From an optimization exercise on the open Yosys and OpenROAD flow, aimed at small area; shortcuts taken in it are not production practice. The RTL was checked by simulation tests, not by an equivalence proof against the original design. The series may have gaps, and a smaller design here may also do less where the tests do not look. No activity file was given, so power comes from the tool's default toggle rates.

### Signal wires on met3, run 1

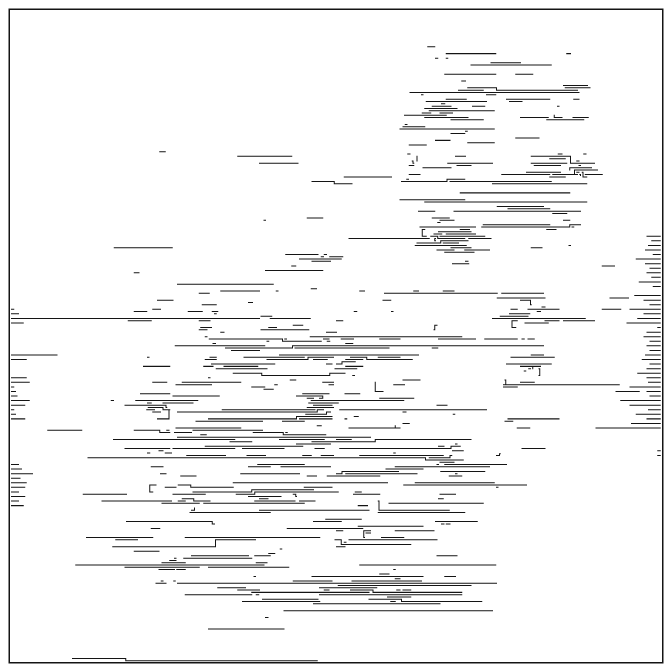
### The clock network, run 1

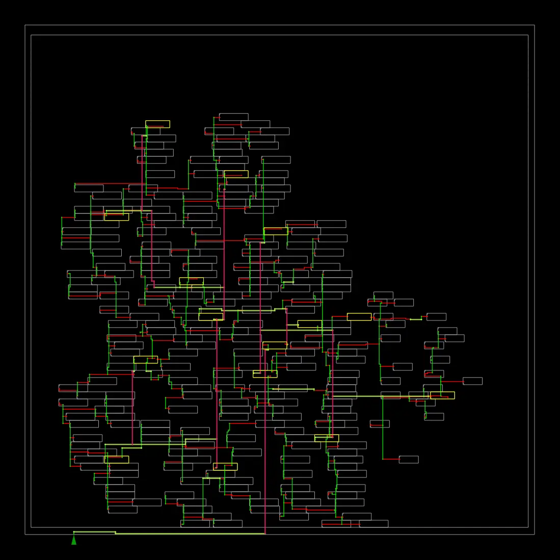
### Pin placement, run 1

Scale bar: 50 um. Pins as bars across the die edge, other pins in gray.
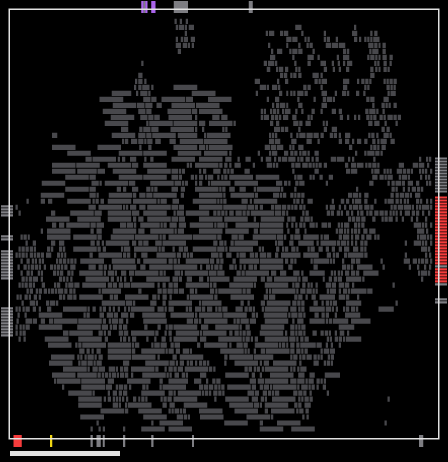
**config.mk**
```make
export PLATFORM = sky130hd
export DESIGN_NAME = wal_video
export DESIGN_NICKNAME = wal_video
export VERILOG_FILES = /design/flow/design.v
export SDC_FILE = /design/flow/constraint.sdc
export NUM_CORES = 4
export LEC_CHECK = 0
export ABC_AREA = 1
export CAP_MARGIN = 0
export CORE_MARGIN = 2
export CORE_UTILIZATION = 40
export CTS_CLUSTER_DIAMETER = 70
export CTS_CLUSTER_SIZE = 24
export PLACE_DENSITY = 0.8
export SLEW_MARGIN = 0
export SYNTH_MEMORY_MAX_BITS = 32768
```
**constraint.sdc**
```tcl
create_clock -name core_clock -period 18.0 [get_ports {clk}]
set_input_delay 3.6000 -clock core_clock [delete_from_list [all_inputs] [get_ports {clk}]]
set_output_delay 3.6000 -clock core_clock [all_outputs]
set_load 0.01 [all_outputs]
```
**design.v**
```verilog
module sprite_rom(img, dy, c, code);
  input [1:0] img;
  wire [1:0] img;
  input [4:0] dy;
  wire [4:0] dy;
  input [3:0] c;
  wire [3:0] c;
  output [2:0] code;
  wire [2:0] code;
  wire _0_;
  wire _100_;
  wire _101_;
  wire _102_;
  wire _103_;
  wire _104_;
  wire _105_;
  wire _106_;
  wire _107_;
  wire _108_;
  wire _109_;
  wire _10_;
  wire _110_;
  wire _111_;
  wire _112_;
  wire _113_;
  wire _114_;
  wire _115_;
  wire _116_;
  wire _117_;
  wire _118_;
  wire _119_;
  wire _11_;
  wire _120_;
  wire _121_;
  wire _122_;
  wire _123_;
  wire _124_;
  wire _125_;
  wire _126_;
  wire _127_;
  wire _128_;
  wire _129_;
  wire _12_;
  wire _130_;
  wire _131_;
  wire _132_;
  wire _133_;
  wire _134_;
  wire _135_;
  wire _136_;
  wire _137_;
  wire _138_;
  wire _139_;
  wire _13_;
  wire _140_;
  wire _141_;
  wire _142_;
  wire _143_;
  wire _144_;
  wire _145_;
  wire _146_;
  wire _147_;
  wire _148_;
  wire _149_;
  wire _14_;
  wire _150_;
  wire _151_;
  wire _152_;
  wire _153_;
  wire _154_;
  wire _155_;
  wire _156_;
  wire _157_;
  wire _158_;
  wire _159_;
  wire _15_;
  wire _160_;
  wire _161_;
  wire _162_;
  wire _163_;
  wire _164_;
  wire _165_;
  wire _166_;
  wire _167_;
  wire _168_;
  wire _169_;
  wire _16_;
  wire _170_;
  wire _171_;
  wire _172_;
  wire _173_;
  wire _174_;
  wire _175_;
  wire _176_;
  wire _177_;
  wire _178_;
  wire _179_;
  wire _17_;
  wire _180_;
  wire _181_;
  wire _182_;
  wire _183_;
  wire _184_;
  wire _185_;
  wire _186_;
  wire _187_;
  wire _188_;
  wire _189_;
  wire _18_;
  wire _190_;
  wire _191_;
  wire _192_;
  wire _193_;
  wire _194_;
  wire _195_;
  wire _196_;
  wire _197_;
  wire _198_;
  wire _199_;
  wire _19_;
  wire _1_;
  wire _200_;
  wire _201_;
  wire _202_;
  wire _203_;
  wire _204_;
  wire _205_;
  wire _206_;
  wire _207_;
  wire _208_;
  wire _209_;
  wire _20_;
  wire _210_;
  wire _211_;
  wire _212_;
  wire _213_;
  wire _214_;
  wire _215_;
  wire _216_;
  wire _217_;
  wire _218_;
  wire _219_;
  wire _21_;
  wire _220_;
  wire _221_;
  wire _222_;
  wire _223_;
  wire _224_;
  wire _225_;
  wire _226_;
  wire _227_;
  wire _228_;
  wire _229_;
  wire _22_;
  wire _230_;
  wire _231_;
  wire _232_;
  wire _233_;
  wire _234_;
  wire _235_;
  wire _236_;
  wire _237_;
  wire _238_;
  wire _239_;
  wire _23_;
  wire _240_;
  wire _241_;
  wire _242_;
  wire _243_;
  wire _244_;
  wire _245_;
  wire _246_;
  wire _247_;
  wire _248_;
  wire _249_;
  wire _24_;
  wire _250_;
  wire _251_;
  wire _252_;
  wire _253_;
  wire _254_;
  wire _255_;
  wire _256_;
  wire _257_;
  wire _258_;
  wire _259_;
  wire _25_;
  wire _260_;
  wire _261_;
  wire _262_;
  wire _263_;
  wire _264_;
  wire _265_;
  wire _266_;
  wire _267_;
  wire _268_;
  wire _269_;
  wire _26_;
  wire _270_;
  wire _271_;
  wire _272_;
  wire _273_;
  wire _274_;
  wire _275_;
  wire _276_;
  wire _277_;
  wire _278_;
  wire _279_;
  wire _27_;
  wire _280_;
  wire _281_;
  wire _282_;
  wire _283_;
  wire _284_;
  wire _285_;
  wire _286_;
  wire _287_;
  wire _288_;
  wire _289_;
  wire _28_;
  wire _290_;
  wire _291_;
  wire _292_;
  wire _293_;
  wire _294_;
  wire _295_;
  wire _296_;
  wire _297_;
  wire _298_;
  wire _299_;
  wire _29_;
  wire _2_;
  wire _300_;
  wire _301_;
  wire _302_;
  wire _303_;
  wire _304_;
  wire _305_;
  wire _306_;
  wire _307_;
  wire _308_;
  wire _309_;
  wire _30_;
  wire _310_;
  wire _311_;
  wire _312_;
  wire _313_;
  wire _314_;
  wire _315_;
  wire _316_;
  wire _317_;
  wire _318_;
  wire _319_;
  wire _31_;
  wire _320_;
  wire _321_;
  wire _322_;
  wire _323_;
  wire _324_;
  wire _325_;
  wire _326_;
  wire _327_;
  wire _328_;
  wire _329_;
  wire _32_;
  wire _330_;
  wire _331_;
  wire _332_;
  wire _333_;
  wire _334_;
  wire _335_;
  wire _336_;
  wire _337_;
  wire _338_;
  wire _339_;
  wire _33_;
  wire _340_;
  wire _341_;
  wire _342_;
  wire _343_;
  wire _344_;
  wire _345_;
  wire _346_;
  wire _347_;
  wire _348_;
  wire _349_;
  wire _34_;
  wire _350_;
  wire _351_;
  wire _352_;
  wire _353_;
  wire _354_;
  wire _355_;
  wire _356_;
  wire _357_;
  wire _358_;
  wire _359_;
  wire _35_;
  wire _360_;
  wire _361_;
  wire _362_;
  wire _363_;
  wire _364_;
  wire _365_;
  wire _366_;
  wire _367_;
  wire _368_;
  wire _369_;
  wire _36_;
  wire _370_;
  wire _371_;
  wire _372_;
  wire _373_;
  wire _374_;
  wire _375_;
  wire _376_;
  wire _377_;
  wire _378_;
  wire _379_;
  wire _37_;
  wire _380_;
  wire _381_;
  wire _382_;
  wire _383_;
  wire _384_;
  wire _385_;
  wire _386_;
  wire _387_;
  wire _388_;
  wire _389_;
  wire _38_;
  wire _390_;
  wire _391_;
  wire _392_;
  wire _393_;
  wire _394_;
  wire _395_;
  wire _396_;
  wire _397_;
  wire _398_;
  wire _399_;
  wire _39_;
  wire _3_;
  wire _400_;
  wire _401_;
  wire _402_;
  wire _403_;
  wire _404_;
  wire _405_;
  wire _406_;
  wire _407_;
  wire _408_;
  wire _409_;
  wire _40_;
  wire _410_;
  wire _411_;
  wire _412_;
  wire _413_;
  wire _414_;
  wire _415_;
  wire _416_;
  wire _417_;
  wire _418_;
  wire _419_;
  wire _41_;
  wire _420_;
  wire _421_;
  wire _422_;
  wire _423_;
  wire _424_;
  wire _425_;
  wire _426_;
  wire _427_;
  wire _428_;
  wire _429_;
  wire _42_;
  wire _430_;
  wire _431_;
  wire _432_;
  wire _433_;
  wire _434_;
  wire _435_;
  wire _436_;
  wire _437_;
  wire _438_;
  wire _439_;
  wire _43_;
  wire _440_;
  wire _441_;
  wire _442_;
  wire _443_;
  wire _444_;
  wire _445_;
  wire _446_;
  wire _447_;
  wire _448_;
  wire _449_;
  wire _44_;
  wire _450_;
  wire _451_;
  wire _452_;
  wire _453_;
  wire _454_;
  wire _455_;
  wire _45_;
  wire _46_;
  wire _47_;
  wire _48_;
  wire _49_;
  wire _4_;
  wire _50_;
  wire _51_;
  wire _52_;
  wire _53_;
  wire _54_;
  wire _55_;
  wire _56_;
  wire _57_;
  wire _58_;
  wire _59_;
  wire _5_;
  wire _60_;
  wire _61_;
  wire _62_;
  wire _63_;
  wire _64_;
  wire _65_;
  wire _66_;
  wire _67_;
  wire _68_;
  wire _69_;
  wire _6_;
  wire _70_;
  wire _71_;
  wire _72_;
  wire _73_;
  wire _74_;
  wire _75_;
  wire _76_;
  wire _77_;
  wire _78_;
  wire _79_;
  wire _7_;
  wire _80_;
  wire _81_;
  wire _82_;
  wire _83_;
  wire _84_;
  wire _85_;
  wire _86_;
  wire _87_;
  wire _88_;
  wire _89_;
  wire _8_;
  wire _90_;
  wire _91_;
  wire _92_;
  wire _93_;
  wire _94_;
  wire _95_;
  wire _96_;
  wire _97_;
  wire _98_;
  wire _99_;
  wire _9_;
  assign _441_ = 4'h2 >> c[3:2];
  assign _440_ = 4'h4 >> c[3:2];
  assign _439_ = 4'h1 >> { _440_, _441_ };
  assign _438_ = 4'h8 >> c[1:0];
  assign _437_ = 4'h8 >> { dy[0], c[3] };
  assign _436_ = 4'h1 >> { dy[0], c[3] };
  assign _435_ = 4'h1 >> { _436_, _437_ };
  assign _434_ = 4'h2 >> { _435_, _438_ };
  assign _433_ = 4'h2 >> c[1:0];
  assign _432_ = 4'h4 >> { _433_, c[3] };
  assign _431_ = 4'h4 >> { _435_, c[1] };
  assign _430_ = 4'h4 >> { _431_, _432_ };
  assign _429_ = 4'h1 >> { _430_, _434_ };
  assign _428_ = 4'h4 >> { _429_, _439_ };
  assign _427_ = 4'h4 >> c[1:0];
  assign _426_ = 4'h4 >> { _427_, c[2] };
  assign _425_ = 4'h8 >> { c[1], c[2] };
  assign _424_ = 4'h8 >> { _425_, c[3] };
  assign _423_ = 4'h1 >> { _424_, dy[0] };
  assign _422_ = 4'h4 >> { _423_, _426_ };
  assign _421_ = 4'h1 >> c[1:0];
  assign _420_ = 4'h2 >> { _421_, dy[0] };
  assign _419_ = 4'h8 >> { _420_, _439_ };
  assign _418_ = 4'h1 >> { _419_, _422_ };
  assign _417_ = 4'h8 >> { c[3], c[0] };
  assign _416_ = 4'h1 >> dy[1:0];
  assign _415_ = 4'h8 >> { _416_, _433_ };
  assign _414_ = 4'h8 >> { _415_, c[2] };
  assign _413_ = 4'h8 >> { dy[0], c[0] };
  assign _412_ = 4'h1 >> { _413_, _414_ };
  assign _411_ = 4'h1 >> { _412_, _417_ };
  assign _410_ = 4'h2 >> { dy[0], c[0] };
  assign _409_ = 4'h8 >> c[3:2];
  assign _408_ = 4'h8 >> { _409_, _410_ };
  assign _407_ = 4'h1 >> { _408_, _424_ };
  assign _406_ = 4'h1 >> { _407_, dy[1] };
  assign _405_ = 4'h2 >> { _406_, dy[2] };
  assign _404_ = 4'h4 >> { _405_, _411_ };
  assign _403_ = 4'h4 >> { _404_, _418_ };
  assign _402_ = 4'h8 >> { _403_, _429_ };
  assign _401_ = 4'h8 >> { dy[2], c[1] };
  assign _400_ = 4'h8 >> { _401_, c[3] };
  assign _399_ = 4'h8 >> dy[2:1];
  assign _398_ = 4'h1 >> { _399_, _400_ };
  assign _397_ = 4'h4 >> { _398_, _402_ };
  assign _396_ = 4'h1 >> { _397_, _428_ };
  assign _395_ = 4'h1 >> { _421_, _438_ };
  assign _394_ = 4'h2 >> { c[3], c[1] };
  assign _393_ = 4'h4 >> { c[3], c[1] };
  assign _392_ = 4'h1 >> { _393_, _394_ };
  assign _391_ = 4'h4 >> { _392_, _395_ };
  assign _390_ = 4'h8 >> { _391_, dy[1] };
  assign _389_ = 4'h2 >> { _390_, c[3] };
  assign _388_ = 4'h2 >> { dy[0], c[2] };
  assign _387_ = 4'h1 >> { _388_, _389_ };
  assign _386_ = 4'h8 >> { _387_, _396_ };
  assign _385_ = 4'h2 >> { _386_, dy[3] };
  assign _384_ = 4'h4 >> { _392_, dy[1] };
  assign _383_ = 4'h8 >> { dy[2], c[2] };
  assign _382_ = 4'h8 >> { _383_, dy[1] };
  assign _381_ = 4'h4 >> { _382_, _392_ };
  assign _380_ = 4'h1 >> { _381_, _384_ };
  assign _379_ = 4'h2 >> { c[0], c[2] };
  assign _378_ = 4'h1 >> { _379_, _437_ };
  assign _377_ = 4'h1 >> { _378_, dy[1] };
  assign _376_ = 4'h8 >> { _410_, _441_ };
  assign _375_ = 4'h2 >> { _376_, dy[2] };
  assign _374_ = 4'h4 >> { _375_, _377_ };
  assign _373_ = 4'h2 >> { _410_, c[3] };
  assign _372_ = 4'h8 >> { _373_, _374_ };
  assign _371_ = 4'h4 >> { _372_, _380_ };
  assign _370_ = 4'h2 >> { _371_, _385_ };
  assign _369_ = 4'h1 >> { c[3], c[0] };
  assign _368_ = 4'h1 >> { _369_, _417_ };
  assign _367_ = 4'h8 >> { _368_, _395_ };
  assign _366_ = 4'h8 >> { _399_, dy[0] };
  assign _365_ = 4'h8 >> { _366_, _367_ };
  assign _364_ = 4'h1 >> { dy[0], c[0] };
  assign _363_ = 4'h2 >> { _364_, dy[1] };
  assign _362_ = 4'h8 >> { _394_, _399_ };
  assign _361_ = 4'h4 >> { _416_, dy[2] };
  assign _360_ = 4'h1 >> { _361_, _439_ };
  assign _359_ = 4'h1 >> { dy[2], c[2] };
  assign _358_ = 4'h1 >> { _364_, _433_ };
  assign _357_ = 4'h2 >> { _358_, _359_ };
  assign _356_ = 4'h8 >> { _357_, _360_ };
  assign _355_ = 4'h1 >> { _356_, _362_ };
  assign _354_ = 4'h8 >> { _355_, _363_ };
  assign _353_ = 4'h2 >> dy[3:2];
  assign _352_ = 4'h4 >> { _394_, c[0] };
  assign _351_ = 4'h1 >> { _352_, _353_ };
  assign _350_ = 4'h4 >> { _351_, _354_ };
  assign _349_ = 4'h1 >> { _350_, _365_ };
  assign _348_ = 4'h1 >> { _349_, img[1] };
  assign _347_ = 4'h4 >> { _395_, dy[0] };
  assign _346_ = 4'h2 >> { _347_, dy[1] };
  assign _345_ = 4'h8 >> { _346_, c[0] };
  assign _344_ = 4'h8 >> { _416_, _421_ };
  assign _343_ = 4'h1 >> { _344_, _345_ };
  assign _342_ = 4'h4 >> { _343_, c[2] };
  assign _341_ = 4'h8 >> { _342_, _433_ };
  assign _340_ = 4'h8 >> { _417_, _425_ };
  assign _339_ = 4'h8 >> dy[1:0];
  assign _338_ = 4'h2 >> { _339_, c[3] };
  assign _337_ = 4'h1 >> { _413_, c[2] };
  assign _336_ = 4'h4 >> { _337_, _338_ };
  assign _335_ = 4'h2 >> { _336_, _405_ };
  assign _334_ = 4'h4 >> { _335_, _340_ };
  assign _333_ = 4'h4 >> { _334_, _341_ };
  assign _332_ = 4'h8 >> { _355_, img[1] };
  assign _331_ = 4'h4 >> { _332_, _333_ };
  assign _330_ = 4'h1 >> { _331_, _348_ };
  assign _329_ = 4'h1 >> { _330_, _370_ };
  assign _328_ = 4'h2 >> { c[1], c[2] };
  assign _327_ = 4'h1 >> { _328_, dy[0] };
  assign _326_ = 4'h8 >> { _327_, _343_ };
  assign _325_ = 4'h2 >> { _326_, _374_ };
  assign _324_ = 4'h4 >> { _325_, _409_ };
  assign _323_ = 4'h2 >> { _324_, _403_ };
  assign _322_ = 4'h8 >> { _368_, dy[1] };
  assign _321_ = 4'h4 >> { img[1], dy[0] };
  assign _320_ = 4'h4 >> { _321_, _322_ };
  assign _319_ = 4'h1 >> dy[2:1];
  assign _318_ = 4'h8 >> { _319_, _367_ };
  assign _317_ = 4'h1 >> { _318_, _320_ };
  assign _316_ = 4'h2 >> { _384_, dy[2] };
  assign _315_ = 4'h4 >> { _368_, _392_ };
  assign _314_ = 4'h1 >> { _315_, _360_ };
  assign _313_ = 4'h1 >> { _314_, _316_ };
  assign _312_ = 4'h8 >> { _313_, _317_ };
  assign _311_ = 4'h8 >> { _364_, _440_ };
  assign _310_ = 4'h8 >> { _359_, _415_ };
  assign _309_ = 4'h2 >> { _310_, dy[3] };
  assign _308_ = 4'h4 >> { _309_, _311_ };
  assign _307_ = 4'h4 >> { _308_, _312_ };
  assign _306_ = 4'h4 >> { _307_, _323_ };
  assign _305_ = 4'h4 >> { _314_, img[1] };
  assign _304_ = 4'h1 >> { img[0], dy[4] };
  assign _303_ = 4'h4 >> { _304_, _305_ };
  assign _302_ = 4'h4 >> { _303_, _306_ };
  assign _301_ = 4'h4 >> { _302_, _329_ };
  assign _300_ = 4'h1 >> { _439_, dy[3] };
  assign _299_ = 4'h2 >> { _300_, _346_ };
  assign _298_ = 4'h1 >> { _439_, dy[2] };
  assign _297_ = 4'h4 >> { _298_, _339_ };
  assign _296_ = 4'h1 >> dy[3:2];
  assign _295_ = 4'h4 >> { c[1], c[2] };
  assign _294_ = 4'h1 >> { _295_, _328_ };
  assign _293_ = 4'h2 >> { _395_, _416_ };
  assign _292_ = 4'h4 >> { _293_, _294_ };
  assign _291_ = 4'h1 >> c[3:2];
  assign _290_ = 4'h4 >> { _291_, _438_ };
  assign _289_ = 4'h8 >> { c[0], c[2] };
  assign _288_ = 4'h4 >> { dy[0], c[3] };
  assign _287_ = 4'h1 >> { _288_, _416_ };
  assign _286_ = 4'h8 >> { _287_, _289_ };
  assign _285_ = 4'h1 >> { _286_, _290_ };
  assign _284_ = 4'h4 >> { _285_, _292_ };
  assign _283_ = 4'h8 >> { _284_, _296_ };
  assign _282_ = 4'h1 >> { _283_, _297_ };
  assign _281_ = 4'h2 >> { _439_, dy[3] };
  assign _280_ = 4'h4 >> { _281_, _315_ };
  assign _279_ = 4'h2 >> { _280_, _282_ };
  assign _278_ = 4'h2 >> { dy[3], dy[0] };
  assign _277_ = 4'h1 >> { _278_, _368_ };
  assign _276_ = 4'h1 >> { _277_, _279_ };
  assign _275_ = 4'h4 >> { _416_, dy[3] };
  assign _274_ = 4'h8 >> { _275_, _282_ };
  assign _273_ = 4'h1 >> { _274_, _276_ };
  assign _272_ = 4'h8 >> { _273_, _439_ };
  assign _271_ = 4'h4 >> { _314_, dy[3] };
  assign _270_ = 4'h4 >> { _271_, _272_ };
  assign _269_ = 4'h1 >> { _270_, _299_ };
  assign _268_ = 4'h4 >> { _392_, dy[2] };
  assign _267_ = 4'h1 >> { _268_, _269_ };
  assign _266_ = 4'h1 >> { _298_, _353_ };
  assign _265_ = 4'h1 >> { _266_, _392_ };
  assign _264_ = 4'h1 >> { _319_, _425_ };
  assign _263_ = 4'h4 >> { img[1], dy[1] };
  assign _262_ = 4'h8 >> { _388_, c[1] };
  assign _261_ = 4'h8 >> { _262_, _263_ };
  assign _260_ = 4'h1 >> { _261_, _264_ };
  assign _259_ = 4'h1 >> { _260_, _273_ };
  assign _258_ = 4'h1 >> { _259_, _265_ };
  assign _257_ = 4'h2 >> { _258_, dy[4] };
  assign _256_ = 4'h4 >> { _257_, _267_ };
  assign _255_ = 4'h1 >> { img[1], dy[4] };
  assign _254_ = 4'h4 >> { _368_, dy[2] };
  assign _253_ = 4'h1 >> { _290_, _340_ };
  assign _252_ = 4'h4 >> { _253_, _325_ };
  assign _251_ = 4'h2 >> dy[1:0];
  assign _250_ = 4'h8 >> { _251_, c[2] };
  assign _249_ = 4'h4 >> { _409_, _421_ };
  assign _248_ = 4'h2 >> { _249_, _250_ };
  assign _247_ = 4'h4 >> { _248_, _430_ };
  assign _246_ = 4'h8 >> { dy[1], c[1] };
  assign _245_ = 4'h1 >> { _339_, _416_ };
  assign _244_ = 4'h2 >> { _319_, _432_ };
  assign _243_ = 4'h8 >> { _244_, _245_ };
  assign _242_ = 4'h1 >> { _290_, _409_ };
  assign _241_ = 4'h4 >> { _242_, _243_ };
  assign _240_ = 4'h1 >> { _241_, _405_ };
  assign _239_ = 4'h8 >> { _240_, _246_ };
  assign _238_ = 4'h1 >> { _239_, _247_ };
  assign _237_ = 4'h8 >> { _238_, _252_ };
  assign _236_ = 4'h1 >> { _237_, _254_ };
  assign _235_ = 4'h1 >> { _284_, dy[2] };
  assign _234_ = 4'h1 >> { _235_, _236_ };
  assign _233_ = 4'h8 >> { _392_, c[0] };
  assign _232_ = 4'h4 >> { _339_, _439_ };
  assign _231_ = 4'h4 >> { _232_, _233_ };
  assign _230_ = 4'h1 >> { _231_, dy[3] };
  assign _229_ = 4'h2 >> { _230_, _234_ };
  assign _228_ = 4'h1 >> { _352_, _417_ };
  assign _227_ = 4'h4 >> { _388_, dy[2] };
  assign _226_ = 4'h4 >> { _227_, _228_ };
  assign _225_ = 4'h8 >> { _226_, _229_ };
  assign _224_ = 4'h4 >> { _388_, c[0] };
  assign _223_ = 4'h1 >> { _224_, _424_ };
  assign _222_ = 4'h1 >> { _223_, _234_ };
  assign _221_ = 4'h1 >> { _289_, _426_ };
  assign _220_ = 4'h1 >> { _221_, dy[1] };
  assign _219_ = 4'h8 >> { _220_, dy[0] };
  assign _218_ = 4'h2 >> { _264_, _416_ };
  assign _217_ = 4'h8 >> { _294_, _319_ };
  assign _216_ = 4'h1 >> { _217_, dy[3] };
  assign _215_ = 4'h4 >> { _216_, _218_ };
  assign _214_ = 4'h4 >> { _215_, _219_ };
  assign _213_ = 4'h1 >> { dy[1], c[1] };
  assign _212_ = 4'h1 >> { _213_, _246_ };
  assign _211_ = 4'h8 >> { _212_, _410_ };
  assign _210_ = 4'h2 >> { _211_, c[3] };
  assign _209_ = 4'h1 >> { _210_, _382_ };
  assign _208_ = 4'h8 >> { _421_, dy[1] };
  assign _207_ = 4'h8 >> { _208_, _388_ };
  assign _206_ = 4'h1 >> { _208_, _388_ };
  assign _205_ = 4'h1 >> { _206_, dy[2] };
  assign _204_ = 4'h4 >> { _205_, _207_ };
  assign _203_ = 4'h1 >> { _204_, _209_ };
  assign _202_ = 4'h8 >> { _203_, _214_ };
  assign _201_ = 4'h4 >> { _202_, _222_ };
  assign _200_ = 4'h1 >> { _424_, _437_ };
  assign _199_ = 4'h2 >> { _200_, _383_ };
  assign _198_ = 4'h2 >> { _199_, dy[3] };
  assign _197_ = 4'h8 >> { _198_, _237_ };
  assign _196_ = 4'h1 >> { _197_, _201_ };
  assign _195_ = 4'h1 >> { _196_, _225_ };
  assign _194_ = 4'h2 >> { _195_, _255_ };
  assign _193_ = 4'h2 >> { _194_, img[0] };
  assign _192_ = 4'h1 >> { _193_, _256_ };
  assign _191_ = 4'h4 >> { img[1], dy[4] };
  assign _190_ = 4'h1 >> { _426_, _433_ };
  assign _189_ = 4'h8 >> { _190_, dy[1] };
  assign _188_ = 4'h8 >> { _189_, _252_ };
  assign _187_ = 4'h8 >> { _391_, _439_ };
  assign _186_ = 4'h2 >> { _187_, _353_ };
  assign _185_ = 4'h2 >> { _190_, _232_ };
  assign _184_ = 4'h1 >> { _358_, dy[1] };
  assign _183_ = 4'h8 >> { _184_, _439_ };
  assign _182_ = 4'h8 >> { _250_, _427_ };
  assign _181_ = 4'h8 >> { _416_, _432_ };
  assign _180_ = 4'h1 >> { _181_, _182_ };
  assign _179_ = 4'h4 >> { _180_, _183_ };
  assign _178_ = 4'h4 >> { _179_, _185_ };
  assign _177_ = 4'h8 >> { _178_, _186_ };
  assign _176_ = 4'h4 >> { _177_, _188_ };
  assign _175_ = 4'h2 >> { _176_, _191_ };
  assign _174_ = 4'h4 >> { _175_, _229_ };
  assign _173_ = 4'h1 >> { _174_, _192_ };
  assign _172_ = 4'h1 >> { _173_, _301_ };
  assign _171_ = 4'h8 >> dy[3:2];
  assign _170_ = 4'h8 >> { _171_, _343_ };
  assign _169_ = 4'h8 >> { _213_, _379_ };
  assign _168_ = 4'h4 >> dy[2:1];
  assign _167_ = 4'h2 >> { _168_, _427_ };
  assign _166_ = 4'h1 >> { _167_, _169_ };
  assign _165_ = 4'h4 >> { _166_, _341_ };
  assign _164_ = 4'h1 >> { _165_, _170_ };
  assign _163_ = 4'h2 >> { _339_, _392_ };
  assign _162_ = 4'h2 >> { _433_, dy[0] };
  assign _161_ = 4'h1 >> { _162_, dy[1] };
  assign _160_ = 4'h1 >> { _161_, _163_ };
  assign _159_ = 4'h1 >> { _160_, _211_ };
  assign _158_ = 4'h2 >> { _159_, _171_ };
  assign _157_ = 4'h1 >> { _294_, dy[2] };
  assign _156_ = 4'h2 >> { dy[3], c[0] };
  assign _155_ = 4'h4 >> { _156_, _425_ };
  assign _154_ = 4'h4 >> { _155_, _245_ };
  assign _153_ = 4'h1 >> { _249_, _291_ };
  assign _152_ = 4'h4 >> { _153_, _154_ };
  assign _151_ = 4'h4 >> { _152_, _157_ };
  assign _150_ = 4'h4 >> { _151_, _158_ };
  assign _149_ = 4'h4 >> { _150_, _164_ };
  assign _148_ = 4'h8 >> { img[0], dy[4] };
  assign _147_ = 4'h4 >> { _148_, _149_ };
  assign code[1] = 4'h1 >> { _147_, _172_ };
  assign _146_ = 4'h1 >> { _401_, _440_ };
  assign _145_ = 4'h1 >> { _146_, _211_ };
  assign _144_ = 4'h2 >> { _234_, _240_ };
  assign _143_ = 4'h4 >> { _234_, c[2] };
  assign _142_ = 4'h2 >> { _143_, _363_ };
  assign _141_ = 4'h4 >> { _142_, _144_ };
  assign _140_ = 4'h1 >> { _141_, _145_ };
  assign _139_ = 4'h1 >> { _140_, dy[3] };
  assign _138_ = 4'h4 >> { _427_, dy[0] };
  assign _137_ = 4'h4 >> { _138_, _355_ };
  assign _136_ = 4'h1 >> { _137_, _386_ };
  assign _135_ = 4'h1 >> { _296_, _340_ };
  assign _134_ = 4'h4 >> { _135_, _243_ };
  assign _133_ = 4'h4 >> { _134_, _136_ };
  assign _132_ = 4'h4 >> { _291_, c[1] };
  assign _131_ = 4'h4 >> { _132_, _184_ };
  assign _130_ = 4'h2 >> { _134_, _136_ };
  assign _129_ = 4'h1 >> { _130_, _131_ };
  assign _128_ = 4'h4 >> { _129_, _133_ };
  assign _127_ = 4'h1 >> { _128_, _139_ };
  assign _126_ = 4'h1 >> { _335_, dy[1] };
  assign _125_ = 4'h8 >> { _126_, _364_ };
  assign _124_ = 4'h1 >> { _364_, _413_ };
  assign _123_ = 4'h1 >> { _124_, _380_ };
  assign _122_ = 4'h1 >> { _123_, _125_ };
  assign _121_ = 4'h4 >> { _424_, dy[2] };
  assign _120_ = 4'h2 >> { _424_, dy[3] };
  assign _119_ = 4'h1 >> { _120_, _121_ };
  assign _118_ = 4'h4 >> { _119_, _122_ };
  assign _117_ = 4'h8 >> { _121_, _122_ };
  assign _116_ = 4'h1 >> { _117_, _118_ };
  assign _115_ = 4'h4 >> { _116_, _127_ };
  assign _114_ = 4'h2 >> { _115_, _191_ };
  assign _113_ = 4'h1 >> { _392_, _427_ };
  assign _112_ = 4'h4 >> { _113_, _234_ };
  assign _111_ = 4'h2 >> { _112_, _439_ };
  assign _110_ = 4'h1 >> { _138_, _413_ };
  assign _109_ = 4'h2 >> { _110_, _440_ };
  assign _108_ = 4'h1 >> { _182_, _414_ };
  assign _107_ = 4'h4 >> { _108_, _109_ };
  assign _106_ = 4'h1 >> { _107_, dy[2] };
  assign _105_ = 4'h2 >> { _124_, _393_ };
  assign _104_ = 4'h1 >> { _294_, c[0] };
  assign _103_ = 4'h1 >> { _104_, _105_ };
  assign _102_ = 4'h1 >> { _103_, dy[3] };
  assign _101_ = 4'h8 >> { _102_, c[3] };
  assign _100_ = 4'h4 >> { _171_, _416_ };
  assign _99_ = 4'h1 >> { _100_, _296_ };
  assign _98_ = 4'h8 >> { _168_, _437_ };
  assign _97_ = 4'h1 >> { _98_, _99_ };
  assign _96_ = 4'h1 >> { _97_, _101_ };
  assign _95_ = 4'h4 >> { _96_, _106_ };
  assign _94_ = 4'h4 >> { _95_, _111_ };
  assign _93_ = 4'h4 >> { _385_, _439_ };
  assign _92_ = 4'h1 >> { _93_, _102_ };
  assign _91_ = 4'h2 >> { _92_, dy[1] };
  assign _90_ = 4'h1 >> { _228_, _392_ };
  assign _89_ = 4'h8 >> { _90_, _99_ };
  assign _88_ = 4'h8 >> { _124_, _319_ };
  assign _87_ = 4'h2 >> { _364_, c[1] };
  assign _86_ = 4'h2 >> { _87_, dy[1] };
  assign _85_ = 4'h2 >> { _421_, _441_ };
  assign _84_ = 4'h4 >> { _85_, _86_ };
  assign _83_ = 4'h4 >> { _84_, _88_ };
  assign _82_ = 4'h4 >> { _251_, c[2] };
  assign _81_ = 4'h8 >> { _82_, _438_ };
  assign _80_ = 4'h2 >> { _81_, _255_ };
  assign _79_ = 4'h4 >> { _80_, _83_ };
  assign _78_ = 4'h4 >> { _79_, _89_ };
  assign _77_ = 4'h4 >> { _78_, _91_ };
  assign _76_ = 4'h4 >> { _77_, _94_ };
  assign _75_ = 4'h2 >> { _270_, _395_ };
  assign _74_ = 4'h4 >> { _157_, dy[1] };
  assign _73_ = 4'h4 >> { _74_, _75_ };
  assign _72_ = 4'h1 >> { _263_, _339_ };
  assign _71_ = 4'h8 >> { _72_, _439_ };
  assign _70_ = 4'h1 >> { _71_, _239_ };
  assign _69_ = 4'h4 >> { _70_, _279_ };
  assign _68_ = 4'h4 >> { _69_, _73_ };
  assign _67_ = 4'h8 >> { _416_, _439_ };
  assign _66_ = 4'h8 >> { _67_, _294_ };
  assign _65_ = 4'h8 >> { _339_, _368_ };
  assign _64_ = 4'h8 >> { _65_, _439_ };
  assign _63_ = 4'h1 >> { _64_, _390_ };
  assign _62_ = 4'h4 >> { _63_, _66_ };
  assign _61_ = 4'h8 >> { _62_, _186_ };
  assign _60_ = 4'h2 >> { _61_, dy[4] };
  assign _59_ = 4'h4 >> { _60_, _68_ };
  assign _58_ = 4'h1 >> { _59_, img[0] };
  assign _57_ = 4'h4 >> { _58_, _76_ };
  assign _56_ = 4'h4 >> { _57_, _114_ };
  assign _55_ = 4'h4 >> { _65_, _156_ };
  assign _54_ = 4'h2 >> { _55_, _157_ };
  assign _53_ = 4'h4 >> { _54_, _222_ };
  assign _52_ = 4'h1 >> { _413_, dy[1] };
  assign _51_ = 4'h2 >> { _52_, _425_ };
  assign _50_ = 4'h1 >> { _369_, c[1] };
  assign _49_ = 4'h8 >> { _50_, _339_ };
  assign _48_ = 4'h1 >> { _49_, _408_ };
  assign _47_ = 4'h4 >> { _48_, _51_ };
  assign _46_ = 4'h4 >> { _47_, _188_ };
  assign _45_ = 4'h2 >> { _343_, c[2] };
  assign _44_ = 4'h8 >> { _325_, _342_ };
  assign _43_ = 4'h1 >> { _44_, _45_ };
  assign _42_ = 4'h1 >> { _43_, dy[3] };
  assign _41_ = 4'h8 >> { _42_, _46_ };
  assign _40_ = 4'h1 >> { _171_, _416_ };
  assign _39_ = 4'h1 >> { _40_, _46_ };
  assign _38_ = 4'h1 >> { _39_, _41_ };
  assign _37_ = 4'h4 >> { _38_, _111_ };
  assign _36_ = 4'h4 >> { _37_, _53_ };
  assign _35_ = 4'h2 >> { _36_, dy[4] };
  assign _34_ = 4'h8 >> { _132_, _309_ };
  assign _33_ = 4'h1 >> { _34_, _106_ };
  assign _32_ = 4'h8 >> { _33_, _370_ };
  assign _31_ = 4'h4 >> { _32_, _225_ };
  assign _30_ = 4'h4 >> { _126_, _401_ };
  assign _29_ = 4'h1 >> { _359_, _383_ };
  assign _28_ = 4'h8 >> { _208_, dy[0] };
  assign _27_ = 4'h4 >> { _28_, _29_ };
  assign _26_ = 4'h4 >> { _410_, _441_ };
  assign _25_ = 4'h4 >> { _26_, _212_ };
  assign _24_ = 4'h8 >> { _251_, _426_ };
  assign _23_ = 4'h1 >> { _24_, dy[3] };
  assign _22_ = 4'h4 >> { _23_, _25_ };
  assign _21_ = 4'h4 >> { _22_, _27_ };
  assign _20_ = 4'h4 >> { _21_, _240_ };
  assign _19_ = 4'h4 >> { _20_, _30_ };
  assign _18_ = 4'h8 >> { _281_, _319_ };
  assign _17_ = 4'h2 >> { _18_, _191_ };
  assign _16_ = 4'h4 >> { _17_, _19_ };
  assign _15_ = 4'h4 >> { _16_, _31_ };
  assign _14_ = 4'h4 >> { _52_, _87_ };
  assign _13_ = 4'h1 >> { _14_, _82_ };
  assign _12_ = 4'h8 >> { _13_, _335_ };
  assign _11_ = 4'h1 >> { _12_, _437_ };
  assign _10_ = 4'h2 >> { _340_, c[3] };
  assign _9_ = 4'h4 >> { _10_, _208_ };
  assign _442_ = 4'h4 >> { _9_, _220_ };
  assign _443_ = 4'h4 >> { _442_, _11_ };
  assign _444_ = 4'h8 >> { _443_, _188_ };
  assign _445_ = 4'h2 >> { _442_, _11_ };
  assign _446_ = 4'h8 >> { _289_, _372_ };
  assign _447_ = 4'h4 >> { _365_, c[2] };
  assign _448_ = 4'h2 >> { _447_, _216_ };
  assign _449_ = 4'h4 >> { _448_, _446_ };
  assign _450_ = 4'h4 >> { _449_, _445_ };
  assign _451_ = 4'h4 >> { _450_, _444_ };
  assign _452_ = 4'h2 >> { _343_, _409_ };
  assign _453_ = 4'h4 >> { _182_, dy[2] };
  assign _454_ = 4'h2 >> { _132_, _309_ };
  assign _455_ = 4'h4 >> { _454_, _453_ };
  assign _0_ = 4'h4 >> { _455_, _452_ };
  assign _1_ = 4'h4 >> { _0_, _396_ };
  assign _2_ = 4'h2 >> { _1_, _255_ };
  assign _3_ = 4'h4 >> { _2_, _451_ };
  assign _4_ = 4'h2 >> { _3_, img[0] };
  assign _5_ = 4'h4 >> { _4_, _15_ };
  assign _6_ = 4'h4 >> { _5_, _35_ };
  assign code[0] = 4'he >> { _6_, _56_ };
  assign _7_ = 4'h8 >> { _255_, _281_ };
  assign _8_ = 4'h8 >> { _7_, _106_ };
  assign code[2] = 4'h8 >> { _8_, _172_ };
endmodule
module colour_out(t, tfg, code, water, act, rgb);
  input [6:0] t;
  wire [6:0] t;
  input tfg;
  wire tfg;
  input [2:0] code;
  wire [2:0] code;
  input water;
  wire water;
  input act;
  wire act;
  output [11:0] rgb;
  wire [11:0] rgb;
  wire _0_;
  wire _10_;
  wire _11_;
  wire _12_;
  wire _13_;
  wire _14_;
  wire _15_;
  wire _16_;
  wire _17_;
  wire _18_;
  wire _19_;
  wire _1_;
  wire _20_;
  wire _21_;
  wire _22_;
  wire _23_;
  wire _24_;
  wire _25_;
  wire _26_;
  wire _27_;
  wire _28_;
  wire _29_;
  wire _2_;
  wire _30_;
  wire _31_;
  wire _32_;
  wire _33_;
  wire _34_;
  wire _35_;
  wire _36_;
  wire _37_;
  wire _38_;
  wire _39_;
  wire _3_;
  wire _40_;
  wire _41_;
  wire _42_;
  wire _43_;
  wire _44_;
  wire _45_;
  wire _46_;
  wire _47_;
  wire _48_;
  wire _49_;
  wire _4_;
  wire _50_;
  wire _51_;
  wire _52_;
  wire _53_;
  wire _54_;
  wire _55_;
  wire _56_;
  wire _57_;
  wire _58_;
  wire _59_;
  wire _5_;
  wire _60_;
  wire _6_;
  wire _7_;
  wire _8_;
  wire _9_;
  assign _60_ = 4'h4 >> { _0_, _33_ };
  assign _59_ = 4'h1 >> { _60_, _23_ };
  assign rgb[8] = 4'h8 >> { _59_, _7_ };
  assign _58_ = 4'h2 >> { _5_, tfg };
  assign _57_ = 4'h2 >> { _58_, _22_ };
  assign _56_ = 4'h4 >> { _57_, _10_ };
  assign _55_ = 4'h4 >> { _13_, _28_ };
  assign _54_ = 4'h1 >> { _55_, _27_ };
  assign _53_ = 4'h2 >> { _54_, t[0] };
  assign _52_ = 4'h1 >> { _57_, _15_ };
  assign _51_ = 4'h1 >> { _52_, _53_ };
  assign _50_ = 4'h8 >> { code[1], water };
  assign _49_ = 4'h1 >> { _50_, _22_ };
  assign rgb[1] = 4'h1 >> { _49_, _51_ };
  assign _48_ = 4'h4 >> { _56_, _3_ };
  assign _47_ = 4'h8 >> { _48_, _4_ };
  assign rgb[0] = 4'he >> { _47_, rgb[1] };
  assign rgb[3] = 4'he >> { rgb[0], _23_ };
  assign rgb[7] = 4'h4 >> { rgb[3], _56_ };
  assign _46_ = 4'h1 >> { _57_, _0_ };
  assign rgb[6] = 4'h4 >> { _46_, _9_ };
  assign _45_ = 4'h8 >> code[1:0];
  assign _44_ = 4'h2 >> { _45_, _34_ };
  assign rgb[5] = 4'h1 >> { _44_, _48_ };
  assign _43_ = 4'h4 >> { _4_, _21_ };
  assign _42_ = 4'h2 >> { _43_, _56_ };
  assign _41_ = 4'h1 >> { _26_, _34_ };
  assign _40_ = 4'h8 >> { _0_, _33_ };
  assign _39_ = 4'h1 >> { _40_, _23_ };
  assign _38_ = 4'h4 >> { _39_, _41_ };
  assign rgb[4] = 4'h1 >> { _38_, _42_ };
  assign _37_ = 4'h2 >> { _3_, _14_ };
  assign rgb[11] = 4'h1 >> { _37_, _32_ };
  assign _36_ = 4'h1 >> code[1:0];
  assign _35_ = 4'h4 >> { act, code[2] };
  assign _34_ = 4'h4 >> { _35_, _36_ };
  assign _33_ = 4'h4 >> { code[1], water };
  assign _32_ = 4'h2 >> { _33_, _34_ };
  assign _31_ = 4'h1 >> { t[5], t[6] };
  assign _30_ = 4'h4 >> { _31_, t[4] };
  assign _29_ = 4'h4 >> { _30_, t[3] };
  assign _28_ = 4'h4 >> { _29_, t[1] };
  assign _27_ = 4'h8 >> { _28_, t[2] };
  assign _26_ = 4'h4 >> { _27_, t[0] };
  assign _25_ = 4'h4 >> { code[2], water };
  assign _24_ = 4'h8 >> { _25_, act };
  assign _23_ = 4'h8 >> { _24_, _36_ };
  assign _22_ = 4'h1 >> { _23_, _34_ };
  assign _21_ = 4'h1 >> { t[2], t[0] };
  assign _20_ = 4'h2 >> { _21_, _29_ };
  assign _19_ = 4'h4 >> { _21_, t[1] };
  assign _18_ = 4'h8 >> { _19_, _30_ };
  assign _17_ = 4'h2 >> { _18_, tfg };
  assign _16_ = 4'h4 >> { _17_, _20_ };
  assign _15_ = 4'h2 >> { _16_, _22_ };
  assign _14_ = 4'h4 >> { _15_, _26_ };
  assign _13_ = 4'h4 >> { tfg, t[2] };
  assign _12_ = 4'h8 >> { _13_, _28_ };
  assign _11_ = 4'h2 >> { _12_, _14_ };
  assign rgb[10] = 4'h1 >> { _11_, _32_ };
  assign _10_ = 4'h8 >> { _18_, t[3] };
  assign _9_ = 4'h2 >> { _10_, _14_ };
  assign _8_ = 4'h8 >> { _15_, tfg };
  assign _7_ = 4'h1 >> { _8_, _9_ };
  assign _6_ = 4'h2 >> { t[2], t[0] };
  assign _5_ = 4'h8 >> { _29_, t[1] };
  assign _4_ = 4'h4 >> { _5_, tfg };
  assign _3_ = 4'h4 >> { _4_, _6_ };
  assign _2_ = 4'h1 >> { _3_, _12_ };
  assign _1_ = 4'h4 >> { _2_, _7_ };
  assign rgb[9] = 4'h1 >> { _1_, _32_ };
  assign _0_ = 4'h8 >> { _35_, code[0] };
  assign rgb[2] = rgb[1];
endmodule
module tile_rom(t, y, x, fg);
  input [3:0] t;
  wire [3:0] t;
  input [3:0] y;
  wire [3:0] y;
  input [2:0] x;
  wire [2:0] x;
  output fg;
  wire fg;
  wire _0_;
  wire _100_;
  wire _101_;
  wire _102_;
  wire _103_;
  wire _104_;
  wire _105_;
  wire _106_;
  wire _107_;
  wire _108_;
  wire _109_;
  wire _10_;
  wire _110_;
  wire _111_;
  wire _112_;
  wire _113_;
  wire _114_;
  wire _115_;
  wire _116_;
  wire _117_;
  wire _118_;
  wire _119_;
  wire _11_;
  wire _120_;
  wire _121_;
  wire _122_;
  wire _123_;
  wire _124_;
  wire _125_;
  wire _126_;
  wire _127_;
  wire _128_;
  wire _129_;
  wire _12_;
  wire _130_;
  wire _131_;
  wire _132_;
  wire _133_;
  wire _134_;
  wire _135_;
  wire _136_;
  wire _13_;
  wire _14_;
  wire _15_;
  wire _16_;
  wire _17_;
  wire _18_;
  wire _19_;
  wire _1_;
  wire _20_;
  wire _21_;
  wire _22_;
  wire _23_;
  wire _24_;
  wire _25_;
  wire _26_;
  wire _27_;
  wire _28_;
  wire _29_;
  wire _2_;
  wire _30_;
  wire _31_;
  wire _32_;
  wire _33_;
  wire _34_;
  wire _35_;
  wire _36_;
  wire _37_;
  wire _38_;
  wire _39_;
  wire _3_;
  wire _40_;
  wire _41_;
  wire _42_;
  wire _43_;
  wire _44_;
  wire _45_;
  wire _46_;
  wire _47_;
  wire _48_;
  wire _49_;
  wire _4_;
  wire _50_;
  wire _51_;
  wire _52_;
  wire _53_;
  wire _54_;
  wire _55_;
  wire _56_;
  wire _57_;
  wire _58_;
  wire _59_;
  wire _5_;
  wire _60_;
  wire _61_;
  wire _62_;
  wire _63_;
  wire _64_;
  wire _65_;
  wire _66_;
  wire _67_;
  wire _68_;
  wire _69_;
  wire _6_;
  wire _70_;
  wire _71_;
  wire _72_;
  wire _73_;
  wire _74_;
  wire _75_;
  wire _76_;
  wire _77_;
  wire _78_;
  wire _79_;
  wire _7_;
  wire _80_;
  wire _81_;
  wire _82_;
  wire _83_;
  wire _84_;
  wire _85_;
  wire _86_;
  wire _87_;
  wire _88_;
  wire _89_;
  wire _8_;
  wire _90_;
  wire _91_;
  wire _92_;
  wire _93_;
  wire _94_;
  wire _95_;
  wire _96_;
  wire _97_;
  wire _98_;
  wire _99_;
  wire _9_;
  assign _124_ = 4'h4 >> { x[2], y[0] };
  assign _123_ = 4'h1 >> { _124_, x[1] };
  assign _122_ = 4'h4 >> { y[2], x[0] };
  assign _121_ = 4'h4 >> { _122_, _123_ };
  assign _120_ = 4'h8 >> x[1:0];
  assign _119_ = 4'h1 >> x[1:0];
  assign _118_ = 4'h1 >> { _119_, _120_ };
  assign _117_ = 4'h4 >> y[1:0];
  assign _116_ = 4'h8 >> { _117_, _118_ };
  assign _115_ = 4'h8 >> x[2:1];
  assign _114_ = 4'h8 >> { y[0], x[0] };
  assign _113_ = 4'h4 >> { _114_, _115_ };
  assign _112_ = 4'h2 >> { _113_, t[1] };
  assign _111_ = 4'h4 >> { _112_, _116_ };
  assign _110_ = 4'h4 >> { _111_, _121_ };
  assign _109_ = 4'h4 >> { y[2], x[2] };
  assign _108_ = 4'h1 >> { x[2], x[0] };
  assign _107_ = 4'h2 >> { _108_, y[1] };
  assign _106_ = 4'h2 >> { _107_, _109_ };
  assign _105_ = 4'h8 >> { _106_, _120_ };
  assign _104_ = 4'h2 >> { y[2], x[2] };
  assign _103_ = 4'h4 >> { y[1], x[1] };
  assign _102_ = 4'h2 >> y[1:0];
  assign _101_ = 4'h4 >> { _102_, x[0] };
  assign _100_ = 4'h1 >> { _101_, _103_ };
  assign _99_ = 4'h2 >> { _100_, _104_ };
  assign _98_ = 4'h1 >> { _99_, _105_ };
  assign _97_ = 4'h8 >> { _98_, _110_ };
  assign _96_ = 4'h1 >> { _97_, t[2] };
  assign _95_ = 4'h1 >> { _96_, t[3] };
  assign _94_ = 4'h2 >> { y[1], x[1] };
  assign _93_ = 4'h2 >> { y[0], x[0] };
  assign _92_ = 4'h2 >> y[2:1];
  assign _91_ = 4'h2 >> { _92_, _93_ };
  assign _90_ = 4'h4 >> { y[0], x[0] };
  assign _89_ = 4'h1 >> { _90_, _104_ };
  assign _88_ = 4'h1 >> { _89_, y[2] };
  assign _87_ = 4'h1 >> { _88_, _91_ };
  assign _86_ = 4'h1 >> { _87_, _94_ };
  assign _85_ = 4'h1 >> { _103_, _109_ };
  assign _84_ = 4'h1 >> { _85_, _93_ };
  assign _83_ = 4'h4 >> { _94_, _109_ };
  assign _82_ = 4'h8 >> { _83_, _89_ };
  assign _81_ = 4'h1 >> { _82_, t[3] };
  assign _80_ = 4'h4 >> { _81_, _84_ };
  assign _79_ = 4'h4 >> { _80_, _86_ };
  assign _78_ = 4'h4 >> y[3:2];
  assign _77_ = 4'h2 >> y[3:2];
  assign _76_ = 4'h1 >> { _77_, _78_ };
  assign _75_ = 4'h2 >> { _76_, _117_ };
  assign _74_ = 4'h8 >> { x[2], y[0] };
  assign _73_ = 4'h1 >> { _74_, x[1] };
  assign _72_ = 4'h8 >> y[1:0];
  assign _71_ = 4'h2 >> { _72_, x[1] };
  assign _70_ = 4'h4 >> { _76_, _103_ };
  assign _69_ = 4'h4 >> { _70_, _71_ };
  assign _68_ = 4'h1 >> { _69_, _73_ };
  assign _67_ = 4'h4 >> { _78_, _124_ };
  assign _66_ = 4'h1 >> { _67_, _68_ };
  assign _65_ = 4'h2 >> { _66_, _75_ };
  assign _64_ = 4'h1 >> { _68_, _75_ };
  assign _63_ = 4'h8 >> { x[2], x[0] };
  assign _62_ = 4'h1 >> { _63_, _108_ };
  assign _61_ = 4'h2 >> { _62_, _78_ };
  assign _60_ = 4'h2 >> { _61_, _90_ };
  assign _59_ = 4'h1 >> { _60_, _93_ };
  assign _58_ = 4'h1 >> { t[2], t[0] };
  assign _57_ = 4'h8 >> { _58_, t[3] };
  assign _56_ = 4'h4 >> { _57_, _115_ };
  assign _55_ = 4'h4 >> { _56_, _59_ };
  assign _54_ = 4'h4 >> { _55_, _64_ };
  assign _53_ = 4'h4 >> { _54_, _65_ };
  assign _52_ = 4'h1 >> { _53_, _79_ };
  assign _51_ = 4'h1 >> { _52_, t[1] };
  assign _50_ = 4'h1 >> { _51_, _95_ };
  assign _49_ = 4'h4 >> { _72_, y[3] };
  assign _48_ = 4'h8 >> { _72_, y[2] };
  assign _47_ = 4'h1 >> y[1:0];
  assign _46_ = 4'h4 >> { _47_, y[3] };
  assign _45_ = 4'h1 >> { _46_, _48_ };
  assign _44_ = 4'h2 >> { _47_, _109_ };
  assign _43_ = 4'h2 >> { _44_, _45_ };
  assign _42_ = 4'h1 >> { _43_, _49_ };
  assign _41_ = 4'h1 >> { _42_, _104_ };
  assign _40_ = 4'h2 >> { y[3], x[0] };
  assign _39_ = 4'h4 >> { _40_, _91_ };
  assign _38_ = 4'h1 >> { _39_, x[1] };
  assign _37_ = 4'h4 >> { _38_, _41_ };
  assign _36_ = 4'h8 >> { _41_, x[1] };
  assign _35_ = 4'h1 >> { _36_, t[0] };
  assign _34_ = 4'h4 >> { _35_, _37_ };
  assign _33_ = 4'h1 >> { _107_, y[2] };
  assign _32_ = 4'h4 >> { y[3], t[0] };
  assign _31_ = 4'h4 >> { _32_, _33_ };
  assign _30_ = 4'h4 >> { _106_, _119_ };
  assign _29_ = 4'h1 >> { _30_, _31_ };
  assign _28_ = 4'h8 >> { _29_, _59_ };
  assign _27_ = 4'h4 >> { y[1], x[0] };
  assign _26_ = 4'h4 >> { _104_, _120_ };
  assign _25_ = 4'h4 >> { _26_, _27_ };
  assign _24_ = 4'h2 >> { _25_, t[0] };
  assign _23_ = 4'h1 >> { _24_, _31_ };
  assign _22_ = 4'h1 >> { _23_, _59_ };
  assign _21_ = 4'h1 >> { _22_, t[1] };
  assign _20_ = 4'h4 >> { _21_, _28_ };
  assign _19_ = 4'h4 >> { _20_, _34_ };
  assign _18_ = 4'h4 >> { _62_, _67_ };
  assign _17_ = 4'h2 >> { _77_, _118_ };
  assign _16_ = 4'h1 >> { _17_, _18_ };
  assign _15_ = 4'h2 >> { _45_, t[0] };
  assign _14_ = 4'h1 >> { _15_, _16_ };
  assign _13_ = 4'h8 >> y[2:1];
  assign _12_ = 4'h8 >> { _13_, y[3] };
  assign _11_ = 4'h1 >> { _12_, t[0] };
  assign _10_ = 4'h8 >> { _77_, _118_ };
  assign _9_ = 4'h4 >> { _10_, _45_ };
  assign _8_ = 4'h1 >> { _9_, _11_ };
  assign _7_ = 4'h4 >> { _8_, _14_ };
  assign _6_ = 4'h8 >> { _47_, _61_ };
  assign _5_ = 4'h2 >> { _118_, y[2] };
  assign _4_ = 4'h1 >> { y[3], y[1] };
  assign _3_ = 4'h4 >> { _4_, _5_ };
  assign _2_ = 4'h4 >> { _118_, y[2] };
  assign _1_ = 4'h4 >> { _48_, _118_ };
  assign _0_ = 4'h2 >> { _102_, y[3] };
  assign _136_ = 4'h1 >> { _0_, _1_ };
  assign _135_ = 4'h4 >> { _136_, _2_ };
  assign _134_ = 4'h4 >> { _135_, _3_ };
  assign _133_ = 4'h1 >> { _134_, _6_ };
  assign _132_ = 4'h2 >> { _72_, _118_ };
  assign _131_ = 4'h1 >> { _132_, _62_ };
  assign _130_ = 4'h1 >> { _131_, t[0] };
  assign _129_ = 4'h4 >> { _130_, _133_ };
  assign _128_ = 4'h1 >> { _129_, _7_ };
  assign _127_ = 4'h2 >> { _128_, t[1] };
  assign _126_ = 4'h2 >> { _127_, t[2] };
  assign _125_ = 4'h4 >> { _126_, _19_ };
  assign fg = 4'h1 >> { _125_, _50_ };
endmodule
module vga_controller (
    input  logic       clk,
    input  logic       rst,
    output logic [9:0] x,        
    output logic [9:0] y,        
    output logic       hs,
    output logic       vs,
    output logic       vde
);
    logic       xlast, ylast;
    logic [9:0] ci, inc, yn;
    logic [10:0] c;
    assign xlast = (x == 10'd799);
    assign ylast = (y == 10'd524);
    assign ci   = xlast ? y : x;
    assign c[0] = 1'b1;
    for (genvar i = 0; i < 10; i++) begin : g_inc
        assign inc[i]  = ci[i] ^ c[i];
        assign c[i+1]  = ci[i] & c[i];
    end
    assign yn = rst ? 10'd0 : xlast ? (ylast ? 10'd0 : inc) : y;
    always_ff @(posedge clk) begin
        x  <= (rst | xlast) ? 10'd0 : inc;
        y  <= yn;
        hs <= ~rst & ~((x >= 10'd655) & (x <= 10'd750));
        vs <= ~rst & ~((y == 10'd489) | (y == 10'd490));
    end
    assign vde = ~(x[9] & (x[8] | x[7])) & ~y[9] & ~(y[8] & y[7] & y[6] & y[5]);
endmodule
module rca #(parameter int W = 8) (
    input  logic [W-1:0] a,
    input  logic [W-1:0] b,
    input  logic         ci,
    output logic [W-1:0] s,
    output logic         co
);
    logic [W:0] c;
    assign c[0] = ci;
    for (genvar i = 0; i < W; i++) begin : g
        assign s[i]   = a[i] ^ b[i] ^ c[i];
        assign c[i+1] = (a[i] & b[i]) | (c[i] & (a[i] ^ b[i]));
    end
    assign co = c[W];
endmodule
module color_mapper (
    input  logic [9:0]      x,
    input  logic [9:0]      y,
    input  logic [7:0]      scene,
    output logic [11:0]     vram_addr,
    input  logic [31:0]     vram_rdata,
    input  logic [9:0]      hit,       
    input  logic [9:0][2:0] ty,        
    input  logic [9:0][3:0] sxl,       
    input  logic [9:0][4:0] syl,       
    output logic [3:0]      red,
    output logic [3:0]      green,
    output logic [3:0]      blue
);
    logic [9:0] u, v;
    logic [7:0] hi;
    logic       co1, co2, co3;
    rca #(10) a_u (.a({scene[4:0], y[8:4]}), .b(~{1'b0, scene, 1'b0}), .ci(1'b1), .s(u), .co(co1));
    rca #(10) a_v (.a(u), .b({7'd0, x[9:7]}), .ci(1'b0), .s(v), .co(co2));
    rca #(8)  a_h (.a(v[9:2]), .b(u[7:0]), .ci(1'b0), .s(hi), .co(co3));
    assign vram_addr = {hi, v[1:0], x[6:5]};
    logic [6:0] t;
    always_comb begin
        case (x[4:3])
            2'd0: t = vram_rdata[6:0];
            2'd1: t = vram_rdata[14:8];
            2'd2: t = vram_rdata[22:16];
            default: t = vram_rdata[30:24];
        endcase
    end
    logic tfg;
    tile_rom tr (.t(t[3:0]), .y(y[3:0]), .x(x[2:0]), .fg(tfg));
    logic [9:0] win, prior;
    assign prior[0] = 1'b0;
    for (genvar i = 1; i < 10; i++) begin : g_pri
        assign prior[i] = prior[i-1] | hit[i-1];
    end
    assign win = hit & ~prior;
    logic       any;
    logic [2:0] wty;
    logic [3:0] wsx;
    logic [4:0] wsy;
    always_comb begin
        wty = 3'd0;
        wsx = 4'd0;
        wsy = 5'd0;
        for (int i = 0; i < 10; i++) begin
            wty = wty | (ty[i]  & {3{win[i]}});
            wsx = wsx | (sxl[i] & {4{win[i]}});
            wsy = wsy | (syl[i] & {5{win[i]}});
        end
    end
    assign any = prior[9] | hit[9];
    logic [3:0] dx, c;
    logic [4:0] dy;
    logic [2:0] code;
    logic       cox, coy;
    rca #(4) a_dx (.a(x[3:0]), .b(~wsx), .ci(1'b1), .s(dx), .co(cox));
    rca #(5) a_dy (.a(y[4:0]), .b(~wsy), .ci(1'b1), .s(dy), .co(coy));
    assign c = dx ^ {4{wty[0]}};
    sprite_rom sr (.img(wty[2:1]), .dy(dy), .c(c), .code(code));
    colour_out co (
        .t(t), .tfg(tfg), .code(code), .water(wty[2]),
        .act(any & ~(~wty[1] & wty[0])),    
        .rgb({red, green, blue})
    );
endmodule
module wal_video (
    input  logic        clk,
    input  logic        rst,         
    input  logic        reg_we,
    input  logic [3:0]  reg_addr,    
    input  logic [31:0] reg_wdata,
    output logic [11:0] vram_addr,
    input  logic [31:0] vram_rdata,
    output logic        hs,
    output logic        vs,
    output logic        vde,
    output logic [3:0]  red,
    output logic [3:0]  green,
    output logic [3:0]  blue
);
    logic [9:0] x, y;
    vga_controller vga (
        .clk(clk), .rst(rst), .x(x), .y(y),
        .hs(hs), .vs(vs), .vde(vde)
    );
    logic [7:0]      scene;
    logic [9:0][9:0] sx;
    logic [9:0][8:0] sy;
    logic [9:0][2:0] ty;
    logic [9:0]      hit;
    logic [9:0][3:0] sxl;
    logic [9:0][4:0] syl;
    logic [11:0] wsx, wsy;
    logic [6:0]  wtype;
    logic        wvalid;
    logic [2:0]  wty;
    assign wsx    = reg_wdata[23:12];
    assign wsy    = reg_wdata[11:0];
    assign wtype  = reg_wdata[30:24];
    assign wvalid = reg_wdata[31] & (wsx[11:10] == 2'd0) & ~(wsx[9] & (wsx[8] | wsx[7]))
                  & (wsy[11:9] == 3'd0) & ~(wsy[8] & wsy[7] & wsy[6] & wsy[5]);
    always_comb begin
        case (wtype)
            7'd0:    wty = 3'b000;
            7'd1:    wty = 3'b010;
            7'd2:    wty = 3'b011;
            7'd3:    wty = 3'b100;
            7'd4:    wty = 3'b110;
            7'd5:    wty = 3'b111;
            default: wty = 3'b001;
        endcase
    end
    always_ff @(posedge clk) begin
        if (reg_we && reg_addr == 4'd10)
            scene <= reg_wdata[7:0];
    end
    logic [5:0] xh1;
    logic [3:0] yh1;
    logic       cxh, cyh;
    rca #(6) a_xh (.a(x[9:4]), .b(6'h3f), .ci(1'b0), .s(xh1), .co(cxh));
    rca #(4) a_yh (.a(y[8:5]), .b(4'hf), .ci(1'b0), .s(yh1), .co(cyh));
    for (genvar i = 0; i < 10; i++) begin : g_spr
        logic we, ltx, lty, hx, hy, nbx, nby;
        logic [3:0] dxs;
        logic [4:0] dys;
        assign we  = reg_we && (reg_addr == 4'(i));
        rca #(4) a_lx (.a(x[3:0]), .b(~sx[i][3:0]), .ci(1'b1), .s(dxs), .co(nbx));
        rca #(5) a_ly (.a(y[4:0]), .b(~sy[i][4:0]), .ci(1'b1), .s(dys), .co(nby));
        assign ltx = ~nbx;
        assign lty = ~nby;
        assign hx  = ltx ? (xh1 == sx[i][9:4]) : (x[9:4] == sx[i][9:4]);
        assign hy  = lty ? (yh1 == sy[i][8:5]) : (y[8:5] == sy[i][8:5]);
        assign hit[i] = hx & hy;
        assign sxl[i] = sx[i][3:0];
        assign syl[i] = sy[i][4:0];
        always_ff @(posedge clk) begin
            if (we) begin
                sx[i] <= wsx[9:0];
                sy[i] <= wvalid ? wsy[8:0] : 9'd480;
                ty[i] <= wty;
            end
        end
    end
    color_mapper cm (
        .x(x), .y(y), .scene(scene),
        .vram_addr(vram_addr), .vram_rdata(vram_rdata),
        .hit(hit), .ty(ty), .sxl(sxl), .syl(syl),
        .red(red), .green(green), .blue(blue)
    );
endmodule
```
**flow/run.sh**
```bash
#!/bin/bash
# Own layout flow: the standard layout (standard.sh), except that
#  - synthesis maps the combinational logic with an area-oriented ABC script
#    (flow/area.script); everything else in synthesis, including the
#    registers, is the standard synthesis (flow/my_synth.tcl is
#    synth_recipe.tcl with the abc call's script swapped);
#  - synthesis leaves adders to ABC instead of mapping them to the
#    library's full/half-adder cells (ADDER_MAP_FILE empty);
#  - port buffers are the smallest buffer (sky130_fd_sc_hd__buf_1);
#  - clock tree synthesis without dummy loads (CTS_ARGS: the standard
#    arguments with CTS_CLUSTER_SIZE / CTS_CLUSTER_DIAMETER from config.mk,
#    plus -dont_use_dummy_load).
set -euo pipefail
W=$(pwd)
F=$W/flow
sed "s#SYNTH_SCRIPT=[^ ]*#SYNTH_SCRIPT=$F/my_synth.tcl#" standard.sh > $W/my_standard.sh
grep -q "SYNTH_SCRIPT=$F/my_synth.tcl" $W/my_standard.sh
export MY_ABC_SCRIPT=$F/area.script
export ADDER_MAP_FILE=
export BUFFER_PORTS_ARGS="-buffer_cell sky130_fd_sc_hd__buf_1"
export CTS_ARGS="-sink_clustering_enable -repair_clock_nets -sink_clustering_size 24 -sink_clustering_max_diameter 70 -dont_use_dummy_load"
bash $W/my_standard.sh finish > $W/flow_make.log 2>&1
```
**flow/area.script**
```
strash
ifraig
scorr
dc2
dch -f
amap -m -F 2 -A 6
strash
dch -f
amap -m -F 2 -A 6
topo
```
**flow/my_synth.tcl**
```tcl
proc synth {args} { yosys synth -nofsm -noshare {*}$args }
proc abc {args} {
  set i [lsearch -exact $args -script]
  if {$i >= 0} { set args [lreplace $args $i [expr {$i+1}] -script $::env(MY_ABC_SCRIPT)] }
  yosys abc {*}$args
}
source $::env(SCRIPTS_DIR)/synth.tcl
# left out here: clear keep_hierarchy, flatten, clean up, hide names made inside functions, write 1_2_yosys.v
```
**standard.sh**
```bash
#!/bin/bash
# synth_recipe.tcl (not shown) runs the flow's synth.tcl, then flattens the netlist and writes it again
# the make line also repeats each setting of config.mk as NAME=value (left out here)
make -C /OpenROAD-flow-scripts/flow DESIGN_CONFIG=/design/flow/config.mk WORK_HOME=/design/flow/orfs CLKGATE_MAP_FILE= SYNTH_SCRIPT=/design/flow/synth_recipe.tcl "${@:-finish}"
```
==> flow_summary.json, run 1 <==
{
  "crit_buf_inv": 9,
  "ys_ff_latch": 250,
  "wl_per_cell_um": 21.7,
  "place.port_buffers": 93,
  "dieArea_sq_um": 37700,
  "chipHeight_um": 194,
  "min_period_over_period_pct": 92.5,
  "hold_path.class": "register to register",
  "dp_hpwl_mm": 35.4,
  "slew_headroom_pct": 14.6,
  "status": "finished clean",
  "avgSynthCellArea_sq_um": 8.96,
  "finalMaxSlewViolations": 0,
  "ir_worst_vdd_v": 0.0000538,
  "yosysWarnings": 3,
  "area_growth_pct": 13.1,
  "fillers": 3347,
  "synth_top_area_cell": "edfxtp_1",
  "cts_tree": "done",
  "grt_pass1_wl_mm": 74.6,
  "cp.required_ns": 14.40,
  "yosysSeqAreaShare_pct": 50.4,
  "setup_viol": 0,
  "max-clock-path-buffers": 3,
  "drc_errors": 0
}
## Picture notes: 'Signal wires on met3'
share of all routed wire: 11%
wire length on this layer: 5,320 um
longest straight run: 101 um
main direction: horizontal

## Picture notes: 'The clock network'
clock skew: 0.0241 ns
seq_cells: 250

## Picture notes: 'Pin placement'
legend:
  purple:
    port: reg_addr
    pins: 4
    direction: input
    edge: top
  red:
    port: vram_rdata
    pins: 32
    direction: input
    edge: 28 right, 4 bottom
  yellow:
    port: clk
    pins: 1
    direction: input
    edge: bottom
all pins by edge: 44 right, 26 left, 14 bottom, 14 top

==> run 1: power breakdown <==
group | total, mW | leakage, nW | internal (mW) | switching, mW
logic | 0.136 | 2.67 | 0.0452 | 0.0903
registers | 0.647 | 2.23 | 0.640 | 0.00701
clock network | 0.328 | 0.185 | 0.149 | 0.179
==> run 1: logic make-up (layout without fill, tap and decap cells) <==
kind of cell              after synthesis  in the layout  share of synthesized area, %
and+or+nand+nor                       520            520                          15.4
xor gates and xnor gates               12             12                         0.726
AOI/OAI and AO/OA                     659            659                          28.9
DFF                                   250            250                          50.4
buffers and inverters                 174            353                          4.59
other                                   0              1                             0
==> run 1: sequential cells by signal, summed over array words and instances (netlist names) <==
| signal | flops |
|---|---|
| sx | 100 |
| sy | 90 |
| ty | 30 |
| vga.x | 10 |
| vga.y | 10 |
| scene | 8 |
| vga.hs | 1 |
| vga.vs | 1 |
==> run 1: cell usage in the layout, fill, tap and decap left out, types with 6 or more instances in the layout <==
cell type | synthesis | final
clkbuf_16 | 0 | 15
a22oi_1 | 18 | 18
or3_1 | 8 | 8
nor2_1 | 283 | 283
nor3_2 | 0 | 10
o31ai_1 | 10 | 10
edfxtp_1 | 228 | 228
nand2_1 | 107 | 107
o221ai_1 | 23 | 23
o21a_1 | 18 | 18
a222oi_1 | 19 | 19
nor3_1 | 50 | 40
buf_1 | 0 | 93
a31oi_1 | 18 | 18
a21oi_1 | 165 | 165
xor2_1 | 7 | 7
nand3_1 | 13 | 13
dfxtp_1 | 22 | 22
or2_0 | 11 | 11
a221o_1 | 7 | 7
a2111oi_0 | 7 | 7
o21ai_0 | 150 | 148
nor4_1 | 8 | 8
a211oi_1 | 15 | 15
o2111ai_1 | 6 | 6
nor2b_1 | 14 | 14
o22ai_1 | 122 | 122
a221oi_1 | 32 | 32
clkinv_1 | 171 | 171
a22o_1 | 11 | 11
buf_4 | 3 | 74
==> run 1: worst paths after layout <==
path                                             from               endpoint  cells after the start
worst max register to register    vga.x[2]$_SDFF_PP0_  vga.y[9]$_SDFFE_PP0P_                     16
worst max-delay path            vga.y[0]$_SDFFE_PP0P_                blue[3]                     62
worst min-delay path            vga.y[9]$_SDFFE_PP0P_  vga.y[9]$_SDFFE_PP0P_                      2
worst min register to register  vga.y[9]$_SDFFE_PP0P_  vga.y[9]$_SDFFE_PP0P_                      2
==> run 1: area by class of cell <==
| cell class | count | area share, % |
|---|---|---|
| sequential | 250 | 44.5 |
| multi-input combinational | 1191 | 40.2 |
| timing repair buffer | 167 | 5.53 |
| inverter | 171 | 3.92 |
| tap | 461 | 3.53 |
| clock buffer | 15 | 2.29 |
| antenna | 1 | 0.0153 |
==> run 1: stage by stage <==
step                      setup slack [ns]  std cells  cell area, sq um  total power [mW]  util (%)
final                                 1.35       2256             16400              1.11      46.0
after floorplan                       3.82       1615             14500             0.736         -
after global placement                2.41       2240             16000             0.791      44.9
after detailed placement              2.34       2240             16000             0.791      44.9
after CTS                             1.77       2255             16400              1.11      46.0
after global routing                 0.194       2255             16400              1.14      46.0
==> run 1: routing by layer <==
layer  GRT usage (%)  vias up  wire, um
met5               0        -         0
li1                -     6579         -
met2            41.3      921     22800
met3            4.07      146      5320
met1            32.9     6688     19100
met4            9.57        0      1770
==> run 1: tightest hold or removal path: stages, from the launching register on <==
cell and delay, ns:
dfxtp_1 0.35, clkinv_1 0.06, o22ai_1 0.07
==> run 2, diff against run 1 <==
--- a/config.mk
+++ b/config.mk
@@ -12,5 +12,4 @@
 export CTS_CLUSTER_DIAMETER = 70
 export CTS_CLUSTER_SIZE = 24
-export PLACE_DENSITY = 0.8
 export SLEW_MARGIN = 0
 export SYNTH_MEMORY_MAX_BITS = 32768
### Cells by drive strength, run 2

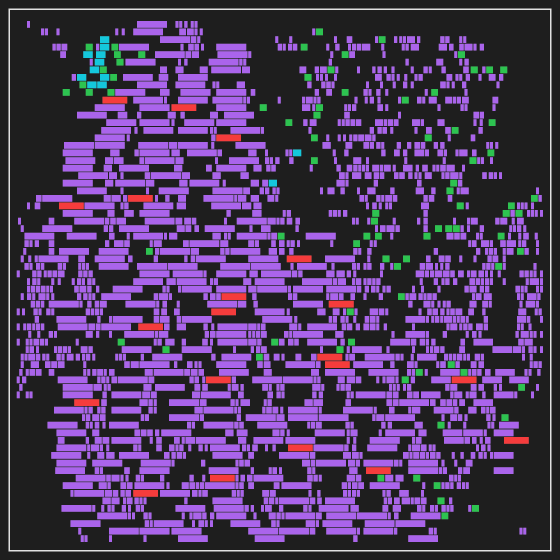
legend:
  green:
    size: drive 3 to 4
    cells: 80
    most_used: buf_4
  purple:
    size: drive 1 or less
    cells: 1,693
    most_used: nor2_1
  cyan:
    size: drive 2
    cells: 12
    most_used: nor3_2
  red:
    size: drive 6 and up
    cells: 20
    most_used: clkbuf_16
number of non-clock buffers in the layout: 173
final worst slack: 1.40 ns
Synth-to-Final Area Change: 14.3%
post-route cell area: 16,500 sq um

### Logic cells by family, run 2

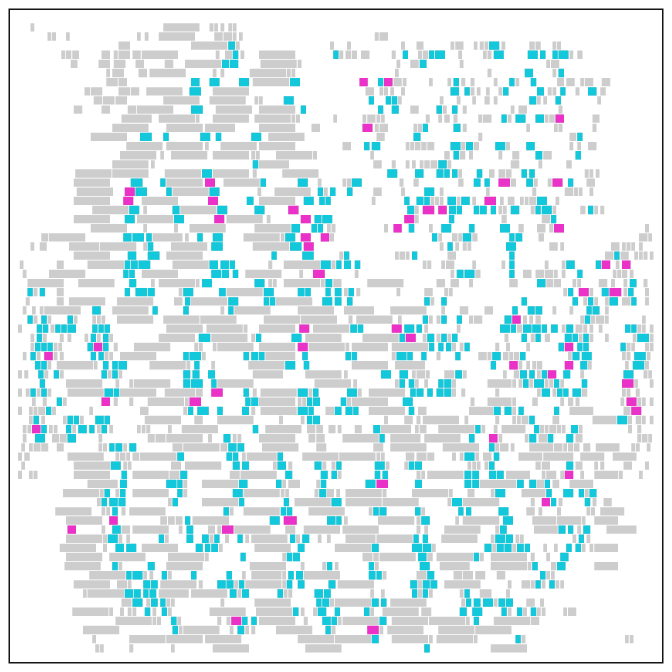
legend:
  magenta:
    family: AND-OR and OR-AND gates
    cells: 55
    most_used: o21a_1
  cyan:
    family: inverting AOI/OAI gates
    cells: 604
    most_used: a21oi_1
    where: all over the die
most common cell after layout, fill and taps aside: nor2_1
Finished Layout Cells: 2,268

### Signal wires on met3, run 2

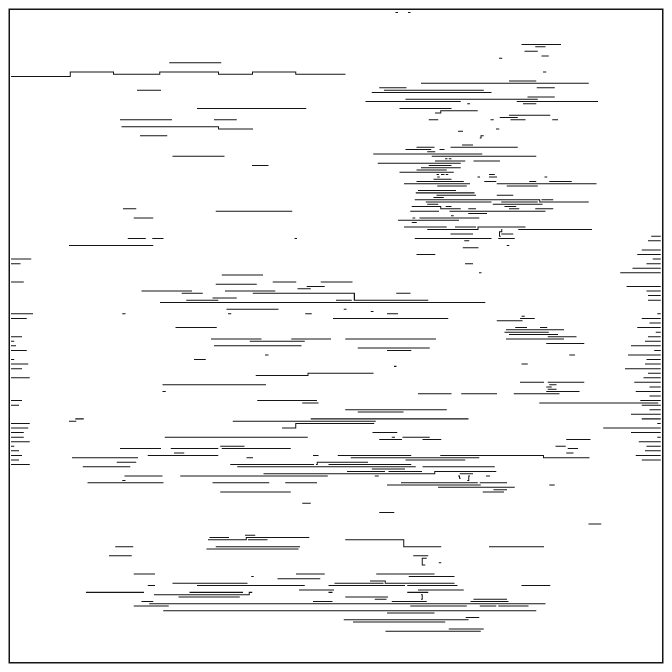
wire length on this layer: 4,240 um
longest straight run: 118 um
met3 usage: 4.47%
DR vias: 14.0k
routed wire length: 49.2 mm

### Pin placement, run 2

Scale bar: 50 um. Pins as bars across the die edge, other pins in gray.
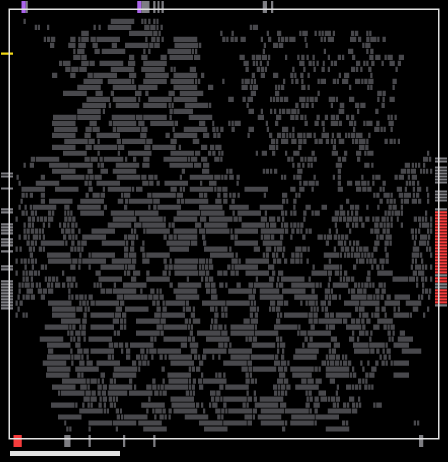
legend:
  yellow:
    port: clk
    pins: 1
    direction: input
    edge: left
  purple:
    port: reg_addr
    pins: 4
    direction: input
    edge: top
  red:
    port: vram_rdata
    pins: 32
    direction: input
    edge: 28 right, 4 bottom
all pins by edge: 45 right, 26 left, 15 top, 12 bottom
die width: 194 um
port buffer count: 93
Vert. Die Dim: 194 um

==> flow_summary.json, run 2 <==
{
  "synthMuxAreaShare_pct": 0,
  "cp.required_ns": 14.40,
  "yosysSeqAreaShare_pct": 50.4,
  "max-clock-path-buffers": 3,
  "largest_register_ffs": 100,
  "finalMaxSlewViolations": 0,
  "hold_path.class": "register to register",
  "setup_viol": 0,
  "yosysWarnings": 3,
  "top_layer": "met5",
  "wl_met3_mm": 4.24,
  "wl_per_cell_um": 21.7,
  "final_cell_mix": "nor2_1 (283), edfxtp_1 (228), clkinv_1 (171), a21oi_1 (164), o21ai_0 (148)",
  "drc_errors": 0,
  "cts_tree": "done",
  "min_period_over_period_pct": 92.2,
  "regToRegStartpoint": "vga.x[3]$_SDFF_PP0_",
  "dieArea_sq_um": 37700,
  "skew_ns": 0.0399,
  "largest_register": "sx",
  "synth_top_area_cell": "edfxtp_1",
  "synth-compound-area-share_pct": 28.9,
  "min_from": "vga.y[9]$_SDFFE_PP0P_",
  "synth-simple-area-share_pct": 15.4,
  "ys_ff_latch": 250,
  "synth_xor_area_share_pct": 0.726,
  "fillers": 3437,
  "ir_worst_vdd_v": 0.0000571,
  "status": "finished clean"
}
==> run 2: cell counts after synthesis <==
No cell type changed its count.
==> run 2: per-stage QoR <==
step | area (sq um) | std cells | utilization [%] | worst slack, ns
after floorplan | 14500 | 1615 | - | 3.82
after global placement | 16000 | 2246 | 45.1 | 1.99
after detailed placement | 16000 | 2246 | 45.1 | 2.15
after CTS | 16500 | 2266 | 46.5 | 1.61
after global routing | 16500 | 2268 | 46.5 | 0.0278
final | 16500 | 2268 | 46.5 | 1.40
==> run 2: cells by family (layout without fill, tap and decap cells) <==
logic type | after synthesis | after routing
AO/OA/AOI/OAI | 659 | 659
AND/OR/NAND/NOR | 520 | 520
flip-flops | 250 | 250
buffers and inverters | 174 | 364
XOR/XNOR | 12 | 12
other | 0 | 2
==> run 2: layer usage <==
layer | vias to the layer above | GRT usage, %
met5 | - | 0
met4 | 2 | 6.43
met3 | 89 | 4.47
met2 | 640 | 40.8
met1 | 6610 | 35.6
li1 | 6618 | -
==> run 2: cell type report <==
class                      instances  area (sq um)  share of cell area [%]
tap                              461           577                    3.49
sequential                       250          7290                    44.1
multi-input combinational       1191          6580                    39.8
inverter                         171           642                    3.88
timing repair buffer             173           950                    5.74
antenna                            2          5.00                  0.0303
clock buffer                      20           500                    3.03
==> run 2: where the power goes <==
part           switching, mW  leakage (nW)  internal (mW)
Clock                  0.188         0.246          0.196
Combinational         0.0913          2.69         0.0453
Sequential           0.00603          2.23          0.640
==> run 2: final timing paths <==
path	to	slack [ns]	cells past startpoint
setup reg to reg	vga.y[9]$_SDFFE_PP0P_	13.65	16
setup / recovery	blue[3]	1.40	57
hold / removal	vga.y[9]$_SDFFE_PP0P_	0.54	2
hold reg to reg	vga.y[9]$_SDFFE_PP0P_	0.54	2
==> run 2: worst max-delay path: cells and delay by family, from the launching register on <==
family / cells / cell delay, ns
flops: 1 / 0.67
buf+inv: 9 / 2.16
compound gates: 30 / 6.60
simple gates: 18 / 3.06
==> run 3, diff against run 2 <==
--- a/config.mk
+++ b/config.mk
@@ -12,4 +12,5 @@
 export CTS_CLUSTER_DIAMETER = 70
 export CTS_CLUSTER_SIZE = 24
+export PLACE_DENSITY = 0.95
 export SLEW_MARGIN = 0
 export SYNTH_MEMORY_MAX_BITS = 32768
### Logic cells by family, run 3

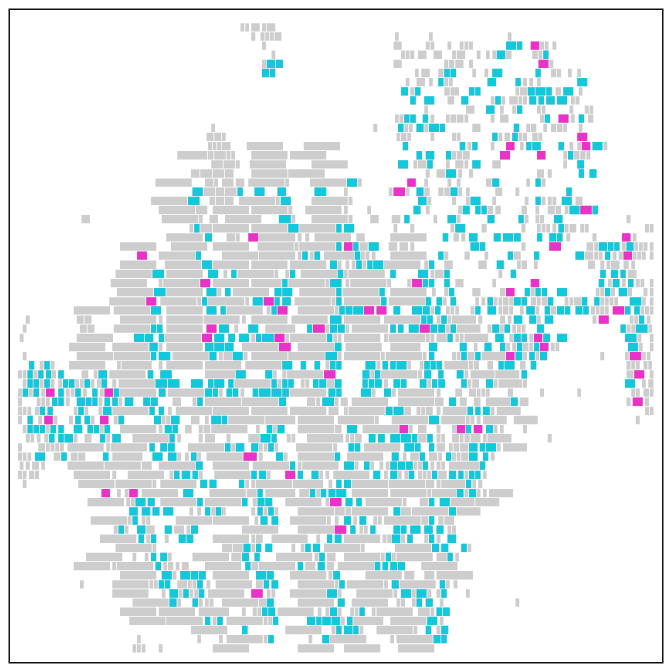
legend:
  cyan:
    family: inverting AOI/OAI gates
    cells: 604
    most_used: a21oi_1
    where: all over the die
  magenta:
    family: AND-OR and OR-AND gates
    cells: 55
    most_used: o21a_1
fraction of area in multi-input gates: 40.6%
Finished Layout Cells: 2,235

### Cells by drive strength, run 3

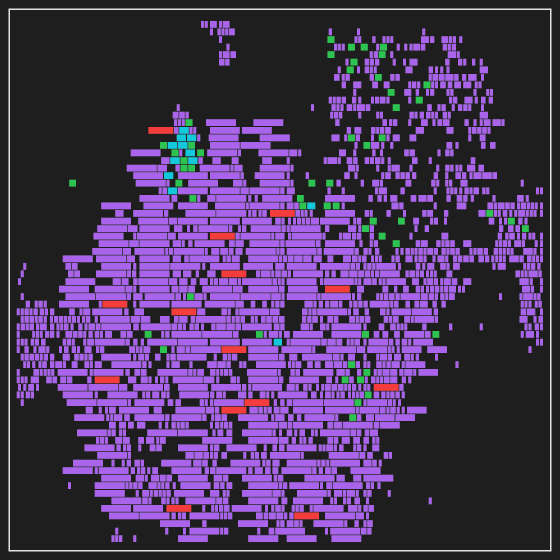
legend:
  purple:
    size: drive 1 or less
    cells: 1,693
    most_used: nor2_1
  green:
    size: drive 3 to 4
    cells: 54
    most_used: buf_4
  cyan:
    size: drive 2
    cells: 12
    most_used: nor3_2
  red:
    size: drive 6 and up
    cells: 14
    most_used: clkbuf_16

### The clock network, run 3

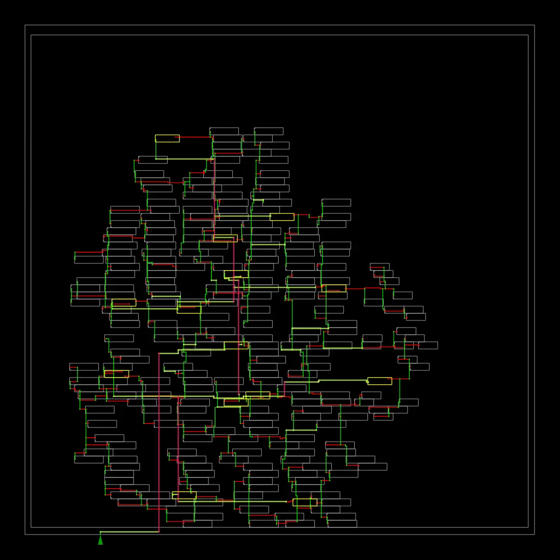
clk latency of the worst-skew pair: 0.49 ns
clkbuf count: 14
clock skew: 0.00608 ns

### Pin placement, run 3

Scale bar: 50 um. Pins as bars across the die edge, other pins in gray.
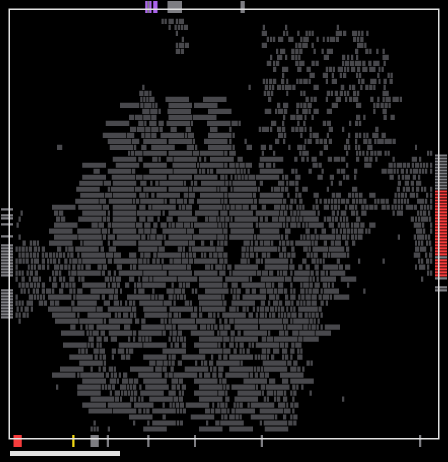
legend:
  yellow:
    port: clk
    pins: 1
    direction: input
    edge: bottom
  purple:
    port: reg_addr
    pins: 4
    direction: input
    edge: top
  red:
    port: vram_rdata
    pins: 32
    direction: input
    edge: 28 right, 4 bottom
all pins by edge: 44 right, 26 left, 14 bottom, 14 top

==> flow_summary.json, run 3 <==
{
  "status": "finished clean",
  "largest_register_ffs": 100,
  "crit_buf_inv": 8,
  "dpl_cell_area_sq_um": 15800,
  "place.port_buffers": 93,
  "dpl_worst_slack_ns": 2.00,
  "yosysWarnings": 3,
  "comb_power_share_pct": 12.1,
  "p_sw_share_pct": 24.7,
  "ir_worst_vdd_v": 0.0000466,
  "regToRegStartpoint": "vga.x[3]$_SDFF_PP0_",
  "largest_register": "sx",
  "drc_errors": 0,
  "final_cell_mix": "nor2_1 (283), edfxtp_1 (228), clkinv_1 (171), a21oi_1 (165), o21ai_0 (147)",
  "setup_viol": 0,
  "drt_wl_total_mm": 49.3,
  "fin_area_sq_um": 16200,
  "vias": 14695,
  "finalMaxSlewViolations": 0,
  "cp_top_family": "compound AO/OA/AOI/OAI gates",
  "share_seq_of_total_power_pct": 59.3,
  "final.setup.worst_slack_ns": 1.07,
  "die_x_um": 194,
  "r2r_slack_ns": 13.55,
  "synth_top_area_cell": "edfxtp_1",
  "yosysSeqAreaShare_pct": 50.4,
  "cts_tree": "done",
  "cp.required_ns": 14.40,
  "layout_commonest_cell": "nor2_1",
  "hold_path.class": "register to register",
  "busiest_layer": "met2",
  "clockPowerShare_pct": 28.7,
  "chipHeight_um": 194,
  "min_from": "vga.y[9]$_SDFFE_PP0P_",
  "use_met3_pct": 4.85
}
[run 3: cell counts after synthesis]
No cell type changed its count.
[run 3: how the worst max path moves through the flow]
stage / start / endpoint / cells after the start
4_1_cts: vga.y[1]$_SDFFE_PP0P_ / green[3] / 56
3_5_place_dp: vga.y[1]$_SDFFE_PP0P_ / green[3] / 56
3_3_place_gp: vga.y[1]$_SDFFE_PP0P_ / blue[3] / 56
2_1_floorplan: vga.y[2]$_SDFFE_PP0P_ / green[3] / 55
6_report: vga.y[1]$_SDFFE_PP0P_ / red[1] / 55
5_1_grt: vga.y[1]$_SDFFE_PP0P_ / blue[3] / 57
[run 3: routing by layer]
layer | up-vias | wire [um] | share of wire, %
met2 | 1193 | 22300 | 45
met3 | 219 | 6540 | 13
met5 | - | 33 | 0.067
met1 | 6718 | 18300 | 37
met4 | 4 | 2090 | 4.2
li1 | 6561 | - | -
[run 3: through the flow]
step                util, %  hold WS [ns]
global route           45.5         0.575
finish                 45.5         0.541
CTS                    45.5         0.538
detailed placement     44.5         0.527
floorplan                 -         0.479
global placement       44.5         0.507
[run 3: final cells by class]
cell class | count | area (sq um)
inverter | 171 | 642
multi-input combinational | 1191 | 6580
timing repair buffer | 147 | 754
sequential | 250 | 7290
clock buffer | 14 | 350
antenna | 1 | 2.50
tap | 461 | 577
fill | 3247 | 19400
[run 3: cells by family after synthesis]
family,Yosys count,synth area share (%)
AOI/OAI and AO/OA,659,28.9
buffers and inverters,174,4.59
DFF,250,50.4
and+or+nand+nor,520,15.4
xor gates and xnor gates,12,0.726
[run 3: worst register-to-register path, stage by stage, from the launching register on]
cell and delay [ns]:
dfxtp_1 0.68, clkinv_1 0.67, nor3_1 0.59, nand3_1 0.12, or4_1 0.54, o21ai_0 0.32
or2_0 0.25, or3_1 0.19, nor2_1 0.09, nand2_1 0.09, clkinv_1 0.07, nand2_1 0.08
clkinv_1 0.09, nand2_1 0.13, nor2_1 0.10, a21oi_1 0.19, o22ai_1 0.11
[run 3: power by group through the flow]
stage / logic, mW / registers (mW) / clock network, mW
after floorplan: 0.0779 / 0.658 / 0
after global placement: 0.127 / 0.659 / 0
after detailed placement: 0.127 / 0.659 / 0
after CTS: 0.128 / 0.646 / 0.312
after global routing: 0.143 / 0.648 / 0.329
final: 0.131 / 0.647 / 0.313
==> run 4, diff against run 3 <==
--- a/config.mk
+++ b/config.mk
@@ -9,8 +9,8 @@
 export CAP_MARGIN = 0
 export CORE_MARGIN = 2
-export CORE_UTILIZATION = 40
+export CORE_UTILIZATION = 55
 export CTS_CLUSTER_DIAMETER = 70
 export CTS_CLUSTER_SIZE = 24
-export PLACE_DENSITY = 0.95
+export PLACE_DENSITY = 0.9
 export SLEW_MARGIN = 0
 export SYNTH_MEMORY_MAX_BITS = 32768
### Cells by drive strength, run 4

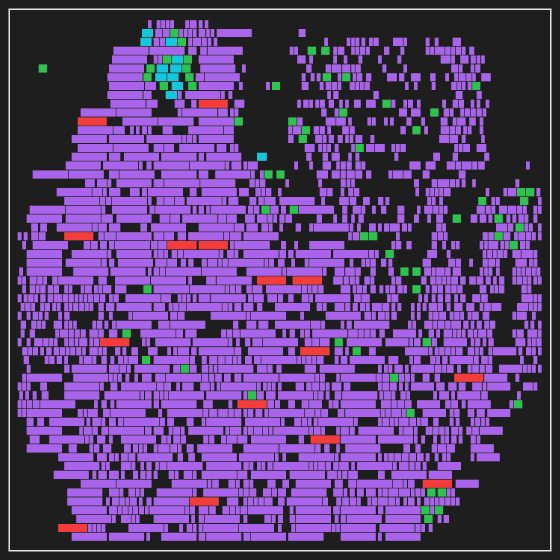
legend:
  purple:
    size: drive 1 or less
    cells: 1,694
    most_used: nor2_1
  cyan:
    size: drive 2
    cells: 11
    most_used: nor3_2
  red:
    size: drive 6 and up
    cells: 15
    most_used: clkbuf_16
  green:
    size: drive 3 to 4
    cells: 61
    most_used: buf_4

### The clock network, run 4

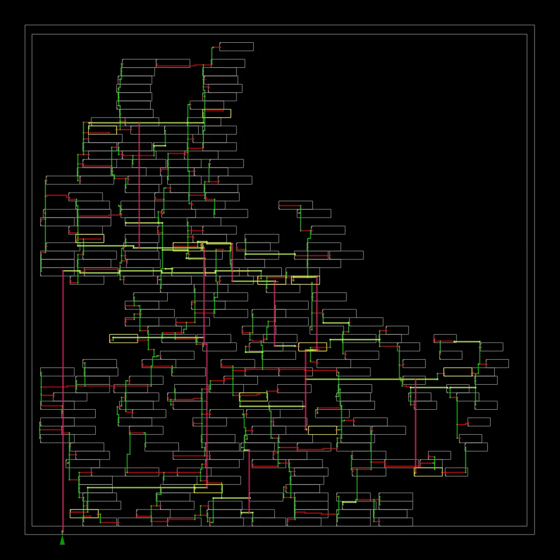
P_clk: 325 uW
clkbuf count: 15
clock skew: 0.0186 ns
clock sink total: 250

### Logic cells by family, run 4

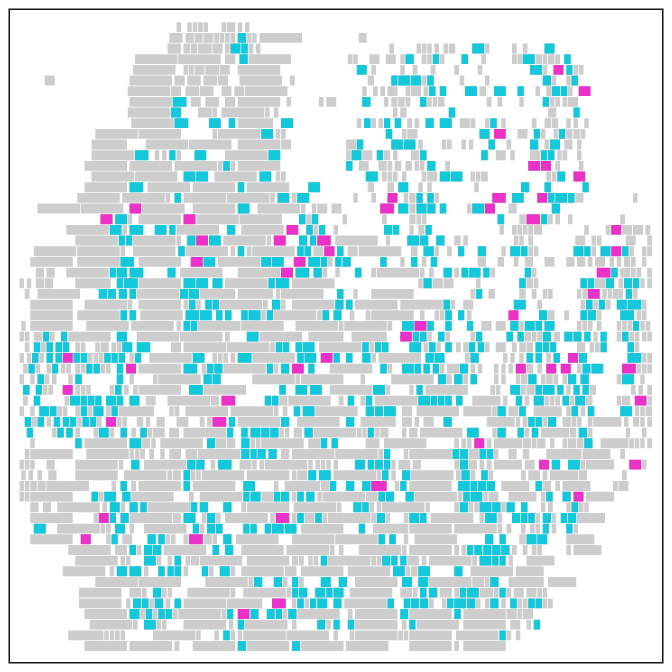
legend:
  magenta:
    family: AND-OR and OR-AND gates
    cells: 55
    most_used: o21a_1
  cyan:
    family: inverting AOI/OAI gates
    cells: 604
    most_used: a21oi_1
    where: all over the die
fraction of area in multi-input gates: 40.8%
Finished Layout Cells: 2,119

### Pin placement, run 4

Scale bar: 50 um. Pins as bars across the die edge, other pins in gray.
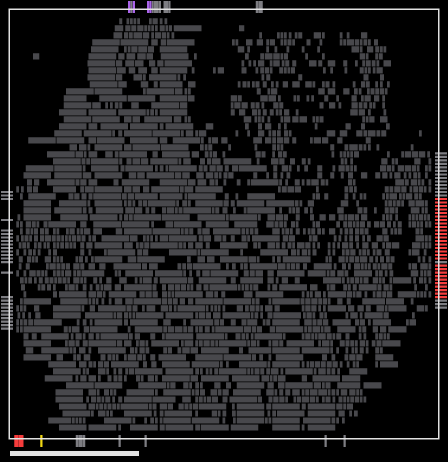
legend:
  red:
    port: vram_rdata
    pins: 32
    direction: input
    edge: 28 right, 4 bottom
  yellow:
    port: clk
    pins: 1
    direction: input
    edge: bottom
  purple:
    port: reg_addr
    pins: 4
    direction: input
    edge: top
all pins by edge: 45 right, 25 left, 15 top, 13 bottom
die width: 166 um
Vert. Die Dim: 166 um

==> flow_summary.json, run 4 <==
{
  "hold_path.class": "register to register",
  "cp.required_ns": 14.40,
  "drt_wl_total_mm": 47.5,
  "r2r_slack_ns": 13.58,
  "hold_ws_ns": 0.542,
  "place.port_buffers": 93,
  "final_cell_mix": "nor2_1 (283), edfxtp_1 (228), clkinv_1 (171), a21oi_1 (165), o21ai_0 (148)",
  "drc_errors": 0,
  "synth_top_area_cell": "edfxtp_1",
  "cts_post_setup_buffers_inserted": 0,
  "setup_viol": 0,
  "startpoint": "vga.y[2]$_SDFFE_PP0P_",
  "p_sw_share_pct": 24.7,
  "regToRegStartpoint": "vga.x[2]$_SDFF_PP0_",
  "core_sq_um": 25900,
  "status": "finished clean",
  "grt_pass1_wl_mm": 72.5,
  "cp_slowest_stage_delay_ns": 0.77,
  "clockPowerShare_pct": 29.4,
  "largestRegisters": "sx (100), sy (90), ty (30)",
  "clock_latency_ns": 0.47,
  "multi_input_area_sq_um": 6580,
  "finalMaxSlewViolations": 0,
  "root_buffer": "clkbuf_16",
  "drive_gt1_share_pct": 4.88,
  "yosysUniqueCellTypes": 56,
  "slew_headroom_pct": 20.2,
  "fillers": 2103,
  "cts_tree": "done",
  "ir_worst_vdd_v": 0.0000611,
  "grt-ovfl-total": 0,
  "p_leak_nw": 5.02,
  "fmax_mhz": 59.7,
  "largest_register_ffs": 100,
  "syn_inst": 1615,
  "synthTopCellsByCount": "nor2_1 (283), edfxtp_1 (228), clkinv_1 (171)",
  "p_sw_uw": 272,
  "comb_power_share_pct": 12.0,
  "yosysWarnings": 3,
  "layout_commonest_cell": "nor2_1",
  "min_from": "vga.y[9]$_SDFFE_PP0P_",
  "yosysSeqAreaShare_pct": 50.4,
  "share_seq_of_total_power_pct": 58.6,
  "vias": 14676,
  "largest_register": "sx",
  "seq_area_sq_um": 7290
}
[run 4: cell counts after synthesis]
Identical to the previous run, type by type.
[run 4: how the worst max path moves through the flow]
stage | slack, ns | to | depth (start not counted)
after CTS | 1.70 | blue[3] | 62
after global placement | 2.32 | blue[3] | 64
after detailed placement | 2.31 | blue[3] | 61
final | 1.24 | red[1] | 63
after floorplan | 3.82 | green[3] | 55
after global routing | 0.15 | green[3] | 61
[run 4: power by group through the flow]
stage / logic, mW / registers (mW) / clock network [mW]
floorplan: 0.0779 / 0.658 / 0
global placement: 0.127 / 0.659 / 0
detailed placement: 0.127 / 0.660 / 0
CTS: 0.127 / 0.646 / 0.324
global route: 0.144 / 0.648 / 0.341
finish: 0.132 / 0.647 / 0.325
[run 4: routing by layer]
metal	GRT usage, %	vias up	wire length [um]
met1	43.6	6673	16900
li1	-	6544	-
met2	53.8	1265	21600
met4	12.6	0	2080
met5	0	-	0
met3	6.63	194	6870
[run 4: per-stage QoR]
step	instances	util [%]	total power [mW]	setup slack, ns	area [sq um]
detailed placement	2101	60.7	0.786	2.31	15700
global placement	2101	60.7	0.786	2.32	15700
global route	2119	62.2	1.13	0.153	16100
finish	2119	62.2	1.10	1.24	16100
floorplan	1615	-	0.736	3.82	14500
CTS	2116	62.2	1.10	1.70	16100
[run 4: cell families (layout without fill, tap and decap cells)]
logic type / Yosys count / after routing / synth area share [%]
AO/OA/AOI/OAI: 659 / 659 / 28.9
AND/OR/NAND/NOR: 520 / 520 / 15.4
flip-flops: 250 / 250 / 50.4
buffers and inverters: 174 / 340 / 4.59
XOR/XNOR: 12 / 12 / 0.726
other: 0 / 3 / 0
[run 4: cell type report]
class	count	area share, %
tap	335	2.60
clock buffer	15	2.33
antenna	3	0.0466
sequential	250	45.2
multi-input combinational	1191	40.8
inverter	171	3.98
timing repair buffer	154	5.01
[run 4: worst max-delay path: cells and delay by family, from the launching register on]
family | cells | cell delay (ns)
buf+inv | 12 | 3.04
flops | 1 | 0.77
xor+xnor | 1 | 0.21
simple gates | 21 | 4.06
compound gates | 29 | 4.59

-- separate check: timing with driven ports --
In the flow no input, the clock included, has a driving cell. The finished layouts below were timed again as built, in two steps.
Step 1: set_driving_cell puts a clkbuf_16 on clk and a buf_2 on each other input, an assumption about the parent block.
Step 2 adds t to the input delays and takes it off the output delays; t is the mean of the earliest and latest rising clock arrival at the registers after step 1. Input paths then give back, and output paths get back, about the clock's delay inside the block.
Slacks: ideal ports / drivers / drivers and shift; pairs: ideal ports / drivers.
run	t, ns	slack for setup (ns)	worst setup path at the end	worst register clock-pin slew, ns
run 1	0.526	1.349 / 1.306 / 1.832	register to output	0.10 / 0.10
run 2	0.541	1.399 / 1.348 / 1.889	register to output	0.08 / 0.08
run 3	0.517	1.074 / 1.031 / 1.548	register to output	0.10 / 0.10
run 4	0.532	1.242 / 1.192 / 1.725	register to output	0.10 / 0.10
After both steps setup and hold are still met in every run listed.
